Source: an optimization exercise on an open RTL-to-GDS flow (aim: small area). Production flows keep margins and buffers that such runs may drop.
Function was checked by simulation only, so behaviour that the tests miss may differ from the original.
Some runs may be left out. An edit can pass the tests and still lose a function that they never use.
The flow treats the clock pin as an ideal source. Dropping or thinning the clock tree relies on that and would not hold on a real chip.
No activity file was given, so power comes from the tool's default toggle rates.

<file path="run.sh">
#!/bin/bash
# synth_recipe.tcl (not shown) runs the flow's synth.tcl, then flattens the netlist and writes it again
# the make line also repeats each setting of config.mk as NAME=value (left out here)
make -C /OpenROAD-flow-scripts/flow DESIGN_CONFIG=/design/flow/config.mk WORK_HOME=/design/flow/orfs CLKGATE_MAP_FILE= SYNTH_SCRIPT=/design/flow/synth_recipe.tcl finish
</file>
<file path="config.mk">
export PLATFORM = sky130hd
export DESIGN_NAME = uart
export DESIGN_NICKNAME = uart
export VERILOG_FILES = /design/flow/design.v
export SDC_FILE = /design/flow/constraint.sdc
export NUM_CORES = 4
export LEC_CHECK = 0
export CAP_MARGIN = 20
export CORE_MARGIN = 2
export CORE_UTILIZATION = 40
export SLEW_MARGIN = 20
</file>
<file path="constraint.sdc">
create_clock -name core_clock -period 10.0 [get_ports {sysclk}]
set_input_delay 2.0000 -clock core_clock [delete_from_list [all_inputs] [get_ports {sysclk}]]
set_output_delay 2.0000 -clock core_clock [all_outputs]
set_load 0.01 [all_outputs]
</file>
<file path="design.v">
module uart(txd,rxd,sysclk,reset);
output reg txd;
input rxd;
input sysclk,reset;
reg [9:0] bc;
wire tick = (bc == 10'd0);
always @(posedge sysclk)
  if (reset) bc <= 10'd325;
  else if (tick) bc <= 10'd650;
  else bc <= bc - 10'd1;
reg [7:0] rc;
reg [7:0] rx;
always @(posedge sysclk)
  if (reset) rc <= 8'd0;
  else if (tick) begin
    if (rc == 8'd0) begin
      if (~rxd) rc <= 8'd161;
    end else
      rc <= rc - 8'd1;
  end
always @(posedge sysclk)
  if (tick && rc[3:0] == 4'd9 && rc[7:4] != 4'd0)
    rx <= {rxd, rx[7:1]};
wire rxn = (rc[7:1] == 7'd2);    
reg [6:0] tb;    
always @(posedge sysclk)
  if (tick && rc == 8'd5)
    tb <= rx[6:0] ^ {7{rx[7]}};
reg [7:0] sp;
reg ready;
reg [6:0] sd;
always @(posedge sysclk)
  if (reset) begin
    sp <= 8'd0;
    ready <= 1'b0;
  end else if (tick) begin
    if (ready && sp[7:1] == 7'd0) sp <= 8'd165;
    else if (sp == 8'd165 && rxn) sp <= 8'd166;
    else if (sp != 8'd0 && sp != 8'd166) sp <= sp - 8'd1;
    if (rxn) ready <= 1'b1;
    else if (sp == 8'd165) ready <= 1'b0;
  end
always @(posedge sysclk)
  if (tick && sp == 8'd163)
    sd <= tb;
reg bitv;
always @(*)
  case (sp[7:4])
    4'd10: bitv = 1'b0;
    4'd9:  bitv = sd[0];
    4'd8:  bitv = sd[1];
    4'd7:  bitv = sd[2];
    4'd6:  bitv = sd[3];
    4'd5:  bitv = sd[4];
    4'd4:  bitv = sd[5];
    4'd3:  bitv = sd[6];
    4'd2:  bitv = 1'b0;
    default: bitv = 1'b1;
  endcase
always @(posedge sysclk)
  if (reset) txd <= 1'b1;
  else if (tick && sp[3:0] == 4'd2 && sp[7:4] != 4'd0)
    txd <= bitv;
endmodule
</file>
==> run_1/flops_by_reg.png <==
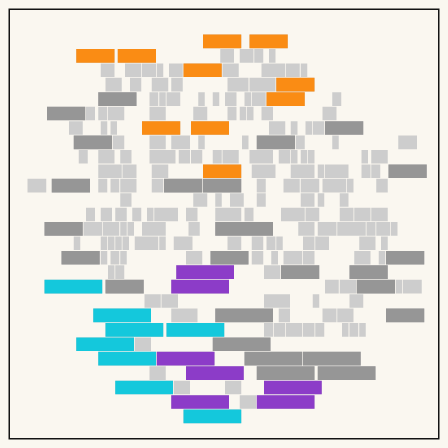
[cyan] rx | placed flops: 8
[purple] tb | placed flops: 7 | where: south
[orange] bc | placed flops: 10 | where: north
not coloured: 25

==> run_1/layer_met2.png <==
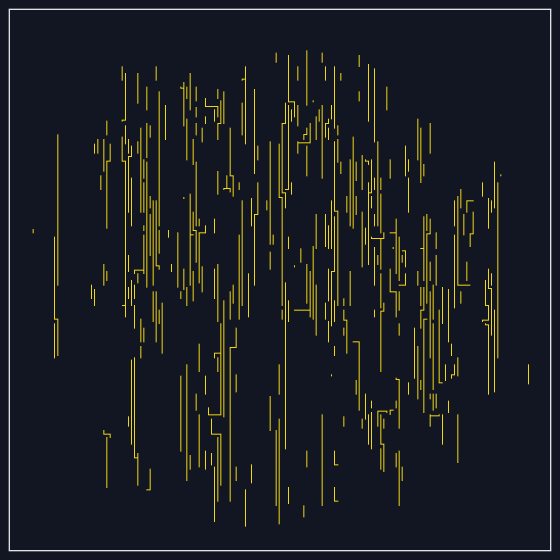
wire length on this layer: 1720 um
longest straight run: 26.2 um
main direction: vertical
share of all routed wire: 44%

==> run_1/detail.png <==
Window x 46 to 76, y 5 to 35 um. Cells in grey, sequential cells in the stronger grey; small squares are vias.
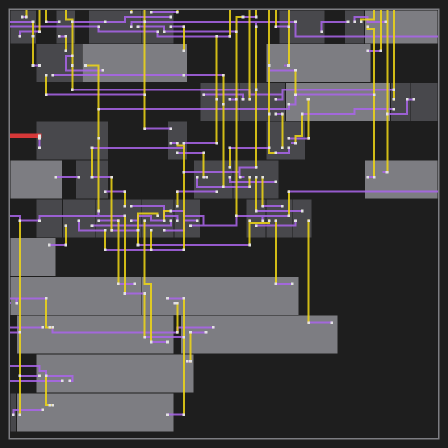
[red] metal 3
[purple] metal 1
[yellow] metal 2
cells with their middle in the window: 36
sequential cells in the window: 11
netlist names of flops here include: sd (4), sp (4), tb (2)
most frequent: edfxtp_1 (6), nor2_1 (5), dfxtp_1 (5)

==> metrics.md, run 1 <==
| Metric | Value |
|---|---|
| Status | complete, no violations |
| Max cap viols | 0 |
| Unrepaired setup endpoints after global routing | false |
| Largest net degree at the start of global routing | 28 |
| Minimum clock period | 3.299 ns |
| WHS Endpoint | sd[1] |
| Post-cts hold buffer count | 0 |
| Syn. warnings | 1 |
| R2R depth | 7 |
| Drc violations | 0 |
| Final Cycle Share | 0.3299 |
| P_leak | 0.8637 nW |
| Routed vias | 1610 |
| Biggest consumer | registers |
| Layout Nets | 238 |
| Worst-path maximum fanout | 27 |
| Rows | 27 |
| # fillers | 558 |
| Fin Setup TNS | 0 ns |
| Mapped cell area | 2355 um^2 |
| Commonest non-fill, non-tap cells in the layout | dfxtp_1, nor2_1, edfxtp_1, a21oi_1, nand2_1 |
| Final Non-Filler Cells | 299 |
| Hold Vio Cnt, Final | 0 |
| M1 WL | 2061 um |
| IO Count | 4 |
| Metal2 WL | 1716 um |
| Clock root cell | clkbuf_8 |
| CTS buffer count | 5 |
| Buffer count from post-CTS setup fixing | 0 |
| Power of the combinational group | 0.0111 mW |
| Reg2reg start | bc[2] |
| Core area | 5608 um^2 |
| Routing usage on met1 | 0.1879 |
| Util after Layout | 0.4523 |
| Crit path kind | primary input to flop |
| Worst Max-Slew Pin Slew | 1.016 ns |
| Vias in the first global route | 1509 |
| Global-route wire length before repair | 7003 um |
| Initial antenna violation count | 0 |
| FF/Latch Area | 1221 um^2 |
| Setup violators final | 0 |
| DP HPWL | 2723 um |
| Worst R2R Setup Slack | 7.56 ns |
| H-tree Lvls | 2 |
| Final hold slack | 0.4275 ns |
| Worst clock skew | 0.007631 ns |
| Ratio of cells with drive above 1 in the final layout | 0.07048 |
| Post-CTS Resized | 0 |
| Reg-to-Reg End | sp[6] |
| RD Place Congestion | 0.8196 |
| VDD IR max | 0.00005527 V |
| Top Metal Used | met4 |
| # clock sinks | 50 |
| Slew headroom | 0.3205 |
| Wire length per cell | 13.17 um |
| WHS Path Cells | 0 |
| Crit path capture type | flop |
| Most common cell after layout, fill and taps aside | dfxtp_1 |
| Most crowded layer after global routing | met2 |
| Routed Antenna Nets | 0 |
| Crit start category | primary input |
| IO Port Bufs | 3 |
| Synthesized netlist net count | 237 |
| Routing usage on met2 | 0.2150 |
| Final slew viol count | 0 |
| Cell count after synthesis | 225 |
| Hold WC Path Type | flop to flop |
| Clock-pin transition on the worst setup and hold timing paths | 0.09 ns |
| Crit path required time | 10.19 ns |
| Die Footprint | 6517 um^2 |
| Clk. pwr | 0.117 mW |
| Reg power frac | 0.628 |
| Max Fclk | 303.1 MHz |
| Die Span X | 80.73 um |
| Number of synthesized register bits | 50 |
| Routed wl met3 | 95 um |
| Initial Util | 0.4199 |
| Vias per cell | 5.385 |
| Clock Power Share | 0.340 |
| DP Cell Count | 291 |
| CTS max path bufs | 2 |
| Critical Path AT | 3.49 ns |
| Clock Latency Late Sink | 0.31 ns |
| Net Sw Power | 0.07620 mW |
| Clock tree from TritonCTS | yes |
| Int Pwr | 0.2675 mW |
| Multi-input logic area | 1064 um^2 |
| Area growth syn-to-layout | 7.704% |
| First-iteration detailed-routing DRC count | 83 |
| Sequential power | 0.216 mW |
| Power Total | 0.3437 mW |
| Pwr/cell area | 135.5 nW/um^2 |
| Drt first pass iters | 4 |
| Chip Height | 80.73 um |
| Mapped Avg Cell Area | 10.47 um^2 |
| Post-synth cell types | 47 |
| GRT Util Overall | 0.1385 |
| Worst hold start | tb[1] |
| GRT overflow | 0 |
| Ant. Diodes | 0 |
| Combinational share of power | 0.032 |
| Met3 Use GR | 0.03371 |
| Switch share | 0.2217 |
| Sequential element share of the synthesized area | 0.5186 |
| DRT Wirelength | 3938 um |
==> run 1: area by class of cell <==
type | count | share of cell area
multi-input cells | 156 | 0.4193
clock inverters | 3 | 0.008387
clock buffers | 5 | 0.02713
repair buffers | 4 | 0.01480
flip-flops and latches | 50 | 0.4815
inverters | 9 | 0.01332
well taps | 72 | 0.03552
==> run 1: worst max-delay path by stage <==
stage	startpoint	cells after the start	slack (ns)	to
6_report	reset	3	6.70	sp[3]
5_1_grt	reset	2	6.55	sp[1]
4_1_cts	reset	3	6.66	sp[4]
3_5_place_dp	reset	3	6.35	sp[4]
3_3_place_gp	reset	3	6.37	sp[3]
2_1_floorplan	rxd	5	7.24	rc[7]
==> run 1: per-stage QoR <==
stage	worst slack [ns]	area, um^2
6_report	6.701	2536
5_1_grt	6.545	2536
4_1_cts	6.660	2536
2_1_floorplan	7.242	2355
3_5_place_dp	6.353	2446
3_3_place_gp	6.368	2446
==> run 1: Yosys cell counts, drive strengths merged <==
library cell,instances,area (um^2)
ha,9,112.6
clkbuf,6,22.52
nand3,4,20.02
nor3b,3,22.52
nor3,7,40.04
nand4,4,25.02
dfxtp,28,560.5
a2111oi,3,32.53
a32o,1,10.01
and4,2,17.52
a211oi,5,37.54
nor4,6,43.79
inv,9,33.78
o21bai,1,7.510
a211o,1,8.760
nand2b,1,6.260
edfxtp,22,660.6
and3b,1,8.760
or3,2,12.51
and3,3,18.77
nand3b,1,7.510
o21ai,4,20.02
o31ai,2,15.01
a21oi,13,68.82
buf,4,18.76
and2,2,12.51
or4,4,33.78
and4b,1,10.01
xnor2,6,52.55
nand2,12,45.04
nor2,24,90.09
a22oi,2,15.01
nor4bb,1,10.01
mux2i,1,10.01
xor2,11,96.34
nor2b,3,18.77
a31oi,5,37.53
a311oi,5,43.79
a21o,4,30.03
nand4b,2,17.52
==> run 1: flip-flops by register name (all words and copies together) (netlist names) <==
signal / cells
bc: 10
rc: 8
ready: 1
rx: 8
sd: 7
sp: 8
tb: 7
txd: 1
==> run 1: logic make-up after synthesis <==
group | after synthesis | share of synthesized area
simple gates | 83 | 0.1955
flops | 50 | 0.5186
compound gates | 46 | 0.1387
buf+inv | 19 | 0.03188
xor+xnor | 17 | 0.06323
fa+ha+maj | 9 | 0.04782
mux | 1 | 0.004251
==> run 1: critical path, cell delays in order <==
cell	delay, ns
clkdlybuf4s50_1	1.13
o21bai_1	0.27
nor2_1	0.08
==> inputs of run 2 (changes only) <==
==> design.v (replaced) <==
module uart(txd,rxd,sysclk,reset);
output reg txd;
input rxd;
input sysclk,reset;
reg [1:0] ba; reg [2:0] bb; reg [4:0] bk;
always @(posedge sysclk)
  if (reset) begin ba <= 2'd0; bb <= 3'd0; bk <= 5'd0; end
  else begin
    ba <= {~ba[0], ba[1]^ba[0]};
    bb <= {~bb[1:0], bb[2]^bb[0]};
    bk <= {~bk[3:0], bk[4]^bk[1]};
  end
wire tick = (ba == 2'd2) && (bb == 3'd1) && (bk == 5'd9);
reg [7:0] rc;
always @(posedge sysclk)
  if (reset) rc <= 8'd0;
  else if (tick) begin
    if (rc == 8'd0) begin
      if (~rxd) rc <= 8'd161;
    end else
      rc <= rc - 8'd1;
  end
reg [7:0] rx;
integer i;
always @(posedge sysclk)
  for (i = 0; i < 8; i = i + 1)
    if (tick && rc[3:0] == 4'd9 && rc[7:4] == 8 - i)
      rx[i] <= rxd;
wire rxn = (rc[7:1] == 7'd2);    
wire rxdone = (rc == 8'd5);
reg [7:0] sp;
reg ready;
always @(posedge sysclk)
  if (reset) begin
    sp <= 8'd0;
    ready <= 1'b0;
  end else if (tick) begin
    if (ready && (sp == 8'd0 || sp == 8'd177)) sp <= 8'd13;
    else if (sp == 8'd13 && rxn) sp <= 8'd12;
    else if (sp == 8'd177) sp <= 8'd0;
    else if (sp != 8'd0 && sp != 8'd12) sp <= sp + 8'd1;
    if (rxn) ready <= 1'b1;
    else if (sp == 8'd13) ready <= 1'b0;
  end
reg [6:0] tb;
always @(posedge sysclk)
  for (i = 0; i < 7; i = i + 1)
    if (tick && ((rxdone && !(sp >= 8'd15 && sp <= 31 + 16*i)) || sp == 32 + 16*i))
      tb[i] <= rx[i] ^ rx[7];
reg bitv;
always @(*)
  case (sp[7:4])
    4'd1:  bitv = 1'b0;
    4'd2:  bitv = tb[0];
    4'd3:  bitv = tb[1];
    4'd4:  bitv = tb[2];
    4'd5:  bitv = tb[3];
    4'd6:  bitv = tb[4];
    4'd7:  bitv = tb[5];
    4'd8:  bitv = tb[6];
    4'd9:  bitv = 1'b0;
    default: bitv = 1'b1;
  endcase
always @(posedge sysclk)
  if (reset) txd <= 1'b1;
  else if (tick && sp[3:0] == 4'd0 && sp[7:4] != 4'd0 && sp[7:4] <= 4'd10)
    txd <= bitv;
endmodule
--- a/config.mk
+++ b/config.mk
@@ -9,3 +9,5 @@
 export CORE_MARGIN = 2
 export CORE_UTILIZATION = 40
+export CTS_CLUSTER_DIAMETER = 200
+export CTS_CLUSTER_SIZE = 60
 export SLEW_MARGIN = 20
==> metrics.md, run 2 <==
| Metric | Value |
|---|---|
| Max cap viols | 0 (unchanged) |
| Synth top area share | 0.2485 (-0.03208) |
| Cell taking the most area after synthesis | dfxtp_1 |
| Worst stage delay on the critical path | 0.67 ns (-0.46 ns) |
| Layout Nets | 252 (+5.9%) |
| # fillers | 553 (-0.90%) |
| Initial Util | 0.4122 (-0.007693) |
| Vias in the first global route | 1637 (+8.5%) |
| Commonest non-fill, non-tap cells in the layout | nor2_1, dfxtp_1, a21oi_1, edfxtp_1, nor3_1 |
| Crit path kind | primary input to flop |
| Post-CTS Resized | 0 (unchanged) |
| Number of synthesized register bits | 43 (-14%) |
| Cell count after synthesis | 249 (+11%) |
| Clock Power Share | 0.440 (+0.100) |
| Routed vias | 1729 (+7.4%) |
| RD Place Congestion | 0.8687 (+6.0%) |
| Post-synth EDFFs | 15 (-32%) |
| DRT Wirelength | 4353 um (+11%) |
| Status | complete, no violations |
| IO Port Bufs | 3 (unchanged) |
| Mapped Avg Cell Area | 9.060 um^2 (-13%) |
| Global-route wire length before repair | 7721 um (+10%) |
| Pwr/cell area | 143.5 nW/um^2 (+5.9%) |
| Clock-pin transition on the worst setup and hold timing paths | 0.08 ns (about the same) |
| Int Pwr | 0.2775 mW (+3.7%) |
| Ant. Diodes | 0 (unchanged) |
| Sequential power | 0.186 mW (-14%) |
| Post-synth cell types | 48 (+2.1%) |
| Critical Path AT | 3.55 ns (+0.06 ns) |
| Final Cycle Share | 0.3394 (+0.009501) |
| Worst hold start | bk[3] |
| Hold Vio Cnt, Final | 0 (unchanged) |
| Wire length per cell | 13.86 um (+5.3%) |
| Cell with the most instances after synthesis | nor2_1 |
| Slew headroom | 0.6131 (+0.2926) |
| Die Footprint | 6257 um^2 (-4.0%) |
| Area growth syn-to-layout | 7.376% |
| Reg2reg start | bk[1] |
| Top_reg_cell synth | dfxtp_1 |
| Worst Slack Setup Final | 6.606 ns (-0.09501 ns) |
| Crit path max-delay cell type | clkdlybuf4s50_1 |
| Vias per cell | 5.506 (+2.3%) |
| GRT Util Overall | 0.1553 (+0.01680) |
| GRT overflow | 0 (unchanged) |
| Worst R2R Setup Slack | 7.50 ns (-0.06 ns) |
| Hold WC Path Type | flop to flop |
| R2R depth | 5 (-2) |
| Drc violations | 0 (unchanged) |
| Top flop regs | rc x8, rx x8, sp x8 |
| Synthesized netlist net count | 260 (+9.7%) |
| Buffer count from post-CTS setup fixing | 0 (unchanged) |
| Biggest consumer | registers |
| Syn. warnings | 1 (unchanged) |
| Largest net degree at the start of global routing | 30 (+7.1%) |
| WHS Path Cells | 1 (+1) |
| Critical path, cell by cell | clkdlybuf4s50_1, nand3_1, and4_1, a211oi_1, a311oi_1 |
| Synth top area cells | dfxtp_1, edfxtp_1, nor2_1 |
| Unrepaired setup endpoints after global routing | false |
| Setup violators final | 0 (unchanged) |
| Worst-path maximum fanout | 10 (-63%) |
| Net Sw Power | 0.07025 mW (-7.8%) |
| Ys async rst share | 0 (unchanged) |
| Crit path capture type | flop |
| Power Total | 0.3477 mW (+1.2%) |
| Clock tree from TritonCTS | yes |
| Routed Antenna Nets | 0 (unchanged) |
| Worst clock skew | 0.005470 ns (-0.002160 ns) |
| Reg-to-Reg End | rx[0] |
| Power of the combinational group | 0.00820 mW (-26%) |
| Reg power frac | 0.536 (-0.092) |
| DP HPWL | 2951 um (+8.4%) |
| Fin Setup TNS | 0 ns (unchanged) |
| Core area | 5473 um^2 (-2.4%) |
| Die Span X | 79.10 um (-2.0%) |
| IO Count | 4 (unchanged) |
| Ratio of cells with drive above 1 in the final layout | 0.04959 (-0.02090) |
| Switch share | 0.2020 (-0.01964) |
| Worst Max-Slew Pin Slew | 0.5787 ns (-0.4373 ns) |
| VDD IR max | 0.00006666 V (+21%) |
| WHS Endpoint | bk[4] |
| P_leak | 0.7957 nW (-7.9%) |
| CTS max path bufs | 2 (unchanged) |
| Crit start category | primary input |
| Clock Latency Late Sink | 0.30 ns (about the same) |
| Minimum clock period | 3.394 ns (+0.09501 ns) |
| Chip Height | 79.10 um (-2.0%) |
| Rows | 27 (unchanged) |
| Clk. pwr | 0.153 mW (+31%) |
| Most common cell after layout, fill and taps aside | nor2_1 |
| Initial antenna violation count | 0 (unchanged) |
| Crit path required time | 10.16 ns (-0.03 ns) |
| Combinational share of power | 0.024 (-0.008) |
run 2: cell types whose count changed in the layout (fill, tap and decap cells not counted), sizes merged, moves of 4 or more:
cell    before  now
nor2        24   32
edfxtp      22   15
nor3         7   14
o21ai        4   10
nand3        4    9
a21oi       13   17
run 2: final cells by class:
class	instances	area (um^2)	area share
Tap cell	72	90.09	0.03719
Clock inverter	1	30.03	0.01240
Sequential cell	43	1011	0.4174
Multi-Input combinational cell	180	1139	0.4700
Clock buffer	7	97.59	0.04029
Timing Repair Buffer	3	25.02	0.01033
Inverter	8	30.03	0.01240
run 2: cell families after synthesis:
logic type | after synthesis | share of synthesized area
and+or+nand+nor | 102 | 0.2429
xor gates and xnor gates | 12 | 0.04659
muxes | 4 | 0.01775
AOI/OAI and AO/OA | 54 | 0.1531
DFF | 43 | 0.4481
adders and majority gates | 8 | 0.04437
buffers and inverters | 26 | 0.04714
run 2: stage by stage:
| step | std cells | instance area, um^2 | hold slack, ns | utilization |
|---|---|---|---|---|
| finish | 314 | 2422 | 0.4084 | 0.4426 |
| global placement | 306 | 2300 | 0.3967 | 0.4202 |
| floorplan | 249 | 2256 | 0.3840 | - |
| global route | 314 | 2422 | 0.4372 | 0.4426 |
| detailed placement | 306 | 2300 | 0.3990 | 0.4202 |
| CTS | 314 | 2427 | 0.4093 | 0.4435 |
run 2: critical path, delay by kind of cell:
kind | cells | cell delay [ns]
buffers and inverters | 1 | 0.67
AND/OR/NAND/NOR | 2 | 0.54
AO/OA/AOI/OAI | 2 | 0.34
run 2: per-layer routing:
metal | vias up | share of wire | GRT usage | routed length (um)
li1 | 890 | - | - | -
met1 | 816 | 0.50 | 0.2157 | 2160
met2 | 19 | 0.47 | 0.2424 | 2033
met3 | 4 | 0.024 | 0.03068 | 106
met4 | 0 | 0.012 | 0.05172 | 54
met5 | - | 0 | 0 | 0
run 2: worst max path at each step:
stage,from,end,slack [ns],cells after the start
finish,rxd,rc[5],6.61,5
global route,rxd,rc[7],6.50,5
CTS,rxd,rc[5],6.61,5
detailed placement,rxd,rc[5],6.29,5
global placement,rxd,rc[7],6.36,5
floorplan,rxd,rc[7],7.11,5
==> run_2/layer_met2.png <==
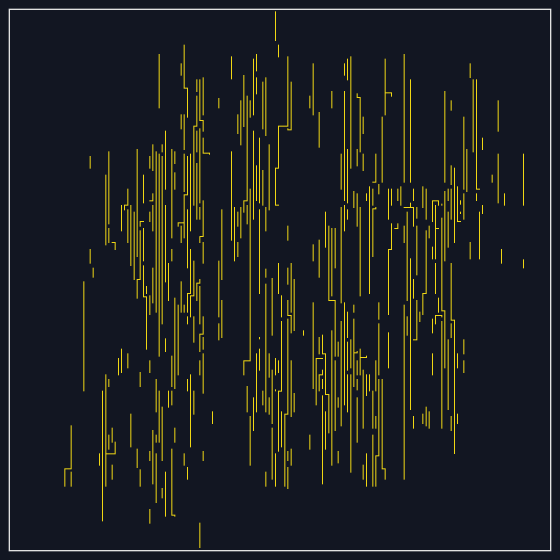
main direction: vertical
share of all routed wire: 47%

==> run_2/clock_tree.png <==
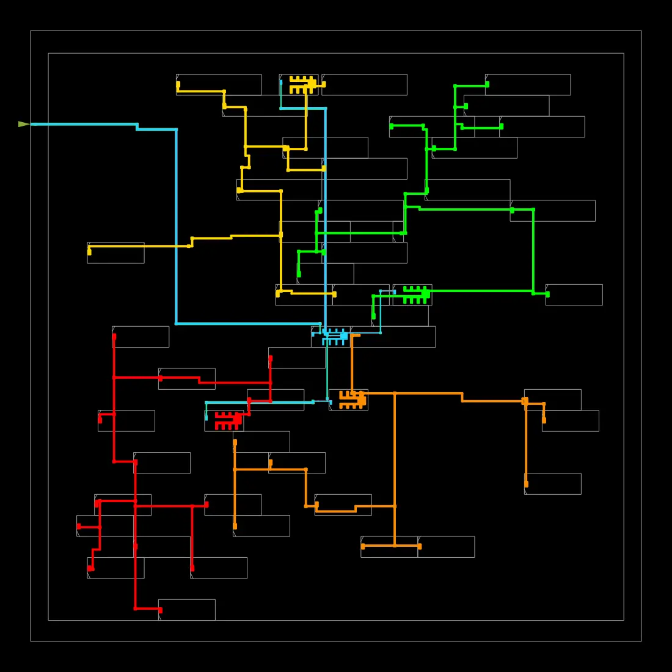
clock root cell: clkbuf_8
sequential cells: 43
H-tree Lvls: 2
# clock sinks: 43

==> run_2/placement_by_type.png <==
Scale bar: 20 um. Fill, decap, tap and diode cells in grey.
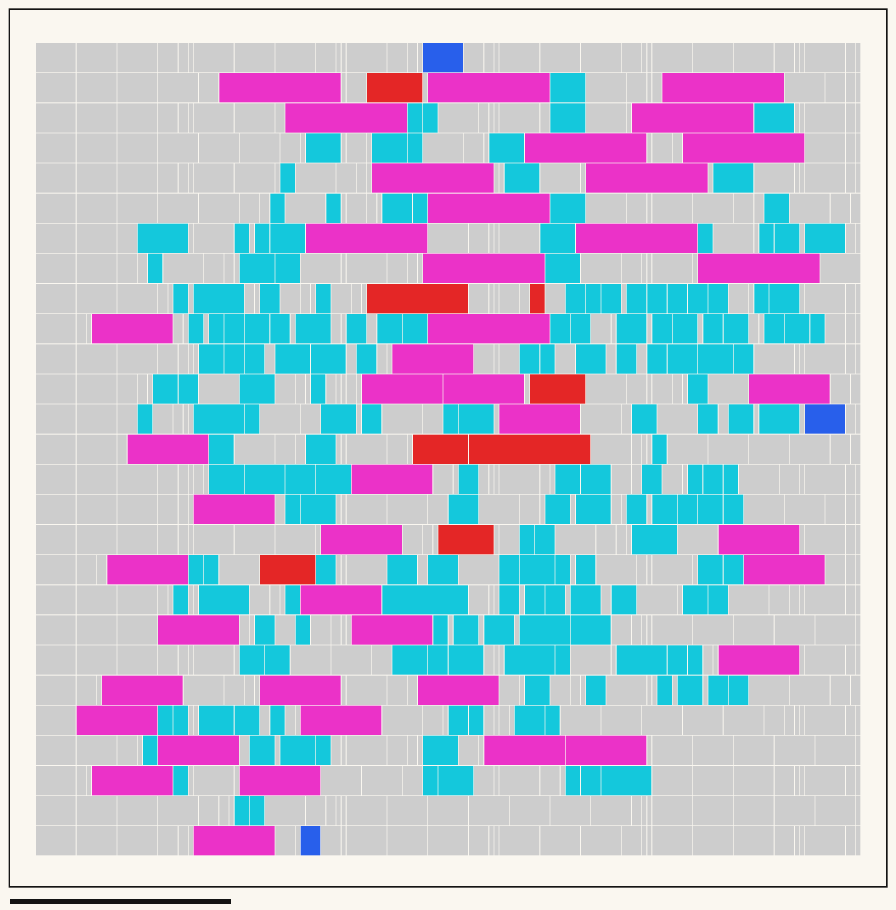
[red] clock drivers and dummy loads | cells: 8 | share of their area: 5.5%
[blue] remaining buffers and delay cells | cells: 3 | share of their area: 1.1%
[magenta] sequential cells | cells: 43 | share of their area: 43%
[cyan] combinational and other logic | cells: 188 | share of their area: 50%

==> inputs of run 3 (changes only) <==
--- a/config.mk
+++ b/config.mk
@@ -9,5 +9,3 @@
 export CORE_MARGIN = 2
 export CORE_UTILIZATION = 40
-export CTS_CLUSTER_DIAMETER = 200
-export CTS_CLUSTER_SIZE = 60
 export SLEW_MARGIN = 20
==> metrics.md, run 3 <==
| Metric | Value |
|---|---|
| Crit start category | primary input |
| # clock sinks | 43 (unchanged) |
| Hold Vio Cnt, Final | 0 (unchanged) |
| VDD IR max | 0.00006666 V (unchanged) |
| Routed vias | 1729 (unchanged) |
| Final Cycle Share | 0.3394 (unchanged) |
| Crit path required time | 10.16 ns (about the same) |
| Die Footprint | 6257 um^2 (unchanged) |
| Post-cts hold buffer count | 0 |
| Max Fclk | 294.6 MHz |
| Power Total | 0.3477 mW (unchanged) |
| Global-route wire length before repair | 7721 um (unchanged) |
| Vias per cell | 5.506 (unchanged) |
| R2R depth | 5 (unchanged) |
| Vias in the first global route | 1637 (unchanged) |
| CTS max path bufs | 2 (unchanged) |
| GRT overflow | 0 (unchanged) |
| Pwr/cell area | 143.5 nW/um^2 (unchanged) |
| Critical Path AT | 3.55 ns (about the same) |
| Clock-pin transition on the worst setup and hold timing paths | 0.08 ns (about the same) |
| Most frequent cells after synthesis | nor2_1, dfxtp_1, a21oi_1, clkbuf_1, edfxtp_1 |
| # fillers | 553 (unchanged) |
| Area growth syn-to-layout | 7.376% (unchanged) |
| Most crowded layer after global routing | met2 |
| Worst setup path end | rc[5] |
| H-tree Lvls | 2 (unchanged) |
| Buffer count from post-CTS setup fixing | 0 (unchanged) |
| DRT Wirelength | 4353 um (unchanged) |
| Met3 Use GR | 0.03068 (unchanged) |
| IO Count | 4 (unchanged) |
| Initial antenna violation count | 0 (unchanged) |
| Routed Antenna Nets | 0 (unchanged) |
| Clock root cell | clkbuf_8 |
| Sequential element share of the synthesized area | 0.4481 |
| Post-synth EDFFs | 15 (unchanged) |
| Worst-path maximum fanout | 10 (unchanged) |
| Mapped Avg Cell Area | 9.060 um^2 (unchanged) |
| Cell count after synthesis | 249 (unchanged) |
| Crit path capture type | flop |
| Die Span X | 79.10 um (unchanged) |
| Synth top area share | 0.2485 (unchanged) |
| Multi-input logic area | 1139 um^2 (unchanged) |
| Post-place setup slack | 6.288 ns |
| DP HPWL | 2951 um (unchanged) |
| P_leak | 0.7957 nW (unchanged) |
| Crit. Startpoint | rxd |
| Chip Height | 79.10 um (unchanged) |
| Hold WC Path Type | flop to flop |
| First-iteration detailed-routing DRC count | 98 |
| Dpl cell area | 2300 um^2 (unchanged) |
| Top_reg_cell synth | dfxtp_1 |
| Crit path kind | primary input to flop |
| Core area | 5473 um^2 (unchanged) |
| Critical path, cell by cell | clkdlybuf4s50_1, nand3_1, and4_1, a211oi_1, a311oi_1 |
| Setup violators final | 0 (unchanged) |
| Top flop regs | rc x8, rx x8, sp x8 |
| Ant. Diodes | 0 (unchanged) |
| Commonest non-fill, non-tap cells in the layout | nor2_1, dfxtp_1, a21oi_1, edfxtp_1, nor3_1 |
| Wire length per cell | 13.86 um (unchanged) |
| Initial Util | 0.4122 (unchanged) |
| Clock tree from TritonCTS | yes |
| Routing usage on met1 | 0.2157 (unchanged) |
| Rows | 27 (unchanged) |
| GRT Util Overall | 0.1553 (unchanged) |
| Status | complete, no violations |
| Largest net degree at the start of global routing | 30 (unchanged) |
| Minimum clock period | 3.394 ns (unchanged) |
| Clock Latency Late Sink | 0.30 ns (about the same) |
| Crit path max-delay cell type | clkdlybuf4s50_1 |
| Post-synth cell types | 48 (unchanged) |
| Max cap viols | 0 (unchanged) |
| CTS buffer count | 5 |
| Worst Slack Setup Final | 6.606 ns (unchanged) |
| Drt first pass iters | 4 |
| Synthesized netlist net count | 260 (unchanged) |
| Final slew viol count | 0 |
| Slew headroom | 0.6131 (unchanged) |
| Ratio of cells with drive above 1 in the final layout | 0.04959 (unchanged) |
| Syn. warnings | 1 (unchanged) |
| Cell taking the most area after synthesis | dfxtp_1 |
| Reg-to-Reg End | rx[0] |
| Worst stage delay on the critical path | 0.67 ns (about the same) |
| Synth top area cells | dfxtp_1, edfxtp_1, nor2_1 |
| Fin Setup TNS | 0 ns (unchanged) |
| Unrepaired setup endpoints after global routing | false |
| Ys async rst share | 0 (unchanged) |
| IO Port Bufs | 3 (unchanged) |
| Drc violations | 0 (unchanged) |
| Worst Max-Slew Pin Slew | 0.5787 ns (unchanged) |
| RD Place Congestion | 0.8687 (unchanged) |
| Routing usage on met2 | 0.2424 (unchanged) |
| Most common cell after layout, fill and taps aside | nor2_1 |
| Final Instance Area | 2422 um^2 (unchanged) |
| Worst R2R Setup Slack | 7.50 ns (about the same) |
| Cell with the most instances after synthesis | nor2_1 |
| Mapped cell area | 2256 um^2 |
| Layout Nets | 252 (unchanged) |
| Reg2reg start | bk[1] |
| Post-CTS Resized | 0 (unchanged) |
| Number of synthesized register bits | 43 (unchanged) |
| Worst clock skew | 0.005470 ns (unchanged) |
==> run 3: power breakdown <==
group | leakage [nW] | total [mW] | internal (mW) | switching (mW)
clock network | 0.0636 | 0.153 | 0.0899 | 0.0632
registers | 0.363 | 0.186 | 0.184 | 0.00236
logic | 0.369 | 0.00820 | 0.00346 | 0.00474
total | 0.796 | 0.348 | 0.277 | 0.0703
==> run 3: layout make-up <==
cell class | count | area share
sequential | 43 | 0.4174
clock buffer | 7 | 0.04029
inverter | 8 | 0.01240
clock inverter | 1 | 0.01240
multi-input combinational | 180 | 0.4700
tap | 72 | 0.03719
timing repair buffer | 3 | 0.01033
==> run 3: stage by stage <==
step / instances / hold WS, ns / utilization
after global routing: 314 / 0.4372 / 0.4426
after detailed placement: 306 / 0.3990 / 0.4202
after floorplan: 249 / 0.3840 / -
after CTS: 314 / 0.4093 / 0.4435
after global placement: 306 / 0.3967 / 0.4202
final: 314 / 0.4084 / 0.4426
==> run 3: kinds of logic after synthesis <==
| logic type | after synthesis | share of synthesized area |
|---|---|---|
| xor gates and xnor gates | 12 | 0.04659 |
| buffers and inverters | 26 | 0.04714 |
| and+or+nand+nor | 102 | 0.2429 |
| muxes | 4 | 0.01775 |
| DFF | 43 | 0.4481 |
| AOI/OAI and AO/OA | 54 | 0.1531 |
| adders and majority gates | 8 | 0.04437 |
==> run 3: worst min path at each step <==
stage	start	to	slack, ns	cells past startpoint
2_1_floorplan	bk[3]	bk[4]	0.38	1
3_3_place_gp	bk[3]	bk[4]	0.40	1
3_5_place_dp	bk[3]	bk[4]	0.40	1
4_1_cts	bk[3]	bk[4]	0.41	1
5_1_grt	ba[0]	ba[1]	0.44	1
6_report	bk[3]	bk[4]	0.41	1
==> run 3: layer usage <==
metal  share of wire  wire length, um
met1            0.50             2160
met2            0.47             2033
met3           0.024              106
met4           0.012               54
met5               0                0
==> run 3: critical path, delay by kind of cell <==
| kind | cells | cell delay [ns] |
|---|---|---|
| AND/OR/NAND/NOR | 2 | 0.54 |
| buffers and inverters | 1 | 0.67 |
| AO/OA/AOI/OAI | 2 | 0.34 |
==> run_3/flops_by_reg.png <==
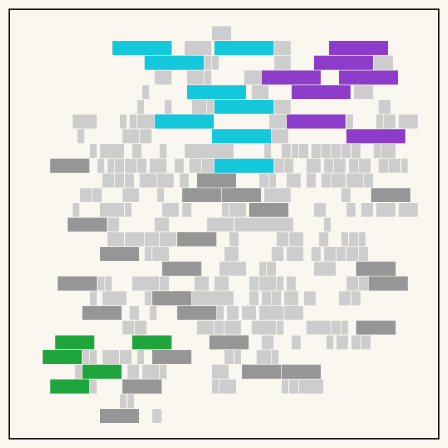
Seq area share: 0.4174
sequential power: 0.186 mW
Util after Layout: 0.4426
FF/Latch Area: 1011 um^2

==> run_3/detail.png <==
Window x 44 to 74, y 5 to 35 um. Cells in grey, sequential cells in the stronger grey; small squares are vias.
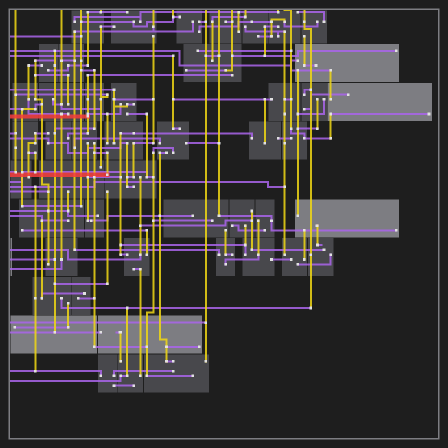
[yellow] metal 2
[purple] metal 1
[red] metal 3
sequential cells in the window: 5
netlist names of flops here include: sp (5)
cells with their middle in the window: 47

==> inputs of run 4 (changes only) <==
==> flow/run.sh (new file) <==
#!/bin/bash
set -euo pipefail
W=$(pwd)
F=$W/flow
R=$W/orfs/results/$FLOW_PLATFORM/uart/base
LIB=$FLOW_HOME/platforms/$FLOW_PLATFORM/lib/sky130_fd_sc_hd__tt_025C_1v80.lib

bash standard.sh synth > synth.log 2>&1
cp $R/1_2_yosys.v $W/std_netlist.v
REMAP_LIB=$LIB REMAP_IN=$W/std_netlist.v REMAP_OUT=$W/remap_netlist.v REMAP_TOP=$FLOW_TOP \
  REMAP_SCRIPT=$F/area.script yosys -c $F/remap.tcl > remap.log 2>&1
mkdir -p $W/eq
cp $W/std_netlist.v $W/eq/gold.v
sed -E 's/\b_([0-9]+)_\b/_g\1_/g' $W/remap_netlist.v > $W/eq/gate.v
sed -e "s#LIB#$LIB#" -e "s#TOP#$FLOW_TOP#" $F/equiv.ys > $W/eq/equiv.ys
if (cd $W/eq && yosys -q equiv.ys) > equiv.log 2>&1; then
  echo "re-mapped netlist proven equivalent; using it" >> equiv.log
  cp $W/remap_netlist.v $R/1_2_yosys.v
  bash standard.sh synth > synth_odb.log 2>&1
else
  echo "equivalence not proven; keeping the standard netlist" >> equiv.log
fi

export BUFFER_PORTS_ARGS="-buffer_cell sky130_fd_sc_hd__buf_1"
export CTS_ARGS="-sink_clustering_enable -repair_clock_nets -dont_use_dummy_load"
export FLOW_CLOCK_PORT=sysclk
export POST_CTS_TCL=$F/post_cts.tcl
bash standard.sh > layout.log 2>&1
==> flow/area.script (new file) <==
&get -n
&st
&dch
&nf -R 1000
&put
==> flow/equiv.ys (new file) <==
# Prove the re-mapped netlist (gate.v) equivalent to the standard one (gold.v).
read_liberty -lib LIB
read_verilog gold.v
rename TOP gold
read_verilog gate.v
rename TOP gate
read_liberty -overwrite -ignore_miss_func LIB
hierarchy -check
flatten
opt_clean
equiv_make gold gate eq
hierarchy -top eq
equiv_simple
equiv_induct
equiv_status -assert
==> flow/post_cts.tcl (new file) <==
set block [ord::get_db_block]
foreach port_net [list [$block findNet $::env(FLOW_CLOCK_PORT)]] {
  set its [$port_net getITerms]
  if { [llength $its] != 1 } { continue }
  set root [[lindex $its 0] getInst]
  if { ![string match sky130_fd_sc_hd__clkbuf_* [[$root getMaster] getName]] } { continue }
  set out_net ""
  foreach it [$root getITerms] {
    if { [$it isOutputSignal] } { set out_net [$it getNet] }
  }
  if { $out_net == "" } { continue }
  set loads [$out_net getITerms]
  set ok [expr {[llength $loads] >= 2 && [llength $loads] <= 5}]
  foreach it $loads {
    if { $it == [lindex [$root getITerms] 0] } { continue }
    set inst [$it getInst]
    if { $inst == $root } { continue }
    if { ![string match sky130_fd_sc_hd__clkbuf_* [[$inst getMaster] getName]] } { set ok 0 }
  }
  if { !$ok } { puts "post_cts: root buffer kept"; continue }
  set moved 0
  foreach it $loads {
    if { [$it getInst] == $root } { continue }
    $it disconnect
    $it connect $port_net
    incr moved
  }
  if { $moved > 4 } { error "post_cts: clock port would drive $moved cells" }
  odb::dbInst_destroy $root
  if { [llength [$out_net getITerms]] == 0 } { odb::dbNet_destroy $out_net }
  puts "post_cts: removed root clock buffer, port drives $moved leaf buffers"
}
==> flow/remap.tcl (new file) <==
# Re-map the combinational logic of the standard synthesis netlist with an
# area-oriented ABC script. Flip-flops stay exactly as the standard synthesis
# made them (same instances, names and cell types); only the gates between
# them change.
set lib $::env(REMAP_LIB)
yosys read_liberty -lib $lib
yosys read_verilog -defer $::env(REMAP_IN)
yosys hierarchy -top $::env(REMAP_TOP)
# Give the combinational cells their logic functions; keep sequential cells whole.
yosys read_liberty -overwrite -ignore_miss_func $lib
yosys hierarchy -top $::env(REMAP_TOP)
yosys setattr -mod -set keep_hierarchy 1 sky130_fd_sc_hd__*df* sky130_fd_sc_hd__*dl* sky130_fd_sc_hd__conb_1
yosys flatten
yosys opt_clean -purge
yosys abc -liberty $lib -script $::env(REMAP_SCRIPT) -dont_use sky130_fd_sc_hd__probe_p_8 -dont_use sky130_fd_sc_hd__probec_p_8 -dont_use sky130_fd_sc_hd__lpflow_*
yosys opt_clean -purge
yosys splitnets
yosys opt_clean -purge
yosys hilomap -singleton -hicell sky130_fd_sc_hd__conb_1 HI -locell sky130_fd_sc_hd__conb_1 LO
yosys select $::env(REMAP_TOP)
yosys tee -o $::env(REMAP_OUT).stat stat -liberty $lib
yosys write_verilog -noattr -nohex -nodec -selected $::env(REMAP_OUT)
==> standard.sh (new file) <==
#!/bin/bash
# synth_recipe.tcl (not shown) runs the flow's synth.tcl, then flattens the netlist and writes it again
# the make line also repeats each setting of config.mk as NAME=value (left out here)
make -C /OpenROAD-flow-scripts/flow DESIGN_CONFIG=/design/flow/config.mk WORK_HOME=/design/flow/orfs CLKGATE_MAP_FILE= SYNTH_SCRIPT=/design/flow/synth_recipe.tcl "${@:-finish}"
removed: run.sh
==> metrics.md, run 4 <==
| Metric | Value |
|---|---|
| Status | complete, no violations |
| Final slew viol count | 0 (unchanged) |
| Worst Max-Slew Pin Slew | 0.6332 ns (+0.05446 ns) |
| Chip Height | 75.49 um (-4.6%) |
| Max Fclk | 291.0 MHz (-1.2%) |
| FF/Latch Area | 1011 um^2 (unchanged) |
| IO Port Bufs | 3 (unchanged) |
| Clock-pin transition on the worst setup and hold timing paths | 0.07 ns (about the same) |
| Unrepaired setup endpoints after global routing | false |
| Minimum clock period | 3.436 ns (+0.04241 ns) |
| Hold Vio Cnt, Final | 0 (unchanged) |
| Post-place setup slack | 6.423 ns (+0.1354 ns) |
| Multi-input logic area | 1015 um^2 (-11%) |
| Crit path required time | 10.05 ns (-0.11 ns) |
| Int Pwr | 0.2236 mW (-19%) |
| Combinational share of power | 0.030 (+0.006) |
| Final hold slack | 0.4242 ns (+0.01571 ns) |
| Reg power frac | 0.681 (+0.145) |
| Drc violations | 0 (unchanged) |
| Global-route wire length before repair | 6534 um (-15%) |
| Worst-path maximum fanout | 11 (+1) |
| Pwr/cell area | 124.3 nW/um^2 (-13%) |
| Mapped cell area | 2044 um^2 (-9.4%) |
| Drt first pass iters | 4 (unchanged) |
| Fin Setup TNS | 0 ns (unchanged) |
| IO Count | 4 (unchanged) |
| Syn. warnings | 1 (unchanged) |
| Vias in the first global route | 1419 (-13%) |
| VDD IR max | 0.00006659 V (-0.10%) |
| Critical Path AT | 3.49 ns (-0.06 ns) |
| # clock sinks | 43 (unchanged) |
| Wire length per cell | 12.38 um (-11%) |
| Routed Antenna Nets | 0 (unchanged) |
| Die Span X | 75.49 um (-4.6%) |
| Max cap viols | 0 (unchanged) |
| GRT Util Overall | 0.1461 (-0.009184) |
| Net Sw Power | 0.05058 mW (-28%) |
| Area growth syn-to-layout | 7.895% |
| Most common cell after layout, fill and taps aside | nor2_1 |
| Worst clock skew | 0.007145 ns (+0.001675 ns) |
| Synthesized netlist net count | 231 (-11%) |
| Layout Nets | 241 (-4.4%) |
| Setup violators final | 0 (unchanged) |
| Mapped Avg Cell Area | 8.967 um^2 (-1.0%) |
| Hold WC Path Type | flop to flop |
| Initial Util | 0.4081 (-0.004117) |
| Switch share | 0.1845 (-0.01754) |
| Crit path kind | primary input to flop |
| Commonest non-fill, non-tap cells in the layout | nor2_1, dfxtp_1, a21oi_1, edfxtp_1, nand2_1 |
| GRT overflow | 0 (unchanged) |
| Slew headroom | 0.5670 (-0.04614) |
| Power Total | 0.2741 mW (-21%) |
| Final Cycle Share | 0.3436 (+0.004241) |
| Clock Latency Late Sink | 0.14 ns (-0.16 ns) |
| P_leak | 0.7329 nW (-7.9%) |
| # fillers | 534 (-3.4%) |
| Top flop regs | rc x8, rx x8, sp x8 |
| Largest net degree at the start of global routing | 27 (-10%) |
| Crit path capture type | flop |
| DP HPWL | 2720 um (-7.8%) |
| RD Place Congestion | 0.8262 (-4.9%) |
| Clock Power Share | 0.289 (-0.151) |
| First-iteration detailed-routing DRC count | 93 (-5.1%) |
| Initial antenna violation count | 0 (unchanged) |
| Cell count after synthesis | 228 (-8.4%) |
| Crit start category | primary input |
| Die Footprint | 5699 um^2 (-8.9%) |
| Ratio of cells with drive above 1 in the final layout | 0.02119 (-0.02840) |
| Ant. Diodes | 0 (unchanged) |
| Worst Slack Setup Final | 6.564 ns (-0.04241 ns) |
| Vias per cell | 5.239 (-4.9%) |
-- run 4: layout make-up --
class,count,share of cell area
well taps,70,0.03970
multi-input cells,180,0.4600
flip-flops and latches,43,0.4583
clock buffers,4,0.02496
repair buffers,4,0.008508
inverters,5,0.008508
-- run 4: metrics by stage --
| stage | std cells | instance area, um^2 | util |
|---|---|---|---|
| 6_report | 306 | 2206 | 0.4403 |
| 2_1_floorplan | 228 | 2044 | - |
| 3_5_place_dp | 302 | 2151 | 0.4293 |
| 3_3_place_gp | 302 | 2151 | 0.4293 |
| 5_1_grt | 306 | 2206 | 0.4403 |
-- run 4: power by group through the flow --
stage                     Sequential [mW]  Combinational [mW]  Clock, mW
after global routing                0.187             0.00950     0.0888
after global placement              0.191             0.00814          0
after detailed placement            0.191             0.00830          0
final                               0.187             0.00822     0.0793
after floorplan                     0.190             0.00505          0
-- run 4: layer usage --
metal | GRT usage | vias up | wire length (um) | part of all wire
met3 | 0.03175 | 2 | 83 | 0.022
met4 | 0.02924 | 0 | 27 | 0.0071
met1 | 0.2109 | 744 | 1966 | 0.52
li1 | - | 846 | - | -
met2 | 0.2271 | 11 | 1713 | 0.45
met5 | 0 | - | 0 | 0
-- run 4: worst paths after layout --
path,startpoint,endpoint,slack [ns],depth (start not counted)
worst max-delay path,rxd,rc[7],6.56,6
worst min-delay path,bk[2],bk[3],0.42,1
worst max register to register,sp[6],sp[6],6.96,9
worst min register to register,bk[2],bk[3],0.42,1
-- run 4: critical path, cell delays in order --
cell	delay (ns)
buf_1	0.19
a2111o_1	0.46
or3_1	0.38
nor3_1	0.21
nor2_1	0.06
a211oi_1	0.19
==> run_4/placement_by_type.png <==
Scale bar: 20 um. Fill, decap, tap and diode cells in grey.
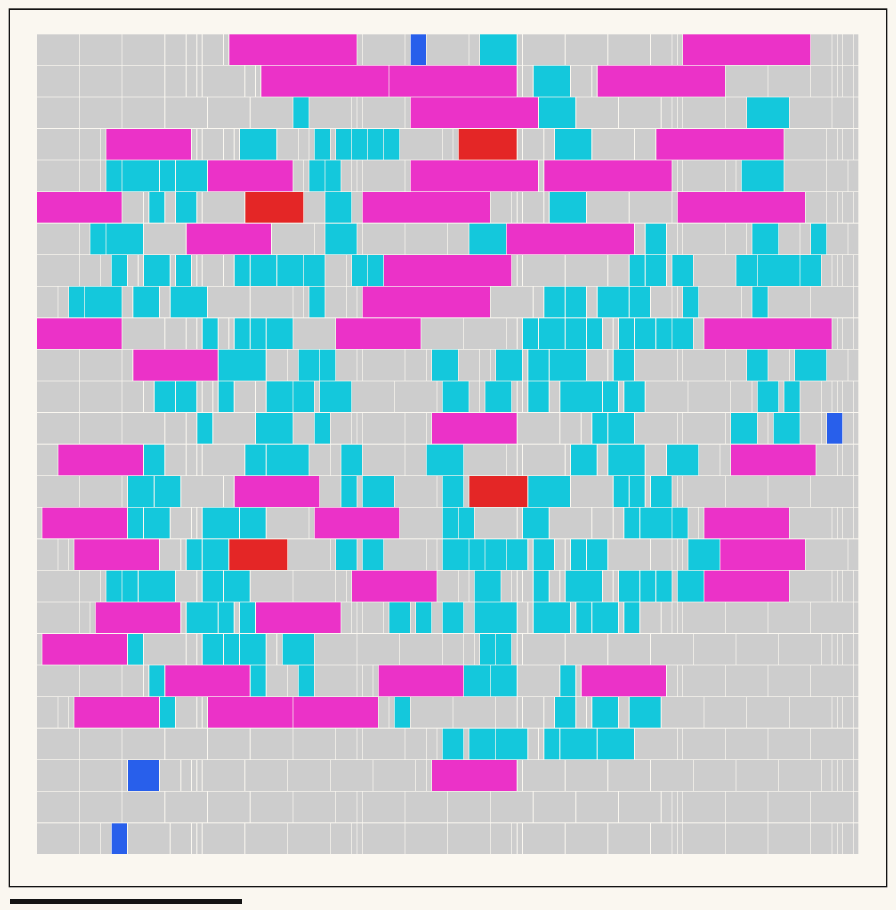
Seq area share: 0.4583
Final Instance Area: 2206 um^2
core area: 5010 um^2
Util after Layout: 0.4403
Rows: 26

==> run_4/layer_met2.png <==
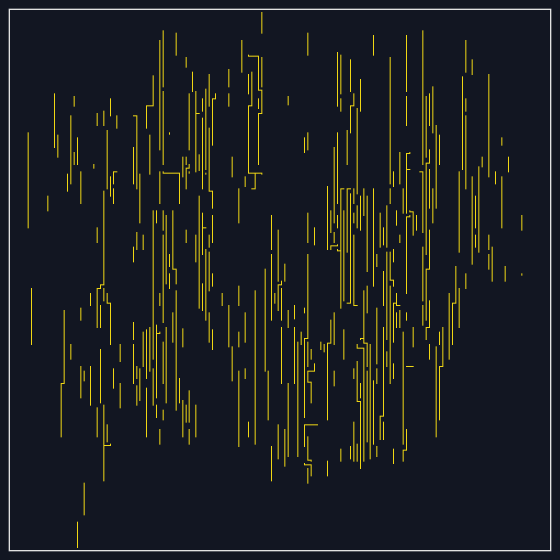
routed vias: 1603
DRT Wirelength: 3789 um
routing usage on met2: 0.2271

==> run_4/flops_by_reg.png <==
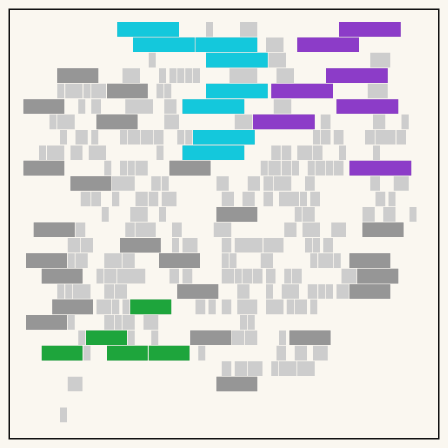
[green] bk | placed flops: 5 | where: south-west
[purple] tb | placed flops: 7 | where: north-east
[cyan] rx | placed flops: 8 | where: north

==> inputs of run 5 (changes only) <==
==> design.v (replaced) <==
module uart(txd,rxd,sysclk,reset);
output reg txd;
input rxd;
input sysclk,reset;
reg [1:0] ba; reg [2:0] bb; reg [4:0] bk;
always @(posedge sysclk)
  if (reset) begin ba <= 2'd0; bb <= 3'd0; bk <= 5'd0; end
  else begin
    ba <= {~ba[0], ba[1]^ba[0]};
    bb <= {~bb[1:0], bb[2]^bb[0]};
    bk <= {~bk[3:0], bk[4]^bk[1]};
  end
wire tick = (ba == 2'd2) && (bb == 3'd1) && (bk == 5'd9);
reg [3:0] rh, rl;
wire ridle = (rh == 4'd15);
always @(posedge sysclk)
  if (tick) rl <= (ridle && ~rxd) ? 4'd0 : rl + 4'd1;
always @(posedge sysclk)
  if (reset) rh <= 4'd15;
  else if (tick) begin
    if (ridle) begin
      if (~rxd) rh <= 4'd0;
    end else if (rh == 4'd10) rh <= 4'd15;    
    else if (rl == 4'd15) rh <= rh + 4'd1;
  end
reg [7:0] rx;
integer i;
always @(posedge sysclk)
  for (i = 0; i < 8; i = i + 1)
    if (tick && rl == 4'd8 && rh == i + 1)
      rx[i] <= rxd;
wire rxn = (rh == 4'd9) && (rl[3:1] == 3'd6);    
wire rxdone = (rh == 4'd9) && (rl == 4'd12);
reg [7:0] sp;
reg ready;
wire [3:0] sh = sp[7:4];
wire [3:0] sl = sp[3:0];
always @(posedge sysclk)
  if (reset) begin
    sp <= 8'ha1;
    ready <= 1'b0;
  end else if (tick) begin
    if (sp == 8'ha1) begin
      if (ready) sp <= 8'hfd;
    end else if (sp == 8'hfd && rxn) sp <= 8'hfc;
    else if (sp != 8'hfc) sp <= sp + 8'd1;
    if (rxn) ready <= 1'b1;
    else if (sp == 8'hfd) ready <= 1'b0;
  end
reg [6:0] tb;
always @(posedge sysclk)
  for (i = 0; i < 7; i = i + 1)
    if (tick && ((rxdone && !(sp == 8'hff || sh <= i)) || (sl == 4'd0 && sh == i + 1)))
      tb[i] <= rx[i] ^ rx[7];
reg bitv;
always @(*)
  case (sh)
    4'd0:  bitv = 1'b0;
    4'd1:  bitv = tb[0];
    4'd2:  bitv = tb[1];
    4'd3:  bitv = tb[2];
    4'd4:  bitv = tb[3];
    4'd5:  bitv = tb[4];
    4'd6:  bitv = tb[5];
    4'd7:  bitv = tb[6];
    4'd8:  bitv = 1'b0;
    default: bitv = 1'b1;
  endcase
always @(posedge sysclk)
  if (reset) txd <= 1'b1;
  else if (tick && sl == 4'd0 && sh <= 4'd9)
    txd <= bitv;
endmodule
==> flow/area.script (replaced) <==
&get -n
&st
&dch -f
&nf -R 1000
&st
&dch -f
&nf -R 1000
&put
==> metrics.md, run 5 <==
| Metric | Value |
|---|---|
| RD Place Congestion | 0.8041 (-2.7%) |
| Rows | 25 (-3.8%) |
| # clock sinks | 43 (unchanged) |
| Reg-to-Reg End | sp[2] |
| Routing usage on met1 | 0.1781 (-0.03279) |
| Area growth syn-to-layout | 7.454% |
| Chip Height | 72.86 um (-3.5%) |
| Worst clock skew | 0.01627 ns (+0.009120 ns) |
| IO Count | 4 (unchanged) |
| Routed vias | 1404 (-12%) |
| Crit path capture type | flop |
| Delay-heaviest family, CP | simple AND/OR/NAND/NOR gates |
| Core area | 4661 um^2 (-7.0%) |
| Initial antenna violation count | 0 (unchanged) |
| Reg2reg start | sp[5] |
| Ratio of cells with drive above 1 in the final layout | 0.02415 (+0.002968) |
| WHS Path Cells | 1 (unchanged) |
| Commonest non-fill, non-tap cells in the layout | nor2_1, dfxtp_1, edfxtp_1, nand2_1, a21oi_1 |
| First-iteration detailed-routing DRC count | 74 (-20%) |
| DRT Wirelength | 3272 um (-14%) |
| Worst Max-Slew Pin Slew | 0.9472 ns (+0.3140 ns) |
| Mapped Avg Cell Area | 9.532 um^2 (+6.3%) |
| Hold Vio Cnt, Final | 0 (unchanged) |
| GRT overflow | 0 (unchanged) |
| Minimum clock period | 3.217 ns (-0.2196 ns) |
| Crit path kind | primary input to flop |
| Post-place setup slack | 6.612 ns (+0.1885 ns) |
| Cell count after synthesis | 199 (-13%) |
| Max cap viols | 0 (unchanged) |
| Worst R2R Setup Slack | 7.21 ns (+0.25 ns) |
| Max Fclk | 310.9 MHz (+6.8%) |
| Fin Setup TNS | 0 ns (unchanged) |
| Final hold slack | 0.4115 ns (-0.01266 ns) |
| Final Non-Filler Cells | 261 (-15%) |
| WHS Endpoint | bk[3] |
| Clock Latency Late Sink | 0.14 ns (about the same) |
| IO Port Bufs | 3 (unchanged) |
| Final Cycle Share | 0.3217 (-0.02196) |
| Worst stage delay on the critical path | 0.28 ns (-0.18 ns) |
| DP HPWL | 2293 um (-16%) |
| Met3 Use GR | 0.04144 (+0.009690) |
| Status | complete, no violations |
| R2R depth | 8 (-1) |
| Drc violations | 0 (unchanged) |
| Unrepaired setup endpoints after global routing | false |
| Critical Path AT | 3.25 ns (-0.24 ns) |
| Layout Nets | 212 (-12%) |
| Largest net degree at the start of global routing | 25 (-7.4%) |
| Crit path required time | 10.03 ns (-0.02 ns) |
| Critical path, cell by cell | buf_1, nor2_1, a21oi_1, nor2b_1, and4_1, xnor2_1, nand2b_1 |
| Mapped cell area | 1897 um^2 (-7.2%) |
| Die Span X | 72.86 um (-3.5%) |
| Crit path max-delay cell type | nor2b_1 |
| Die Footprint | 5309 um^2 (-6.8%) |
| GRT Util Overall | 0.1337 (-0.01239) |
| Worst path buffer plus inverter count | 1 (unchanged) |
| Hold WC Path Type | flop to flop |
| Slew headroom | 0.3686 (-0.1984) |
| Setup violators final | 0 (unchanged) |
| Syn. warnings | 1 (unchanged) |
| Initial Util | 0.4070 (-0.001112) |
| Worst Slack Setup Final | 6.783 ns (+0.2196 ns) |
| Worst-path maximum fanout | 10 (-1) |
| Crit start category | primary input |
| Vias in the first global route | 1278 (-9.9%) |
| Vias per cell | 5.379 (+2.7%) |
| Dpl cell area | 1983 um^2 (-7.8%) |
| VDD IR max | 0.00007758 V (+17%) |
| P_leak | 0.6984 nW (-4.7%) |
| Global-route wire length before repair | 5582 um (-15%) |
| Drt first pass iters | 4 (unchanged) |
| Routed Antenna Nets | 0 (unchanged) |
| Ant. Diodes | 0 (unchanged) |
| Most common cell after layout, fill and taps aside | nor2_1 |
| Worst hold start | bk[2] |
| Final slew viol count | 0 (unchanged) |
| Wire length per cell | 12.54 um (+1.2%) |
| Routing usage on met2 | 0.2111 (-0.01594) |
| Crit. Startpoint | rxd |
-- run 5: worst register-to-register path: stages (launching register included) --
cell      delay (ns)
dfxtp_1         0.64
clkinv_1        0.27
nor4b_1         0.34
nand3_1         0.18
o21ai_0         0.62
a21o_1          0.22
nor2_1          0.11
a41oi_1         0.21
o21a_1          0.14
-- run 5: layer usage --
| metal | share of wire | up-vias |
|---|---|---|
| met5 | 0 | - |
| met2 | 0.45 | 15 |
| li1 | - | 741 |
| met3 | 0.024 | 2 |
| met4 | 0.0058 | 0 |
| met1 | 0.52 | 646 |
-- run 5: cell type report --
type	count	area, um^2
clock buffer	4	55.05
fill	454	2623
inverter	5	18.77
multi-input combinational	151	827.0
sequential	43	1051
tap	54	67.56
timing repair buffer	4	18.77
-- run 5: through the flow --
| step | total power, mW | utilization |
|---|---|---|
| after floorplan | 0.1975 | - |
| after global placement | 0.2006 | 0.4255 |
| after detailed placement | 0.2007 | 0.4255 |
| after global routing | 0.2872 | 0.4373 |
| final | 0.2763 | 0.4373 |
-- run 5: worst max path at each step --
stage / endpoint / slack, ns / cells after the start
floorplan: rh[3] / 6.99 / 6
finish: rh[3] / 6.78 / 7
detailed placement: rh[3] / 6.61 / 7
global placement: rh[3] / 6.67 / 7
global route: rh[3] / 6.64 / 7
-- run 5: report_power, final --
part	leakage [nW]	internal, mW	switching [mW]
registers	0.368	0.186	0.00253
clock network	0.0288	0.0365	0.0433
logic	0.302	0.00359	0.00395
total	0.698	0.227	0.0498
==> run_5/layer_met2.png <==
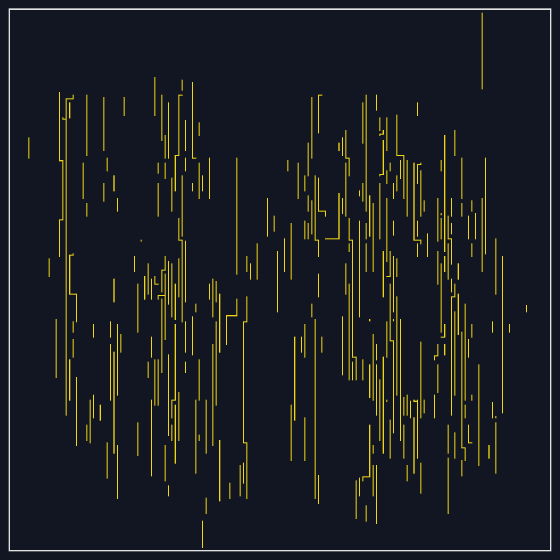
main direction: vertical
nets with wire on the layer: 162

==> run_5/placement_by_type.png <==
Scale bar: 20 um. Fill, decap, tap and diode cells in grey.
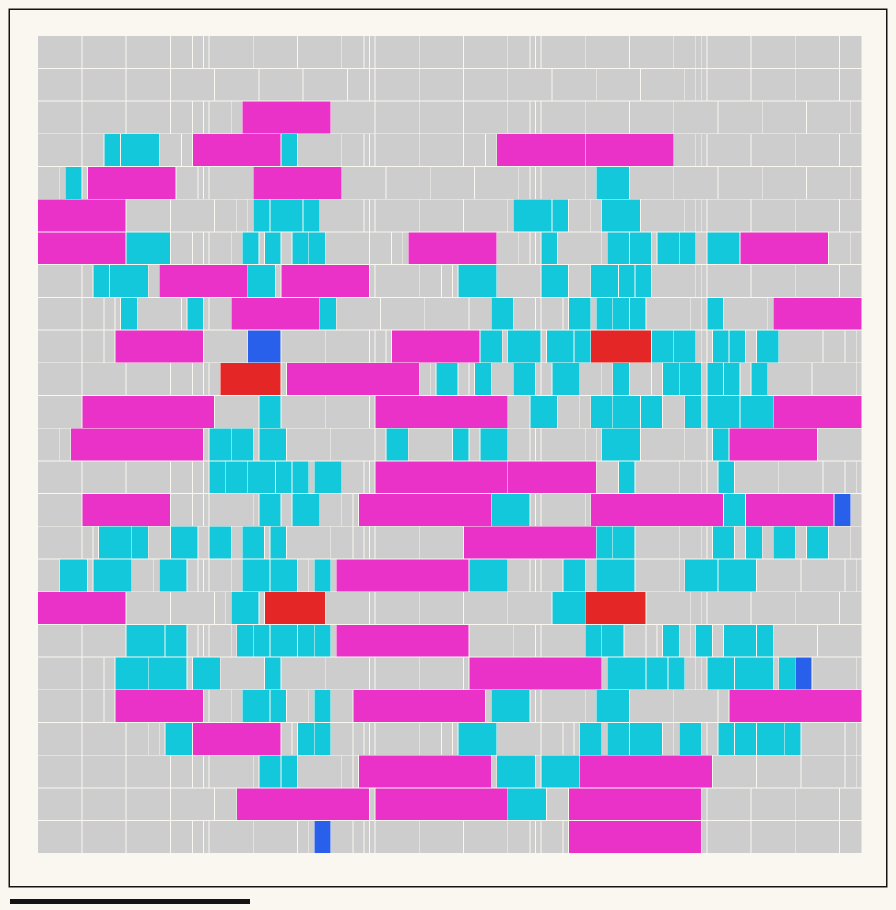
[red] clock drivers | cells: 4 | share of their area: 2.8%
[cyan] combinational and other logic | cells: 156 | share of their area: 43%
[blue] remaining buffers and delay cells | cells: 4 | share of their area: 0.95%
[magenta] sequential cells | cells: 43 | share of their area: 53%
Final Instance Area: 2038 um^2
Seq area share: 0.5157

==> run_5/flops_by_reg.png <==
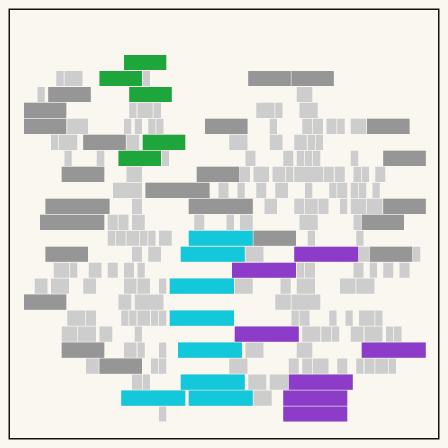
[purple] tb | placed flops: 7
[cyan] rx | placed flops: 8
[green] bk | placed flops: 5

==> inputs of run 6 (changes only) <==
==> flow/area.script (replaced) <==
&get -n
&st
&dch
&nf -R 1000
&put
==> metrics.md, run 6 <==
| Metric | Value |
|---|---|
| Hold WC Path Type | flop to flop |
| Routed vias | 1520 (+8.3%) |
| Critical Path AT | 3.42 ns (+0.17 ns) |
| GRT overflow | 0 (unchanged) |
| Setup violators final | 0 (unchanged) |
| Vias in the first global route | 1351 (+5.7%) |
| Reg2reg start | sp[5] |
| Max cap viols | 0 (unchanged) |
| Crit start category | primary input |
| DRT Wirelength | 3583 um (+9.5%) |
| Chip Height | 73.63 um (+1.1%) |
| Drt first pass iters | 4 (unchanged) |
| Worst-path maximum fanout | 9 (-1) |
| Wire length per cell | 13.22 um (+5.5%) |
| DP HPWL | 2521 um (+10%) |
| IO Port Bufs | 3 (unchanged) |
| Minimum clock period | 3.354 ns (+0.1371 ns) |
| Mapped cell area | 1939 um^2 (+2.2%) |
| Mapped Avg Cell Area | 9.279 um^2 (-2.6%) |
| IO Count | 4 (unchanged) |
| Final slew viol count | 0 (unchanged) |
| Worst setup path end | rh[3] |
| GRT Util Overall | 0.1455 (+0.01182) |
| Clock-pin transition on the worst setup and hold timing paths | 0.09 ns |
| Ratio of cells with drive above 1 in the final layout | 0.02304 (-0.001113) |
| Switch share | 0.1836 (+0.003526) |
| Routing usage on met2 | 0.2083 (-0.002778) |
| VDD IR max | 0.00009449 V (+22%) |
| Core area | 4692 um^2 (+0.67%) |
| Clock Latency Late Sink | 0.15 ns (about the same) |
| Area growth syn-to-layout | 7.291% |
| Crit path kind | primary input to flop |
| Commonest non-fill, non-tap cells in the layout | nor2_1, dfxtp_1, a21oi_1, edfxtp_1, nand2_1 |
| Met3 Use GR | 0.03155 (-0.009886) |
| Global-route wire length before repair | 6237 um (+12%) |
| Crit path required time | 10.07 ns (+0.04 ns) |
| Routing usage on met1 | 0.2194 (+0.04130) |
| Cell count after synthesis | 209 (+5.0%) |
| Drc violations | 0 (unchanged) |
| Crit path capture type | flop |
| # clock sinks | 43 (unchanged) |
| Int Pwr | 0.2261 mW (-0.19%) |
| Top flop regs | rx x8, sp x8, tb x7 |
| Vias per cell | 5.609 (+4.3%) |
| Crit. Startpoint | rxd |
| Unrepaired setup endpoints after global routing | false |
| Status | complete, no violations |
| Hold Vio Cnt, Final | 0 (unchanged) |
| First-iteration detailed-routing DRC count | 165 (+120%) |
| Most common cell after layout, fill and taps aside | nor2_1 |
| Routed Antenna Nets | 0 (unchanged) |
| Reg-to-Reg End | sp[5] |
| RD Place Congestion | 0.7792 (-3.1%) |
| Final Cycle Share | 0.3354 (+0.01371) |
| Max Fclk | 298.2 MHz (-4.1%) |
| Ant. Diodes | 0 (unchanged) |
| Reg power frac | 0.683 (about the same) |
| Fin Setup TNS | 0 ns (unchanged) |
| Worst Max-Slew Pin Slew | 1.019 ns (+0.07220 ns) |
| Worst R2R Setup Slack | 7.29 ns (+0.08 ns) |
| Net Sw Power | 0.05086 mW (+2.2%) |
| Pwr/cell area | 133.1 nW/um^2 |
| Initial antenna violation count | 0 (unchanged) |
| Multi-input logic area | 858.3 um^2 (+3.8%) |
| Combinational share of power | 0.028 (about the same) |
| Worst clock skew | 0.02092 ns (+0.004658 ns) |
| Largest net degree at the start of global routing | 25 (unchanged) |
| FF/Latch Area | 1051 um^2 (unchanged) |
| Die Span X | 73.63 um (+1.1%) |
| # fillers | 458 (+0.88%) |
| Layout Nets | 222 (+4.7%) |
| Synthesized netlist net count | 212 |
| Syn. warnings | 1 (unchanged) |
| Die Footprint | 5421 um^2 (+2.1%) |
| Clock Power Share | 0.289 (about the same) |
| P_leak | 0.6819 nW (-2.4%) |
| R2R depth | 9 (+1) |
| Initial Util | 0.4133 (+0.006354) |
| Slew headroom | 0.3204 (-0.04813) |
| Most crowded layer after global routing | met1 |
| Power Total | 0.2769 mW (+0.24%) |
run 6: how the worst min path moves through the flow:
stage | start | endpoint | slack (ns) | depth (start not counted)
2_1_floorplan | bk[2] | bk[3] | 0.39 | 1
3_3_place_gp | bk[2] | bk[3] | 0.40 | 1
3_5_place_dp | bk[2] | bk[3] | 0.41 | 1
5_1_grt | ba[0] | ba[1] | 0.45 | 1
6_report | bk[0] | bk[1] | 0.43 | 1
run 6: cell type report:
class	count	area share
Tap cell	54	0.03247
Inverter	8	0.01443
Timing Repair Buffer	4	0.009020
Multi-Input combinational cell	158	0.4125
Sequential cell	43	0.5051
Clock buffer	4	0.02646
run 6: per-stage QoR:
step                      std cells  hold WS [ns]  worst slack, ns  utilization  area, um^2
after floorplan                 209        0.3925            6.902            -        1939
after global placement          267        0.4046            6.549       0.4317        2026
after detailed placement        267        0.4103            6.472       0.4317        2026
after global routing            271        0.4515            6.357       0.4435        2081
final                           271        0.4301            6.646       0.4435        2081
run 6: power by group through the flow:
| stage | clock [mW] | sequential [mW] | combinational [mW] |
|---|---|---|---|
| 2_1_floorplan | 0 | 0.192 | 0.00495 |
| 3_3_place_gp | 0 | 0.193 | 0.00759 |
| 3_5_place_dp | 0 | 0.193 | 0.00783 |
| 5_1_grt | 0.0897 | 0.190 | 0.00898 |
| 6_report | 0.0801 | 0.189 | 0.00770 |
run 6: layer usage:
layer,share of wire,up-vias
li1,-,781
met1,0.52,717
met2,0.44,17
met3,0.026,5
met4,0.012,0
met5,0,-
run 6: worst max-delay path, cell delays in order:
cell and delay (ns):
buf_1 0.17, nor3_1 0.47, o21ai_0 0.34, nor2_1 0.25
a21oi_1 0.09, o21ai_0 0.11
==> run_6/layer_met2.png <==
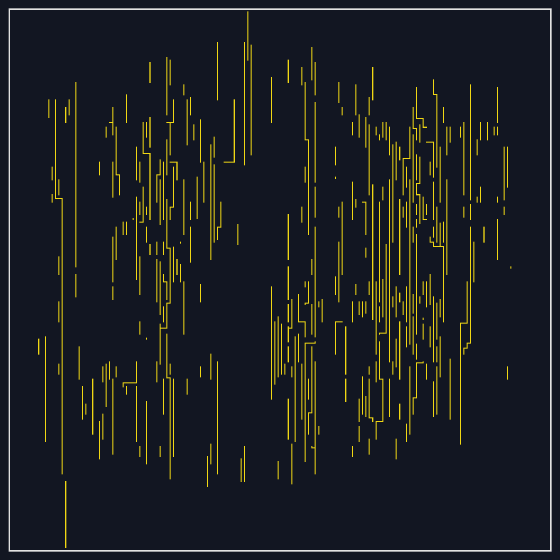
wire length on this layer: 1570 um
nets with wire on the layer: 169

==> run_6/detail.png <==
Window x 40 to 70, y 3 to 33 um. Cells in grey, sequential cells in the stronger grey; small squares are vias.
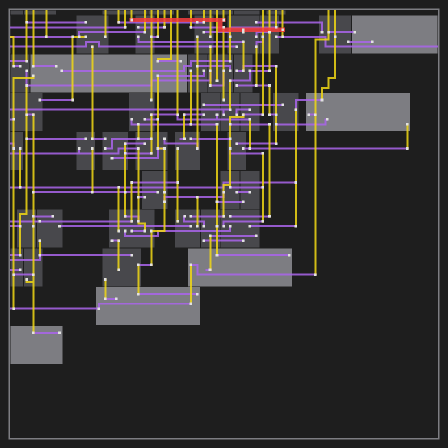
[yellow] metal 2
[red] metal 3
[purple] metal 1
cells with their middle in the window: 38
sequential cells in the window: 6
most frequent: nor2_1 (10), dfxtp_1 (5)
netlist names of flops here include: sp (5), tb (1)

==> run_6/placement_by_type.png <==
Scale bar: 20 um. Fill, decap, tap and diode cells in grey.
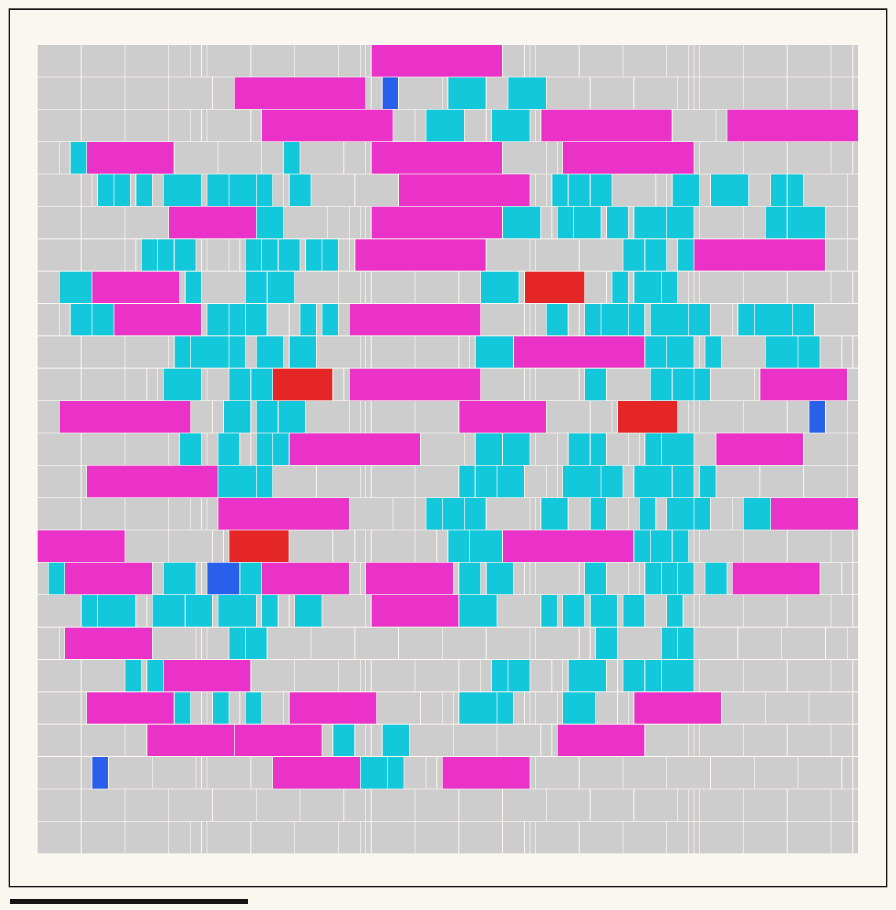
Seq area share: 0.5051
Rows: 25
Util after Layout: 0.4435

==> inputs of run 7 (changes only) <==
==> flow/area.script (replaced) <==
&get -n
&st
&dch -f
&nf -R 1000
&st
&dch -f
&nf -R 1000
&put
--- a/flow/post_cts.tcl
+++ b/flow/post_cts.tcl
@@ -1,2 +1,3 @@
+set block [ord::get_db_block]
 set block [ord::get_db_block]
 foreach port_net [list [$block findNet $::env(FLOW_CLOCK_PORT)]] {
@@ -31,2 +32,34 @@
   puts "post_cts: removed root clock buffer, port drives $moved leaf buffers"
 }
+
+proc my_leaf_slew { inst } {
+  set mx 0
+  foreach it [$inst getITerms] {
+    if { ![$it isOutputSignal] } { continue }
+    foreach s [[$it getNet] getITerms] {
+      if { [$s getInst] == $inst } { continue }
+      set pin [get_pins [[$s getInst] getName]/[[$s getMTerm] getName]]
+      foreach k {slew_max_rise slew_max_fall} {
+        set v [get_property $pin $k]
+        if { $v > $mx } { set mx $v }
+      }
+    }
+  }
+  return $mx
+}
+estimate_parasitics -placement
+foreach it [[$block findNet $::env(FLOW_CLOCK_PORT)] getITerms] {
+  set inst [$it getInst]
+  set old [[$inst getMaster] getName]
+  if { $old != "sky130_fd_sc_hd__clkbuf_8" } { continue }
+  replace_cell [$inst getName] sky130_fd_sc_hd__clkbuf_4
+  estimate_parasitics -placement
+  set s [my_leaf_slew $inst]
+  if { $s > 0.100 } {
+    replace_cell [$inst getName] $old
+    estimate_parasitics -placement
+    puts "post_cts: [$inst getName] kept $old (clkbuf_4 slew $s)"
+  } else {
+    puts "post_cts: [$inst getName] now clkbuf_4 (slew $s)"
+  }
+}
==> metrics.md, run 7 <==
| Metric | Value |
|---|---|
| Routed vias | 1396 (-8.2%) |
| Unrepaired setup endpoints after global routing | false |
| RD Place Congestion | 0.8041 (+3.2%) |
| Crit path required time | 10.03 ns (-0.04 ns) |
| Initial antenna violation count | 0 (unchanged) |
| GRT overflow | 0 (unchanged) |
| Crit path max-delay cell type | nor2b_1 |
| Dpl cell area | 1983 um^2 (-2.1%) |
| Crit path capture type | flop |
| Largest net degree at the start of global routing | 25 (unchanged) |
| R2R depth | 8 (-1) |
| Vias per cell | 5.349 (-4.6%) |
| Final Cycle Share | 0.3218 (-0.01363) |
| Power Total | 0.2727 mW (-1.5%) |
| Post-place setup slack | 6.612 ns (+0.1400 ns) |
| Most common cell after layout, fill and taps aside | nor2_1 |
| Pwr/cell area | 134.2 nW/um^2 (+0.83%) |
| Wire length per cell | 12.57 um (-4.9%) |
| Routed Antenna Nets | 0 (unchanged) |
| Final hold slack | 0.4115 ns (-0.01865 ns) |
| # clock sinks | 43 (unchanged) |
| Minimum clock period | 3.218 ns (-0.1363 ns) |
| DP HPWL | 2293 um (-9.1%) |
| Rows | 25 (unchanged) |
| Core area | 4661 um^2 (-0.67%) |
| Ratio of cells with drive above 1 in the final layout | 0.02415 (+0.001113) |
| Area growth syn-to-layout | 7.124% |
| WHS Path Cells | 1 (unchanged) |
| Layout Nets | 212 (-4.5%) |
| Initial Util | 0.4070 (-0.006354) |
| Max cap viols | 0 (unchanged) |
| VDD IR max | 0.00007747 V (-18%) |
| Worst Max-Slew Pin Slew | 0.9485 ns (-0.07083 ns) |
| Clock Latency Late Sink | 0.16 ns (about the same) |
| Clock-pin transition on the worst setup and hold timing paths | 0.08 ns (about the same) |
| Max Fclk | 310.8 MHz (+4.2%) |
| Die Span X | 72.86 um (-1.0%) |
| Final slew viol count | 0 (unchanged) |
| IO Count | 4 (unchanged) |
| P_leak | 0.6958 nW (+2.0%) |
| Crit start category | primary input |
| GRT Util Overall | 0.1346 (-0.01095) |
| Worst path buffer plus inverter count | 1 (unchanged) |
| IO Port Bufs | 3 (unchanged) |
| Worst clock skew | 0.02626 ns (+0.005333 ns) |
| DRT Wirelength | 3282 um (-8.4%) |
| First-iteration detailed-routing DRC count | 77 (-53%) |
| Chip Height | 72.86 um (-1.0%) |
| Final Instance Area | 2032 um^2 (-2.3%) |
| Worst-path maximum fanout | 10 (+1) |
| Commonest non-fill, non-tap cells in the layout | nor2_1, dfxtp_1, edfxtp_1, nand2_1, a21oi_1 |
| Ant. Diodes | 0 (unchanged) |
| Hold Vio Cnt, Final | 0 (unchanged) |
| Cell count after synthesis | 199 (-4.8%) |
| Critical Path AT | 3.25 ns (-0.17 ns) |
| Worst Slack Setup Final | 6.782 ns (+0.1363 ns) |
| Worst stage delay on the critical path | 0.28 ns (-0.19 ns) |
| Mapped cell area | 1897 um^2 (-2.2%) |
| Mapped Avg Cell Area | 9.532 um^2 (+2.7%) |
| CP Depth | 7 (+1) |
| Global-route wire length before repair | 5595 um (-10%) |
| Delay-heaviest family, CP | simple AND/OR/NAND/NOR gates |
| Drt first pass iters | 4 (unchanged) |
| DP Cell Count | 257 (-3.7%) |
| Status | complete, no violations |
| Setup violators final | 0 (unchanged) |
| Fin Setup TNS | 0 ns (unchanged) |
| Final Non-Filler Cells | 261 (-3.7%) |
| Top flop regs | rx x8, sp x8, tb x7 |
| Syn. warnings | 1 (unchanged) |
| Hold WC Path Type | flop to flop |
| Drc violations | 0 (unchanged) |
| Critical path, cell by cell | buf_1, nor2_1, a21oi_1, nor2b_1, and4_1, xnor2_1, nand2b_1 |
| Die Footprint | 5309 um^2 (-2.1%) |
| Vias in the first global route | 1274 (-5.7%) |
| Slew headroom | 0.3676 (+0.04722) |
| Util after Layout | 0.4360 (-0.007494) |
| Synthesized netlist net count | 202 (-4.7%) |
| Crit path kind | primary input to flop |
run 7: cell types whose count changed in the layout (fill, tap and decap cells not counted), sizes merged, moves of 2 or more:
cell    previous run  this run
a311oi             2         0
clkinv             8         5
nand3             11         5
nor3               9         5
a21o               2         4
a41oi              4         1
nand4              2         4
or2                3         1
nor2              41        39
a211oi             1         4
nand2             14        18
a31oi              3         1
o32ai              0         2
run 7: final timing paths:
| path | from | to | slack, ns |
|---|---|---|---|
| min | bk[2] | bk[3] | 0.41 |
| max | rxd | rh[3] | 6.78 |
| max reg2reg | sp[5] | sp[2] | 7.22 |
| min reg2reg | bk[2] | bk[3] | 0.41 |
run 7: report_power, final:
group / internal, mW / leakage [nW] / switching, mW
sequential: 0.186 / 0.368 / 0.00253
clock: 0.0322 / 0.0262 / 0.0440
combinational: 0.00359 / 0.302 / 0.00395
run 7: final cells by class:
| class | count | area [um^2] |
|---|---|---|
| fill | 456 | 2629 |
| sequential | 43 | 1051 |
| multi-input combinational | 151 | 827.0 |
| tap | 54 | 67.56 |
| clock buffer | 4 | 48.80 |
| timing repair buffer | 4 | 18.77 |
| inverter | 5 | 18.77 |
run 7: per-layer routing:
layer	routed length, um	track usage	vias up
met5	0	0	-
met4	17	0.03704	0
met3	84	0.04558	2
met2	1472	0.2111	12
met1	1708	0.1781	640
li1	-	-	742
==> run_7/detail.png <==
Window x 40 to 70, y 3 to 33 um. Cells in grey, sequential cells in the stronger grey; small squares are vias.
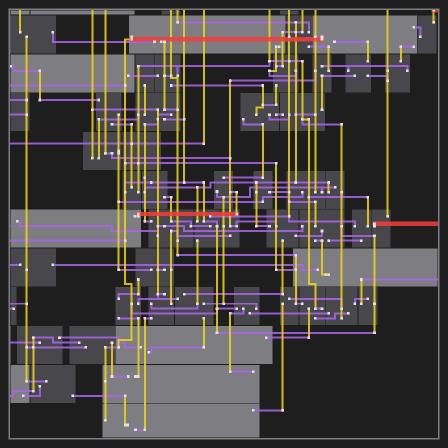
[purple] metal 1
[yellow] metal 2
[red] metal 3
sequential cells in the window: 8
most frequent: edfxtp_1 (7), a21oi_1 (6)
netlist names of flops here include: tb (7), txd (1)
cells with their middle in the window: 49

==> run_7/placement_by_type.png <==
Scale bar: 20 um. Fill, decap, tap and diode cells in grey.
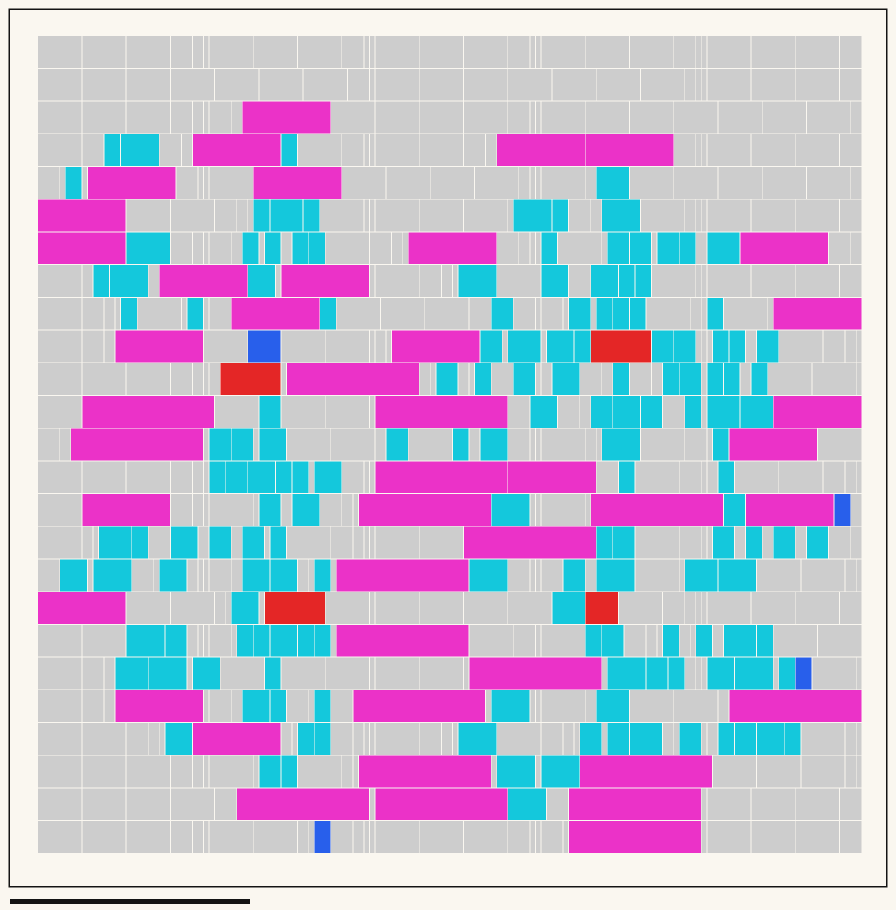
[red] clock drivers | cells: 4 | share of their area: 2.5%
[magenta] sequential cells | cells: 43 | share of their area: 54%
[blue] remaining buffers and delay cells | cells: 4 | share of their area: 0.96%
[cyan] combinational and other logic | cells: 156 | share of their area: 43%

==> run_7/layer_met2.png <==
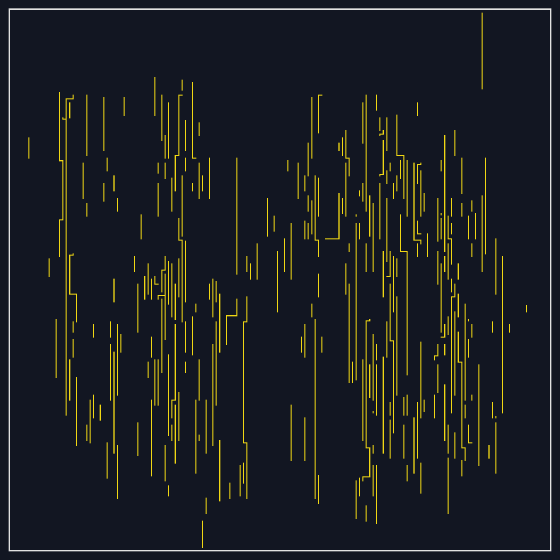
main direction: vertical
wire length on this layer: 1470 um
nets with wire on the layer: 162
share of all routed wire: 45%
longest straight run: 42.7 um

==> inputs of run 8 (changes only) <==
==> flow/run.sh (replaced) <==
#!/bin/bash
# Layout flow: the standard flow, with these changes:
#  1. the combinational logic of the standard synthesis is re-mapped with
#     several area-oriented ABC scripts (some with SAT-based AIG resynthesis,
#     &deepsyn), in parallel; the smallest result that is proven equivalent
#     to the standard netlist is used (flip-flops untouched: same instances,
#     names and cell types);
#  3. everything else is standard.sh unchanged.
# Each tool's output goes to a log file of its own in this folder.
set -euo pipefail
W=$(pwd)
F=$W/flow
R=$W/orfs/results/$FLOW_PLATFORM/uart/base
LIB=$FLOW_HOME/platforms/$FLOW_PLATFORM/lib/sky130_fd_sc_hd__tt_025C_1v80.lib
JOBS=${NUM_CORES:-4}

bash standard.sh synth > synth.log 2>&1
cp $R/1_2_yosys.v $W/std_netlist.v

mkdir -p $W/remap
run_remap() {
  local name=$1 scripts=$2
  mkdir -p $W/remap/$name.d
  (cd $W/remap/$name.d && REMAP_LIB=$LIB REMAP_IN=$W/std_netlist.v REMAP_OUT=$W/remap/$name.v \
    REMAP_TOP=$FLOW_TOP REMAP_SCRIPTS=$scripts timeout 900 yosys -c $F/remap.tcl > $W/remap/$name.log 2>&1) || true
}
run_remap classic $F/t5.script,$F/u4.script,$F/w3.script,$F/w4.script,$F/s1.script,$F/t10.script,$F/a2.script &
n=1
for s in $F/ds*.script; do
  run_remap $(basename $s .script) $s &
  n=$((n + 1))
  if [ $n -ge $JOBS ]; then wait -n || true; n=$((n - 1)); fi
done
wait

# Candidates from smallest to largest area; use the first one proven equivalent.
for st in $(ls $W/remap/*.v.stat 2> /dev/null); do
  a=$(awk '/Chip area for module/ {print $NF}' $st)
  [ -n "$a" ] && echo "$a ${st%.stat}"
done | sort -n > $W/remap/candidates.txt
cat $W/remap/candidates.txt > remap.log
used=std
mkdir -p $W/eq
while read -r a v; do
  cp $W/std_netlist.v $W/eq/gold.v
  sed -E 's/\b_([0-9]+)_\b/_g\1_/g' $v > $W/eq/gate.v
  sed -e "s#LIB#$LIB#" -e "s#TOP#$FLOW_TOP#" $F/equiv.ys > $W/eq/equiv.ys
  if (cd $W/eq && timeout 900 yosys -q equiv.ys) >> equiv.log 2>&1; then
    echo "$v ($a) proven equivalent; using it" >> equiv.log
    cp $v $R/1_2_yosys.v
    used=$v
    break
  else
    echo "$v ($a) not proven equivalent" >> equiv.log
  fi
done < $W/remap/candidates.txt
echo "netlist used: $used" >> equiv.log
if [ "$used" != std ]; then
  bash standard.sh synth > synth_odb.log 2>&1
fi

export BUFFER_PORTS_ARGS="-buffer_cell sky130_fd_sc_hd__buf_1"
export CTS_ARGS="-sink_clustering_enable -repair_clock_nets -dont_use_dummy_load"
export FLOW_CLOCK_PORT=sysclk
export POST_CTS_TCL=$F/post_cts.tcl
bash standard.sh > layout.log 2>&1
==> flow/a2.script (new file) <==
&get -n
&st
&dch
&nf -R 1000
&put
==> flow/ds1.script (new file) <==
&get -n
&st
&deepsyn -T 120 -S 1
&dch -f
&nf -R 1000
&st
&dch -f
&nf -R 1000
&put
==> flow/ds2.script (new file) <==
&get -n
&st
&deepsyn -T 120 -S 2
&dch -f
&nf -R 1000
&st
&dch -f
&nf -R 1000
&put
==> flow/ds3.script (new file) <==
&get -n
&st
&deepsyn -T 120 -S 3
&dch -f
&nf -R 1000
&st
&dch -f
&nf -R 1000
&put
==> flow/ds4.script (new file) <==
&get -n
&st
&deepsyn -T 120 -S 4
&dch -f
&nf -R 1000
&st
&dch -f
&nf -R 1000
&put
==> flow/ds5.script (new file) <==
&get -n
&st
&deepsyn -T 120 -S 5
&dch -f
&nf -R 1000
&st
&dch -f
&nf -R 1000
&put
==> flow/ds6.script (new file) <==
&get -n
&st
&deepsyn -T 120 -S 6
&dch -f
&nf -R 1000
&st
&dch -f
&nf -R 1000
&put
==> flow/ds7.script (new file) <==
&get -n
&st
&deepsyn -T 120 -S 7
&dch -f
&nf -R 1000
&st
&dch -f
&nf -R 1000
&put
==> flow/remap.tcl (replaced) <==
# Re-map the combinational logic of the standard synthesis netlist with
# area-oriented ABC scripts and keep the smallest result. Flip-flops stay
# exactly as the standard synthesis made them (same instances, names and
# cell types); only the gates between them change.
set lib $::env(REMAP_LIB)
set top $::env(REMAP_TOP)
yosys read_liberty -lib $lib
yosys read_verilog -defer $::env(REMAP_IN)
yosys hierarchy -top $top
# Give the combinational cells their logic functions; keep sequential cells whole.
yosys read_liberty -overwrite -ignore_miss_func $lib
yosys hierarchy -top $top
yosys setattr -mod -set keep_hierarchy 1 sky130_fd_sc_hd__*df* sky130_fd_sc_hd__conb_1
yosys flatten
yosys opt_clean -purge
yosys design -save base
set abc_dont_use {-dont_use sky130_fd_sc_hd__probe_p_8 -dont_use sky130_fd_sc_hd__probec_p_8 -dont_use sky130_fd_sc_hd__lpflow_*}
proc area_of {lib top} {
  yosys select $top
  yosys tee -q -o area.tmp stat -liberty $lib
  yosys select -clear
  set f [open area.tmp]; set t [read $f]; close $f
  if { [regexp {Chip area for module '\\[^']*': ([0-9.]+)} $t -> a] } { return $a }
  return 1e9
}
set best ""
set best_area 1e9
foreach s [split $::env(REMAP_SCRIPTS) ","] {
  yosys design -load base
  if { [catch { yosys abc -liberty $lib -script $s {*}$abc_dont_use $top } err] } { puts "REMAP $s failed: $err"; continue }
  yosys opt_clean -purge
  set a [area_of $lib $top]
  puts "REMAP $s area $a"
  if { $a < $best_area } { set best_area $a; set best $s }
}
puts "REMAP best $best area $best_area"
yosys design -load base
yosys abc -liberty $lib -script $best {*}$abc_dont_use $top
yosys opt_clean -purge
yosys splitnets
yosys opt_clean -purge
yosys hilomap -singleton -hicell sky130_fd_sc_hd__conb_1 HI -locell sky130_fd_sc_hd__conb_1 LO
yosys select $top
yosys tee -o $::env(REMAP_OUT).stat stat -liberty $lib
yosys write_verilog -noattr -nohex -nodec -selected $::env(REMAP_OUT)
==> flow/s1.script (new file) <==
&get -n
&st
&dch
&nf -R 1000
&st
&dch
&nf -R 1000
&put
==> flow/t10.script (new file) <==
&get -n
&st
&dch -f
&nf -p -R 1000
&st
&dch -f
&nf -p -R 1000
&put
==> flow/t5.script (new file) <==
&get -n
&st
&dch -f
&nf -R 1000
&st
&dch -f
&nf -R 1000
&put
==> flow/u4.script (new file) <==
&get -n
&st
&dch -f
&nf -R 1000 -D 8000 -F 40 -A 40
&st
&dch -f
&nf -R 1000 -D 8000 -F 40 -A 40
&put
==> flow/w3.script (new file) <==
&get -n
&st
&syn3
&dch -f
&nf -R 1000
&st
&dch -f
&nf -R 1000
&put
==> flow/w4.script (new file) <==
strash
dc2
drw
drf
dc2
&get -n
&st
&dch -f
&nf -R 1000
&st
&dch -f
&nf -R 1000
&put
removed: flow/area.script
==> metrics.md, run 8 <==
| Metric | Value |
|---|---|
| Status | complete, no violations |
| Minimum clock period | 3.319 ns (+0.1017 ns) |
| Slew headroom | 0.3481 (-0.01959) |
| DRT Wirelength | 3144 um (-4.2%) |
| Dpl cell area | 1899 um^2 (-4.2%) |
| Worst path buffer plus inverter count | 1 (unchanged) |
| GRT Util Overall | 0.1389 (+0.004329) |
| Largest net degree at the start of global routing | 25 (unchanged) |
| Synthesized netlist net count | 186 (-7.9%) |
| Pwr/cell area | 139.0 nW/um^2 (+3.6%) |
| Die Footprint | 5114 um^2 (-3.7%) |
| RD Place Congestion | 0.7884 (-2.0%) |
| Crit path max-delay cell type | nor3b_1 |
| Die Span X | 71.51 um (-1.9%) |
| Mapped Avg Cell Area | 9.962 um^2 (+4.5%) |
| Worst clock skew | 0.02034 ns (-0.005914 ns) |
| Mapped cell area | 1823 um^2 (-3.9%) |
| P_leak | 0.6663 nW (-4.2%) |
| Max cap viols | 0 (unchanged) |
| Commonest non-fill, non-tap cells in the layout | nor2_1, dfxtp_1, edfxtp_1 |
| VDD IR max | 0.00007764 V (+0.22%) |
| Worst R2R Setup Slack | 7.05 ns (-0.17 ns) |
| Initial antenna violation count | 0 (unchanged) |
| Vias in the first global route | 1276 (+0.16%) |
| Global-route wire length before repair | 5630 um (+0.63%) |
| Drt first pass iters | 4 (unchanged) |
| Vias per cell | 5.620 (+5.1%) |
| Post-place setup slack | 6.520 ns (-0.09128 ns) |
| Routed vias | 1360 (-2.6%) |
| Unrepaired setup endpoints after global routing | false |
| Critical Path AT | 3.35 ns (+0.10 ns) |
| Area growth syn-to-layout | 6.864% |
| # clock sinks | 43 (unchanged) |
| Rows | 24 (-4.0%) |
| Worst stage delay on the critical path | 0.54 ns (+0.26 ns) |
| Wire length per cell | 12.99 um (+3.3%) |
| Ratio of cells with drive above 1 in the final layout | 0.02105 (-0.003102) |
| Top flop regs | rx x8, sp x8, tb x7 |
| Layout Nets | 195 (-8.0%) |
| Crit path required time | 10.04 ns (about the same) |
| First-iteration detailed-routing DRC count | 59 (-23%) |
| Ant. Diodes | 0 (unchanged) |
| Final Instance Area | 1948 um^2 (-4.1%) |
| GRT overflow | 0 (unchanged) |
| Clock Latency Late Sink | 0.15 ns (about the same) |
| Crit path capture type | flop |
| Routed Antenna Nets | 0 (unchanged) |
| DP HPWL | 2358 um (+2.9%) |
| Final slew viol count | 0 (unchanged) |
| Initial Util | 0.4158 (+0.008831) |
| Clock-pin transition on the worst setup and hold timing paths | 0.07 ns (about the same) |
| Cell count after synthesis | 183 (-8.0%) |
| Worst Max-Slew Pin Slew | 0.9779 ns (+0.02938 ns) |
| Core area | 4384 um^2 (-5.9%) |
| Chip Height | 71.51 um (-1.9%) |
| IO Count | 4 (unchanged) |
| Worst Slack Setup Final | 6.681 ns (-0.1017 ns) |
| Delay-heaviest family, CP | simple AND/OR/NAND/NOR gates |
| Fin Setup TNS | 0 ns (unchanged) |
| Max Fclk | 301.3 MHz (-3.1%) |
| Drc violations | 0 (unchanged) |
| Syn. warnings | 1 (unchanged) |
| Most common cell after layout, fill and taps aside | nor2_1 |
| Crit path kind | primary input to flop |
| Hold Vio Cnt, Final | 0 (unchanged) |
| Crit start category | primary input |
| Worst-path maximum fanout | 9 (-1) |
| Critical path, cell by cell | buf_1, nor3b_1, and2_0, a21oi_1, nand2b_1, a21o_1 |
| IO Port Bufs | 3 (unchanged) |
| Final Cycle Share | 0.3319 (+0.01017) |
| Hold WC Path Type | flop to flop |
| Setup violators final | 0 (unchanged) |
run 8: metrics by stage:
step / utilization / std cells / hold slack (ns) / total power [mW]
2_1_floorplan: - / 183 / 0.3849 / 0.1977
3_3_place_gp: 0.4332 / 238 / 0.3912 / 0.2003
3_5_place_dp: 0.4332 / 238 / 0.4017 / 0.2013
5_1_grt: 0.4443 / 242 / 0.4363 / 0.2826
6_report: 0.4443 / 242 / 0.4141 / 0.2709
run 8: per-layer routing:
metal | up-vias | track usage | share of wire
li1 | 679 | - | -
met3 | 7 | 0.04079 | 0.048
met2 | 28 | 0.2253 | 0.49
met4 | 0 | 0.05660 | 0.017
met1 | 646 | 0.1741 | 0.45
met5 | - | 0 | 0
run 8: final timing paths:
path / start / endpoint / cells after the start
max: rxd / rh[2] / 6
min: bk[3] / bk[4] / 1
max reg2reg: ba[1] / tb[0] / 9
min reg2reg: bk[3] / bk[4] / 1
run 8: power by group:
part           leakage, nW  internal, mW  switching (mW)
combinational        0.272       0.00358         0.00441
clock               0.0262        0.0322          0.0416
sequential           0.368         0.186         0.00268
run 8: area by class of cell:
class                   count  area, um^2
fillers                   444        2436
inverters                   5       18.77
repair buffers              3       11.26
multi-input cells         135       753.2
clock buffers               4       48.80
well taps                  52       65.06
flip-flops and latches     43        1051
==> run_8/detail.png <==
Window x 39 to 69, y 3 to 33 um. Cells in grey, sequential cells in the stronger grey; small squares are vias.
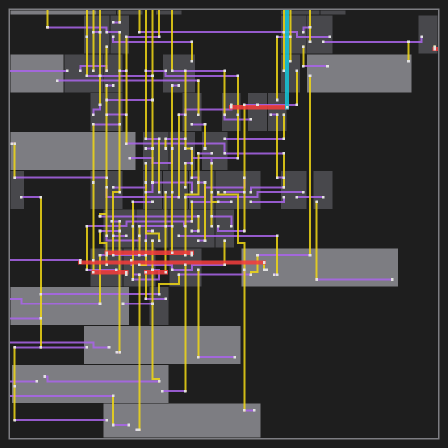
[red] metal 3
[cyan] metal 4
[yellow] metal 2
[purple] metal 1
most frequent: o22ai_1 (6), edfxtp_1 (6)
netlist names of flops here include: tb (6), txd (1)
sequential cells in the window: 7
cells with their middle in the window: 39

==> run_8/flops_by_reg.png <==
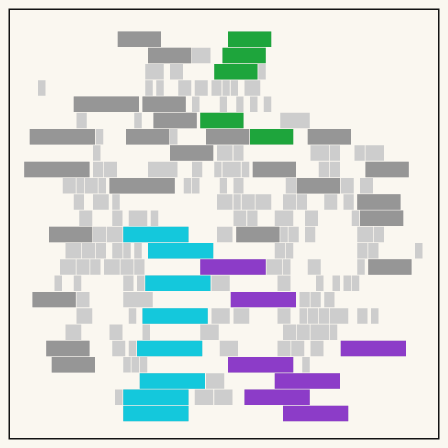
[cyan] rx | placed flops: 8
[green] bk | placed flops: 5 | where: north
[purple] tb | placed flops: 7
not coloured: 23
Seq area share: 0.5395
FF/Latch Area: 1051 um^2
Util after Layout: 0.4443
sequential power: 0.189 mW

==> run_8/placement_by_type.png <==
Scale bar: 20 um. Fill, decap, tap and diode cells in grey.
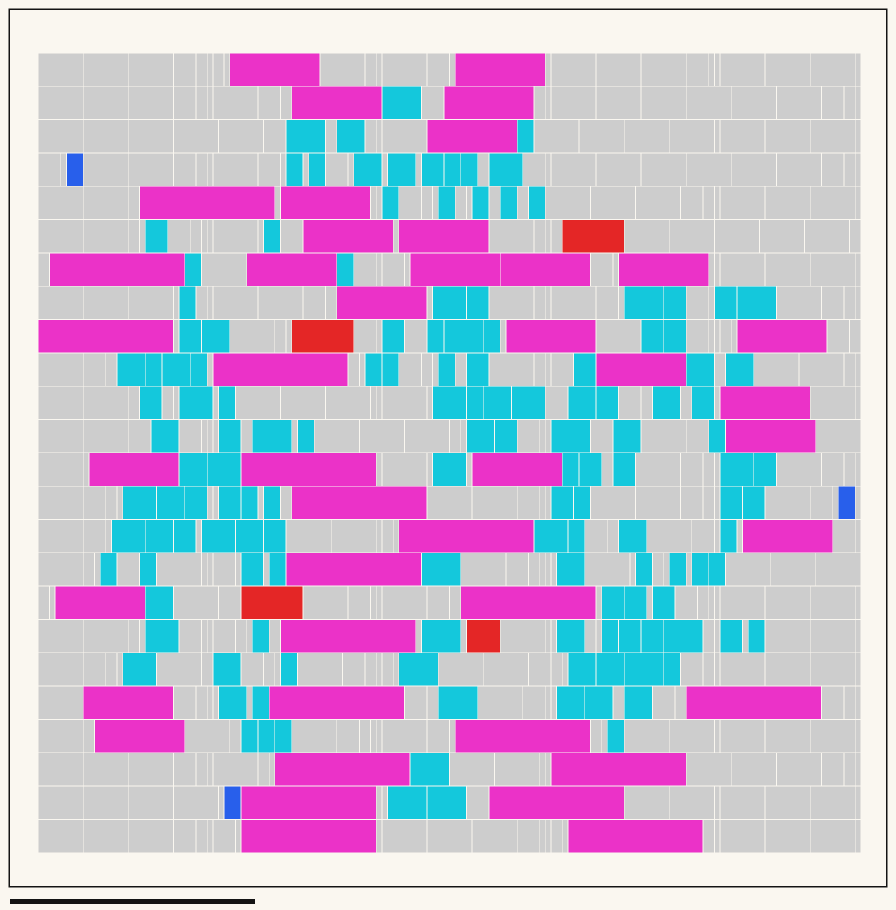
[cyan] combinational and other logic | cells: 140 | share of their area: 41%
[red] clock drivers | cells: 4 | share of their area: 2.6%
[magenta] sequential cells | cells: 43 | share of their area: 56%
[blue] remaining buffers and delay cells | cells: 3 | share of their area: 0.60%

==> inputs of run 9 (changes only) <==
==> flow/ds1.script (replaced) <==
&get -n
&st
&deepsyn -T 90 -S 1
&dch -f
&nf -R 1000
&st
&dch -f
&nf -R 1000
&put
==> flow/ds10.script (new file) <==
&get -n
&st
&deepsyn -T 90 -S 10
&dch -f
&nf -R 1000
&st
&dch -f
&nf -R 1000
&put
==> flow/ds11.script (new file) <==
&get -n
&st
&deepsyn -T 90 -S 11
&dch -f
&nf -R 1000
&st
&dch -f
&nf -R 1000
&put
==> flow/ds2.script (replaced) <==
&get -n
&st
&deepsyn -T 90 -S 2
&dch -f
&nf -R 1000
&st
&dch -f
&nf -R 1000
&put
==> flow/ds3.script (replaced) <==
&get -n
&st
&deepsyn -T 90 -S 3
&dch -f
&nf -R 1000
&st
&dch -f
&nf -R 1000
&put
==> flow/ds4.script (replaced) <==
&get -n
&st
&deepsyn -T 90 -S 4
&dch -f
&nf -R 1000
&st
&dch -f
&nf -R 1000
&put
==> flow/ds5.script (replaced) <==
&get -n
&st
&deepsyn -T 90 -S 5
&dch -f
&nf -R 1000
&st
&dch -f
&nf -R 1000
&put
==> flow/ds6.script (replaced) <==
&get -n
&st
&deepsyn -T 90 -S 6
&dch -f
&nf -R 1000
&st
&dch -f
&nf -R 1000
&put
==> flow/ds7.script (replaced) <==
&get -n
&st
&deepsyn -T 90 -S 7
&dch -f
&nf -R 1000
&st
&dch -f
&nf -R 1000
&put
==> flow/ds8.script (new file) <==
&get -n
&st
&deepsyn -T 90 -S 8
&dch -f
&nf -R 1000
&st
&dch -f
&nf -R 1000
&put
==> flow/ds9.script (new file) <==
&get -n
&st
&deepsyn -T 90 -S 9
&dch -f
&nf -R 1000
&st
&dch -f
&nf -R 1000
&put
--- a/flow/remap.tcl
+++ b/flow/remap.tcl
@@ -32,10 +32,9 @@
   set a [area_of $lib $top]
   puts "REMAP $s area $a"
-  if { $a < $best_area } { set best_area $a; set best $s }
+  if { $a < $best_area } { set best_area $a; set best $s; yosys design -save best }
 }
 puts "REMAP best $best area $best_area"
-yosys design -load base
-yosys abc -liberty $lib -script $best {*}$abc_dont_use $top
-yosys opt_clean -purge
+if { $best == "" } { error "no re-mapping succeeded" }
+yosys design -load best
 yosys splitnets
 yosys opt_clean -purge
==> metrics.md, run 9 <==
| Metric | Value |
|---|---|
| Status | complete, no violations |
| Reg-to-Reg End | tb[0] |
| Final Cycle Share | 0.3319 (unchanged) |
| Worst clock skew | 0.02034 ns (unchanged) |
| Post-place setup slack | 6.520 ns (unchanged) |
| Worst-path maximum fanout | 9 (unchanged) |
| Dpl cell area | 1899 um^2 (unchanged) |
| Rows | 24 (unchanged) |
| R2R depth | 9 (unchanged) |
| Ratio of cells with drive above 1 in the final layout | 0.02105 (unchanged) |
| Mapped cell area | 1823 um^2 (unchanged) |
| Global-route wire length before repair | 5630 um (unchanged) |
| Hold Vio Cnt, Final | 0 (unchanged) |
| Syn. warnings | 1 (unchanged) |
| Clock Latency Late Sink | 0.15 ns (about the same) |
| Max cap viols | 0 (unchanged) |
| IO Port Bufs | 3 (unchanged) |
| Hold WC Path Type | flop to flop |
| Crit start category | primary input |
| Clock-pin transition on the worst setup and hold timing paths | 0.07 ns (about the same) |
| Power Total | 0.2709 mW (unchanged) |
| Reg2reg start | ba[1] |
| Final slew viol count | 0 (unchanged) |
| Routed Antenna Nets | 0 (unchanged) |
| WHS Endpoint | bk[4] |
| Initial Util | 0.4158 (unchanged) |
| Drc violations | 0 (unchanged) |
| Clock Power Share | 0.272 (about the same) |
| VDD IR max | 0.00007764 V (unchanged) |
| Chip Height | 71.51 um (unchanged) |
| Synthesized netlist net count | 186 (unchanged) |
| Vias per cell | 5.620 (unchanged) |
| Vias in the first global route | 1276 (unchanged) |
| Top flop regs | rx x8, sp x8, tb x7 |
| Mapped Avg Cell Area | 9.962 um^2 (unchanged) |
| Minimum clock period | 3.319 ns (unchanged) |
| Wire length per cell | 12.99 um (unchanged) |
| WHS Path Cells | 1 (unchanged) |
| GRT Util Overall | 0.1389 (unchanged) |
| Reg power frac | 0.698 (about the same) |
| Ant. Diodes | 0 (unchanged) |
| Drt first pass iters | 4 (unchanged) |
| Crit path kind | primary input to flop |
| Cell count after synthesis | 183 (unchanged) |
| # clock sinks | 43 (unchanged) |
| Worst stage delay on the critical path | 0.54 ns (about the same) |
| Layout Nets | 195 (unchanged) |
| Slew headroom | 0.3481 (unchanged) |
| Worst Max-Slew Pin Slew | 0.9779 ns (unchanged) |
| Final Non-Filler Cells | 242 (unchanged) |
| Crit path capture type | flop |
| DP Cell Count | 238 (unchanged) |
| Int Pwr | 0.2222 mW (unchanged) |
| Unrepaired setup endpoints after global routing | false |
| Worst hold start | bk[3] |
| Commonest non-fill, non-tap cells in the layout | nor2_1, dfxtp_1, edfxtp_1 |
| Area growth syn-to-layout | 6.864% (unchanged) |
| Critical Path AT | 3.35 ns (about the same) |
| DRT Wirelength | 3144 um (unchanged) |
| Initial antenna violation count | 0 (unchanged) |
| Max Fclk | 301.3 MHz (unchanged) |
| P_leak | 0.6663 nW (unchanged) |
| Crit path max-delay cell type | nor3b_1 |
| Crit path required time | 10.04 ns (about the same) |
| Switch share | 0.1797 (unchanged) |
| Worst path buffer plus inverter count | 1 (unchanged) |
| Pwr/cell area | 139.0 nW/um^2 (unchanged) |
| Delay-heaviest family, CP | simple AND/OR/NAND/NOR gates |
| IO Count | 4 (unchanged) |
| Die Span X | 71.51 um (unchanged) |
| DP HPWL | 2358 um (unchanged) |
| First-iteration detailed-routing DRC count | 59 (unchanged) |
| Critical path, cell by cell | buf_1, nor3b_1, and2_0, a21oi_1, nand2b_1, a21o_1 |
| Core area | 4384 um^2 (unchanged) |
| Final Instance Area | 1948 um^2 (unchanged) |
| GRT overflow | 0 (unchanged) |
| RD Place Congestion | 0.7884 (unchanged) |
| Largest net degree at the start of global routing | 25 (unchanged) |
| Die Footprint | 5114 um^2 (unchanged) |
| Worst Slack Setup Final | 6.681 ns (unchanged) |
| Routed vias | 1360 (unchanged) |
| Setup violators final | 0 (unchanged) |
| Net Sw Power | 0.04868 mW (unchanged) |
| Fin Setup TNS | 0 ns (unchanged) |
| Most common cell after layout, fill and taps aside | nor2_1 |
| Combinational share of power | 0.029 (about the same) |
| Worst R2R Setup Slack | 7.05 ns (about the same) |
==> run 9: metal layers <==
layer / GRT usage / vias up / share of wire
met5: 0 / - / 0
met4: 0.05660 / 0 / 0.017
met3: 0.04079 / 7 / 0.048
met2: 0.2253 / 28 / 0.49
met1: 0.1741 / 646 / 0.45
li1: - / 679 / -
==> run 9: power groups by stage <==
| stage | combinational [mW] | clock, mW | sequential [mW] |
|---|---|---|---|
| 6_report | 0.00799 | 0.0738 | 0.189 |
| 5_1_grt | 0.00898 | 0.0839 | 0.190 |
| 3_5_place_dp | 0.00816 | 0 | 0.193 |
| 3_3_place_gp | 0.00751 | 0 | 0.193 |
| 2_1_floorplan | 0.00517 | 0 | 0.193 |
==> run 9: worst reg2reg max path, cell delays in order, from the launching register on <==
cell      delay (ns)
dfxtp_1         0.32
nor2b_1         0.13
nand4_1         0.22
clkinv_1        0.35
and3_1          0.37
nor2b_1         0.16
or4_1           0.54
o21ai_0         0.16
nand2_1         0.14
o32ai_1         0.28
==> run 9: metrics by stage <==
stage          hold slack (ns)    util
5_1_grt                 0.4363  0.4443
2_1_floorplan           0.3849       -
3_3_place_gp            0.3912  0.4332
6_report                0.4141  0.4443
3_5_place_dp            0.4017  0.4332
==> run 9: worst max-delay path by stage <==
stage               slack, ns  startpoint  cells past startpoint  endpoint
floorplan                6.93         rxd                      5     rh[1]
global placement         6.61         rxd                      6     rh[1]
detailed placement       6.52         rxd                      6     rh[2]
global route             6.53         rxd                      6     rh[2]
finish                   6.68         rxd                      6     rh[2]
==> run 9: final cells by class <==
class / count / area [um^2]
fill: 444 / 2436
inverter: 5 / 18.77
tap: 52 / 65.06
clock buffer: 4 / 48.80
timing repair buffer: 3 / 11.26
multi-input combinational: 135 / 753.2
sequential: 43 / 1051
==> run_9/layer_met2.png <==
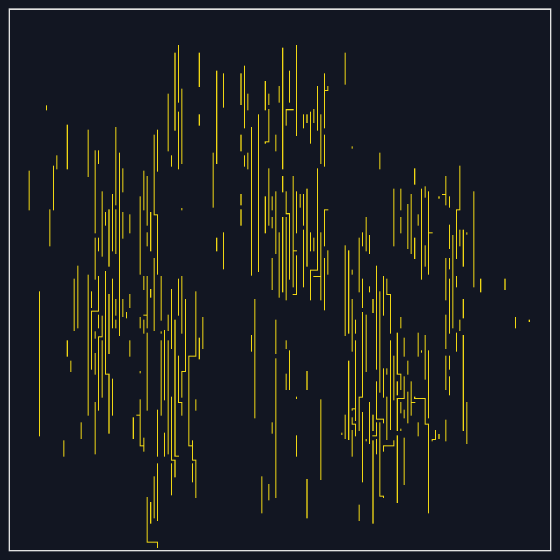
share of all routed wire: 49%
wire length on this layer: 1540 um
main direction: vertical

==> inputs of run 10 (changes only) <==
--- a/flow/run.sh
+++ b/flow/run.sh
@@ -3,7 +3,8 @@
 #  1. the combinational logic of the standard synthesis is re-mapped with
 #     several area-oriented ABC scripts (some with SAT-based AIG resynthesis,
-#     &deepsyn), in parallel; the smallest result that is proven equivalent
-#     to the standard netlist is used (flip-flops untouched: same instances,
-#     names and cell types);
+#     &deepsyn), in parallel, starting both from the standard netlist and
+#     from the same synthesis run with ORFS's area-oriented ABC script; the
+#     smallest result proven equivalent to the standard netlist is used
+#     (flip-flops untouched: same instances, names and cell types);
 #  3. everything else is standard.sh unchanged.
 # Each tool's output goes to a log file of its own in this folder.
@@ -18,15 +19,29 @@
 cp $R/1_2_yosys.v $W/std_netlist.v
 
+# The same synthesis with ORFS's area-oriented ABC script, in a folder of its own.
+sed -e "s#WORK_HOME=$W/orfs #WORK_HOME=$W/orfs_area ABC_AREA=1 #" standard.sh > standard_area.sh
+if bash standard_area.sh synth > synth_area.log 2>&1; then
+  cp $W/orfs_area/results/$FLOW_PLATFORM/uart/base/1_2_yosys.v $W/area_netlist.v
+else
+  cp $W/std_netlist.v $W/area_netlist.v
+fi
+
 mkdir -p $W/remap
 run_remap() {
-  local name=$1 scripts=$2
+  local name=$1 in=$2 scripts=$3
   mkdir -p $W/remap/$name.d
-  (cd $W/remap/$name.d && REMAP_LIB=$LIB REMAP_IN=$W/std_netlist.v REMAP_OUT=$W/remap/$name.v \
+  (cd $W/remap/$name.d && REMAP_LIB=$LIB REMAP_IN=$in REMAP_OUT=$W/remap/$name.v \
     REMAP_TOP=$FLOW_TOP REMAP_SCRIPTS=$scripts timeout 900 yosys -c $F/remap.tcl > $W/remap/$name.log 2>&1) || true
 }
-run_remap classic $F/t5.script,$F/u4.script,$F/w3.script,$F/w4.script,$F/s1.script,$F/t10.script,$F/a2.script &
-n=1
+classic=$F/t5.script,$F/u4.script,$F/w3.script,$F/w4.script,$F/s1.script,$F/t10.script,$F/a2.script
+jobs=("classic_std|$W/std_netlist.v|$classic" "classic_area|$W/area_netlist.v|$classic")
 for s in $F/ds*.script; do
-  run_remap $(basename $s .script) $s &
+  b=$(basename $s .script)
+  jobs+=("${b}_std|$W/std_netlist.v|$s" "${b}_area|$W/area_netlist.v|$s")
+done
+n=0
+for job in "${jobs[@]}"; do
+  IFS='|' read -r name in scripts <<< "$job"
+  run_remap $name $in $scripts &
   n=$((n + 1))
   if [ $n -ge $JOBS ]; then wait -n || true; n=$((n - 1)); fi
==> flow/ds1.script (replaced) <==
&get -n
&st
&deepsyn -T 60 -S 1
&dch -f
&nf -R 1000
&st
&dch -f
&nf -R 1000
&put
==> flow/ds2.script (replaced) <==
&get -n
&st
&deepsyn -T 60 -S 2
&dch -f
&nf -R 1000
&st
&dch -f
&nf -R 1000
&put
==> flow/ds3.script (replaced) <==
&get -n
&st
&deepsyn -T 60 -S 3
&dch -f
&nf -R 1000
&st
&dch -f
&nf -R 1000
&put
==> flow/ds4.script (replaced) <==
&get -n
&st
&deepsyn -T 60 -S 4
&dch -f
&nf -R 1000
&st
&dch -f
&nf -R 1000
&put
==> flow/ds5.script (replaced) <==
&get -n
&st
&deepsyn -T 60 -S 5
&dch -f
&nf -R 1000
&st
&dch -f
&nf -R 1000
&put
==> flow/ds6.script (replaced) <==
&get -n
&st
&deepsyn -T 60 -S 6
&dch -f
&nf -R 1000
&st
&dch -f
&nf -R 1000
&put
==> flow/ds7.script (replaced) <==
&get -n
&st
&deepsyn -T 60 -S 7
&dch -f
&nf -R 1000
&st
&dch -f
&nf -R 1000
&put
==> flow/ds8.script (replaced) <==
&get -n
&st
&deepsyn -T 60 -S 8
&dch -f
&nf -R 1000
&st
&dch -f
&nf -R 1000
&put
removed: flow/ds10.script
removed: flow/ds11.script
removed: flow/ds9.script
==> metrics.md, run 10 <==
| Metric | Value |
|---|---|
| Net Sw Power | 0.04891 mW (+0.49%) |
| Ant. Diodes | 0 (unchanged) |
| Crit path required time | 9.88 ns (-0.16 ns) |
| Crit path kind | flop to flop |
| Chip Height | 71.26 um (-0.36%) |
| Die Footprint | 5077 um^2 (-0.71%) |
| Fin Setup TNS | 0 ns (unchanged) |
| # fillers | 414 (-6.8%) |
| First-iteration detailed-routing DRC count | 35 (-41%) |
| Max Fclk | 331.2 MHz (+9.9%) |
| Routed Antenna Nets | 0 (unchanged) |
| Routed wl met3 | 96 um (-37%) |
| Most common cell after layout, fill and taps aside | nor2_1 |
| Worst stage delay on the critical path | 0.39 ns (-0.15 ns) |
| Minimum clock period | 3.019 ns (-0.3003 ns) |
| # clock sinks | 43 (unchanged) |
| DP HPWL | 2201 um (-6.7%) |
| Vias in the first global route | 1233 (-3.4%) |
| Initial antenna violation count | 0 (unchanged) |
| Vias per cell | 5.553 (-1.2%) |
| Final Cycle Share | 0.3019 (-0.03003) |
| Clock-pin transition on the worst setup and hold timing paths | 0.08 ns (about the same) |
| Cell count after synthesis | 177 (-3.3%) |
| Drt first pass iters | 5 (+1) |
| Die Span X | 71.26 um (-0.36%) |
| Crit path max-delay cell type | a21boi_0 |
| GRT overflow | 0 (unchanged) |
| Syn. warnings | 1 (unchanged) |
| Commonest non-fill, non-tap cells in the layout | nor2_1, dfxtp_1, edfxtp_1, a21oi_1, nand2_1 |
| M1 WL | 1419 um (+1.4%) |
| Worst clock skew | 0.03315 ns (+0.01281 ns) |
| Crit path capture type | flop |
| Pwr/cell area | 139.6 nW/um^2 (+0.40%) |
| Delay-heaviest family, CP | simple AND/OR/NAND/NOR gates |
| Mapped Avg Cell Area | 10.22 um^2 (+2.6%) |
| Critical Path AT | 2.90 ns (-0.45 ns) |
| RD Place Congestion | 0.7931 (+0.60%) |
| Clock Power Share | 0.274 (+0.002) |
| Mapped cell area | 1809 um^2 (-0.75%) |
| Status | complete, no violations |
| Top Metal Used | met4 |
| Initial Util | 0.4155 (about the same) |
| Hold WC Path Type | flop to flop |
| VDD IR max | 0.00006672 V (-14%) |
| Core area | 4354 um^2 (-0.68%) |
| Largest net degree at the start of global routing | 25 (unchanged) |
| Worst-path maximum fanout | 12 (+3) |
| Max cap viols | 0 (unchanged) |
| Crit start category | flop |
| Worst Max-Slew Pin Slew | 0.9706 ns (-0.007349 ns) |
| Metal2 WL | 1509 um (-1.7%) |
| Top flop regs | rx x8, sp x8, tb x7 |
| P_leak | 0.6777 nW (+1.7%) |
| Slew headroom | 0.3530 (+0.004899) |
| Unrepaired setup endpoints after global routing | false |
| Ratio of cells with drive above 1 in the final layout | 0.03243 (+0.01138) |
| Dpl cell area | 1893 um^2 (-0.33%) |
| IO Port Bufs | 3 (unchanged) |
| Area growth syn-to-layout | 7.330% |
| Drc violations | 0 (unchanged) |
| IO Count | 4 (unchanged) |
| GRT Util Overall | 0.1361 (-0.002853) |
| Setup violators final | 0 (unchanged) |
| Global-route wire length before repair | 5499 um (-2.3%) |
| Switch share | 0.1804 (+0.0007312) |
| Clock Latency Late Sink | 0.16 ns (about the same) |
| Combinational share of power | 0.028 (about the same) |
| Hold Vio Cnt, Final | 0 (unchanged) |
| Final Non-Filler Cells | 237 (-2.1%) |
| Final slew viol count | 0 (unchanged) |
| Synthesized netlist net count | 180 (-3.2%) |
| Reg power frac | 0.698 (about the same) |
run 10: cell types whose count changed in the layout (fill, tap and decap cells not counted), sizes merged, moves of 3 or more:
cell,change
nor3,-6
nor2,+5
a31oi,+3
nor4,+4
clkinv,-4
o22ai,-7
nand3,-5
run 10: layout make-up:
class                           instances  area, um^2  share of cell area
Clock buffer                            4       48.80             0.02513
Inverter                                1       3.754            0.001933
Multi-Input combinational cell        133       754.5              0.3885
Tap cell                               52       65.06             0.03351
Timing Repair Buffer                    4       18.77            0.009665
Sequential cell                        43        1051              0.5412
run 10: layer usage:
layer,vias to the layer above,GRT usage
li1,657,-
met1,633,0.1700
met2,21,0.2284
met3,5,0.03797
met4,0,0.04403
met5,-,0
run 10: final timing paths:
| path | from | end | slack [ns] | cells after the start |
|---|---|---|---|---|
| max | bb[0] | tb[1] | 6.98 | 10 |
| min | bk[3] | bk[4] | 0.41 | 1 |
| max reg2reg | bb[0] | tb[1] | 6.98 | 10 |
| min reg2reg | bk[3] | bk[4] | 0.41 | 1 |
run 10: stage by stage:
step	util	setup WS [ns]	total power, mW	hold WS, ns
after global placement	0.4348	6.906	0.2001	0.3925
after floorplan	-	6.806	0.1975	0.3849
final	0.4460	6.981	0.2711	0.4076
after global routing	0.4460	6.712	0.2812	0.4217
after detailed placement	0.4348	6.864	0.2009	0.3986
run 10: power groups by stage:
stage               clock network, mW  logic [mW]  registers (mW)
floorplan                           0     0.00501           0.193
global placement                    0     0.00724           0.193
detailed placement                  0     0.00775           0.193
global route                   0.0824     0.00885           0.190
finish                         0.0742     0.00762           0.189
run 10: worst register-to-register path: cells and delay by family (launching register included):
family / cells / cell delay, ns
buf+inv: 1 / 0.24
compound gates: 2 / 0.75
simple gates: 7 / 1.41
flops: 1 / 0.36
==> run_10/layer_met2.png <==
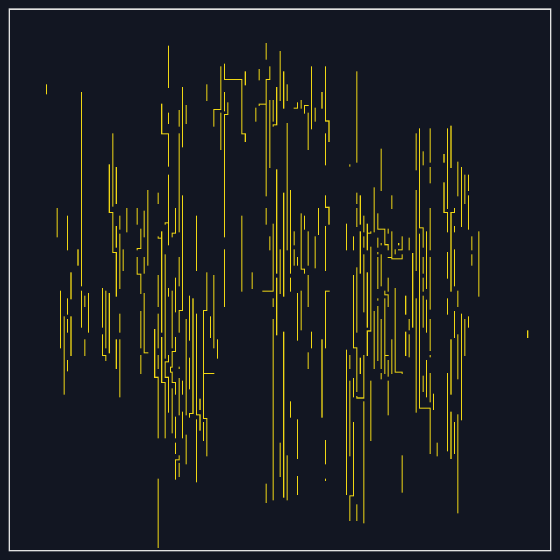
wire length on this layer: 1510 um
main direction: vertical
longest straight run: 25.5 um
routed vias: 1316
DRT Wirelength: 3074 um
routing usage on met2: 0.2284

==> run_10/placement_by_type.png <==
Scale bar: 20 um. Fill, decap, tap and diode cells in grey.
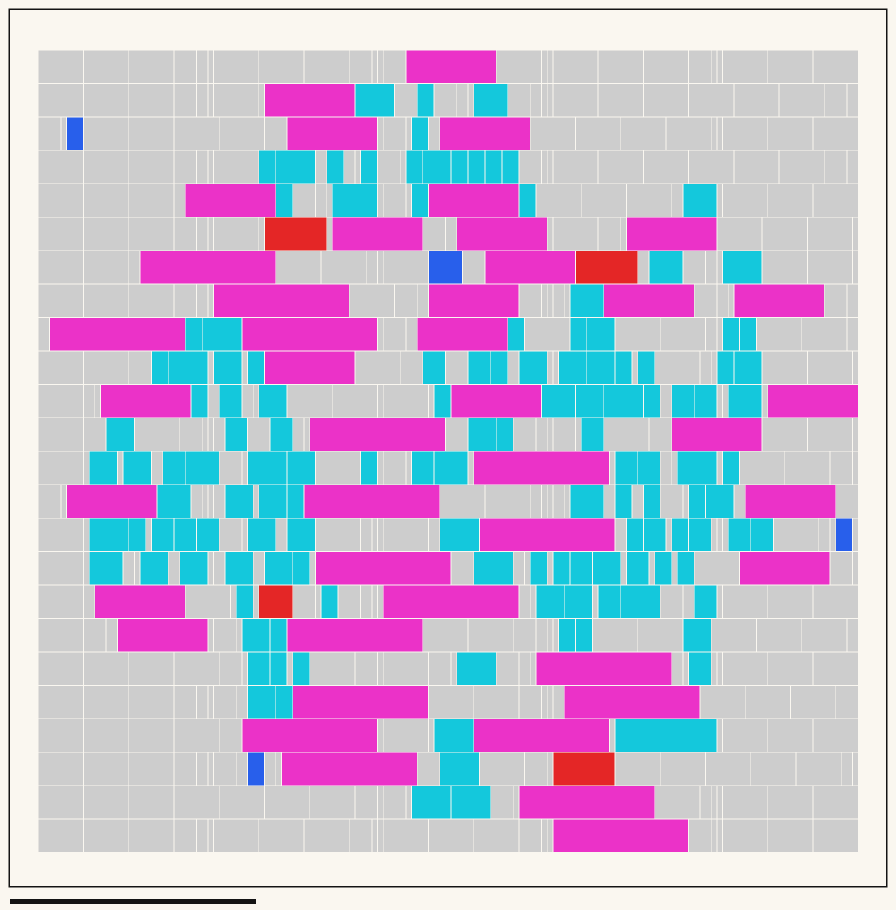
[blue] remaining buffers and delay cells | cells: 4 | share of their area: 1.0%
[cyan] combinational and other logic | cells: 134 | share of their area: 40%
[red] clock drivers | cells: 4 | share of their area: 2.6%
[magenta] sequential cells | cells: 43 | share of their area: 56%
Util after Layout: 0.4460
Rows: 24
Final Instance Area: 1942 um^2

==> run_10/flops_by_reg.png <==
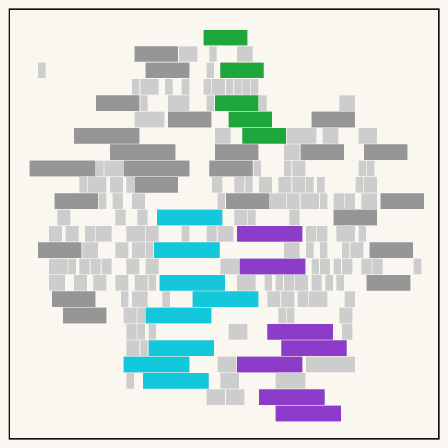
[purple] tb | placed flops: 7
[cyan] rx | placed flops: 8
[green] bk | placed flops: 5 | where: north
not coloured: 23
Seq area share: 0.5412


==> layout pictures side by side <==
Layout detail.
image #1
Window x 40 to 70, y 3 to 33 um. Cells in grey, sequential cells in the stronger grey; small squares are vias.
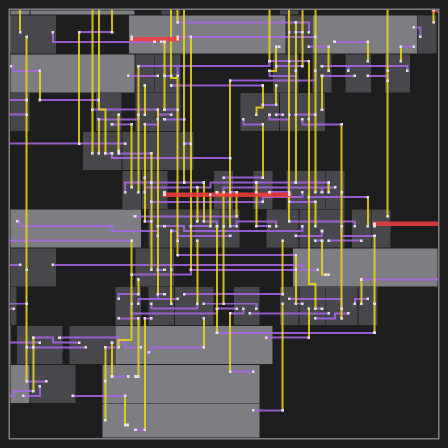
image #2
Window x 38 to 68, y 3 to 33 um. Cells in grey, sequential cells in the stronger grey; small squares are vias.
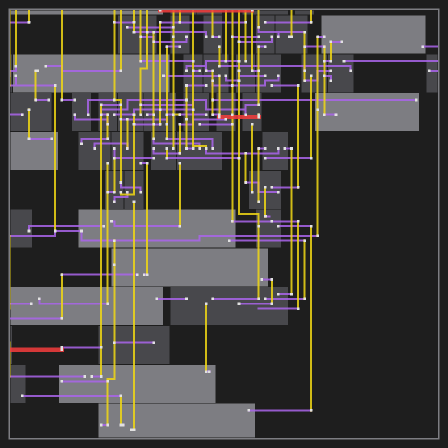
image #3
Window x 42 to 72, y 4 to 34 um. Cells in grey, sequential cells in the stronger grey; small squares are vias.
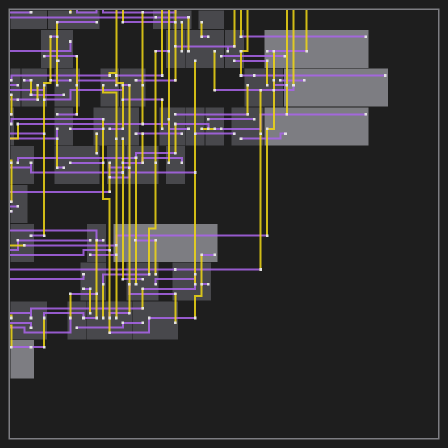
Image #3 comes from run 4.
Image #1 comes from run 5.
Image #2 comes from run 10.

Key to image #3:
[yellow] metal 2
[purple] metal 1
netlist names of flops here include: sp (4)
most frequent: nor2_1 (8), dfxtp_1 (4)
sequential cells in the window: 4
cells with their middle in the window: 33

## what the ideal ports hide
The flow's constraints put no driver on any port. The routed layouts listed below were extracted and timed again, unchanged, in two steps.
Step 1 assumes that a clkbuf_16 drives the clock port and a buf_2 every other input.
Step 2 moves the port delays by t, midway between the first and last clock arrival at a register: inputs arrive t later, outputs are due t later. That takes back most of the time a late clock gives input paths.
Slacks: no drivers / after step 1 / after step 2; pairs: no drivers / after step 1.
run | t, ns | slack for setup (ns) | worst setup path at the end | clock arrival spread, ns
run 1 | 0.331 | 6.701 / 6.706 / 6.376 | input to register | 0.007 / 0.007
run 2 | 0.321 | 6.606 / 6.611 / 6.291 | input to register | 0.005 / 0.005
run 3 | 0.321 | 6.606 / 6.611 / 6.291 | input to register | 0.005 / 0.005
run 4 | 0.185 | 6.564 / 6.595 / 6.410 | input to register | 0.008 / 0.007
run 5 | 0.186 | 6.783 / 6.815 / 6.629 | input to register | 0.016 / 0.016
run 6 | 0.185 | 6.646 / 6.674 / 6.489 | input to register | 0.021 / 0.021
run 7 | 0.197 | 6.782 / 6.814 / 6.617 | input to register | 0.026 / 0.026
run 8 | 0.193 | 6.681 / 6.708 / 6.515 | input to register | 0.020 / 0.021
run 9 | 0.193 | 6.681 / 6.708 / 6.515 | input to register | 0.020 / 0.021
run 10 | 0.195 | 6.981 / 6.981 / 6.847 | input to register | 0.033 / 0.033
After both steps every run listed still meets setup and hold. For run 1, which loses most, drivers alone change the setup slack by +0.005 ns; drivers and shift together by -0.325 ns.
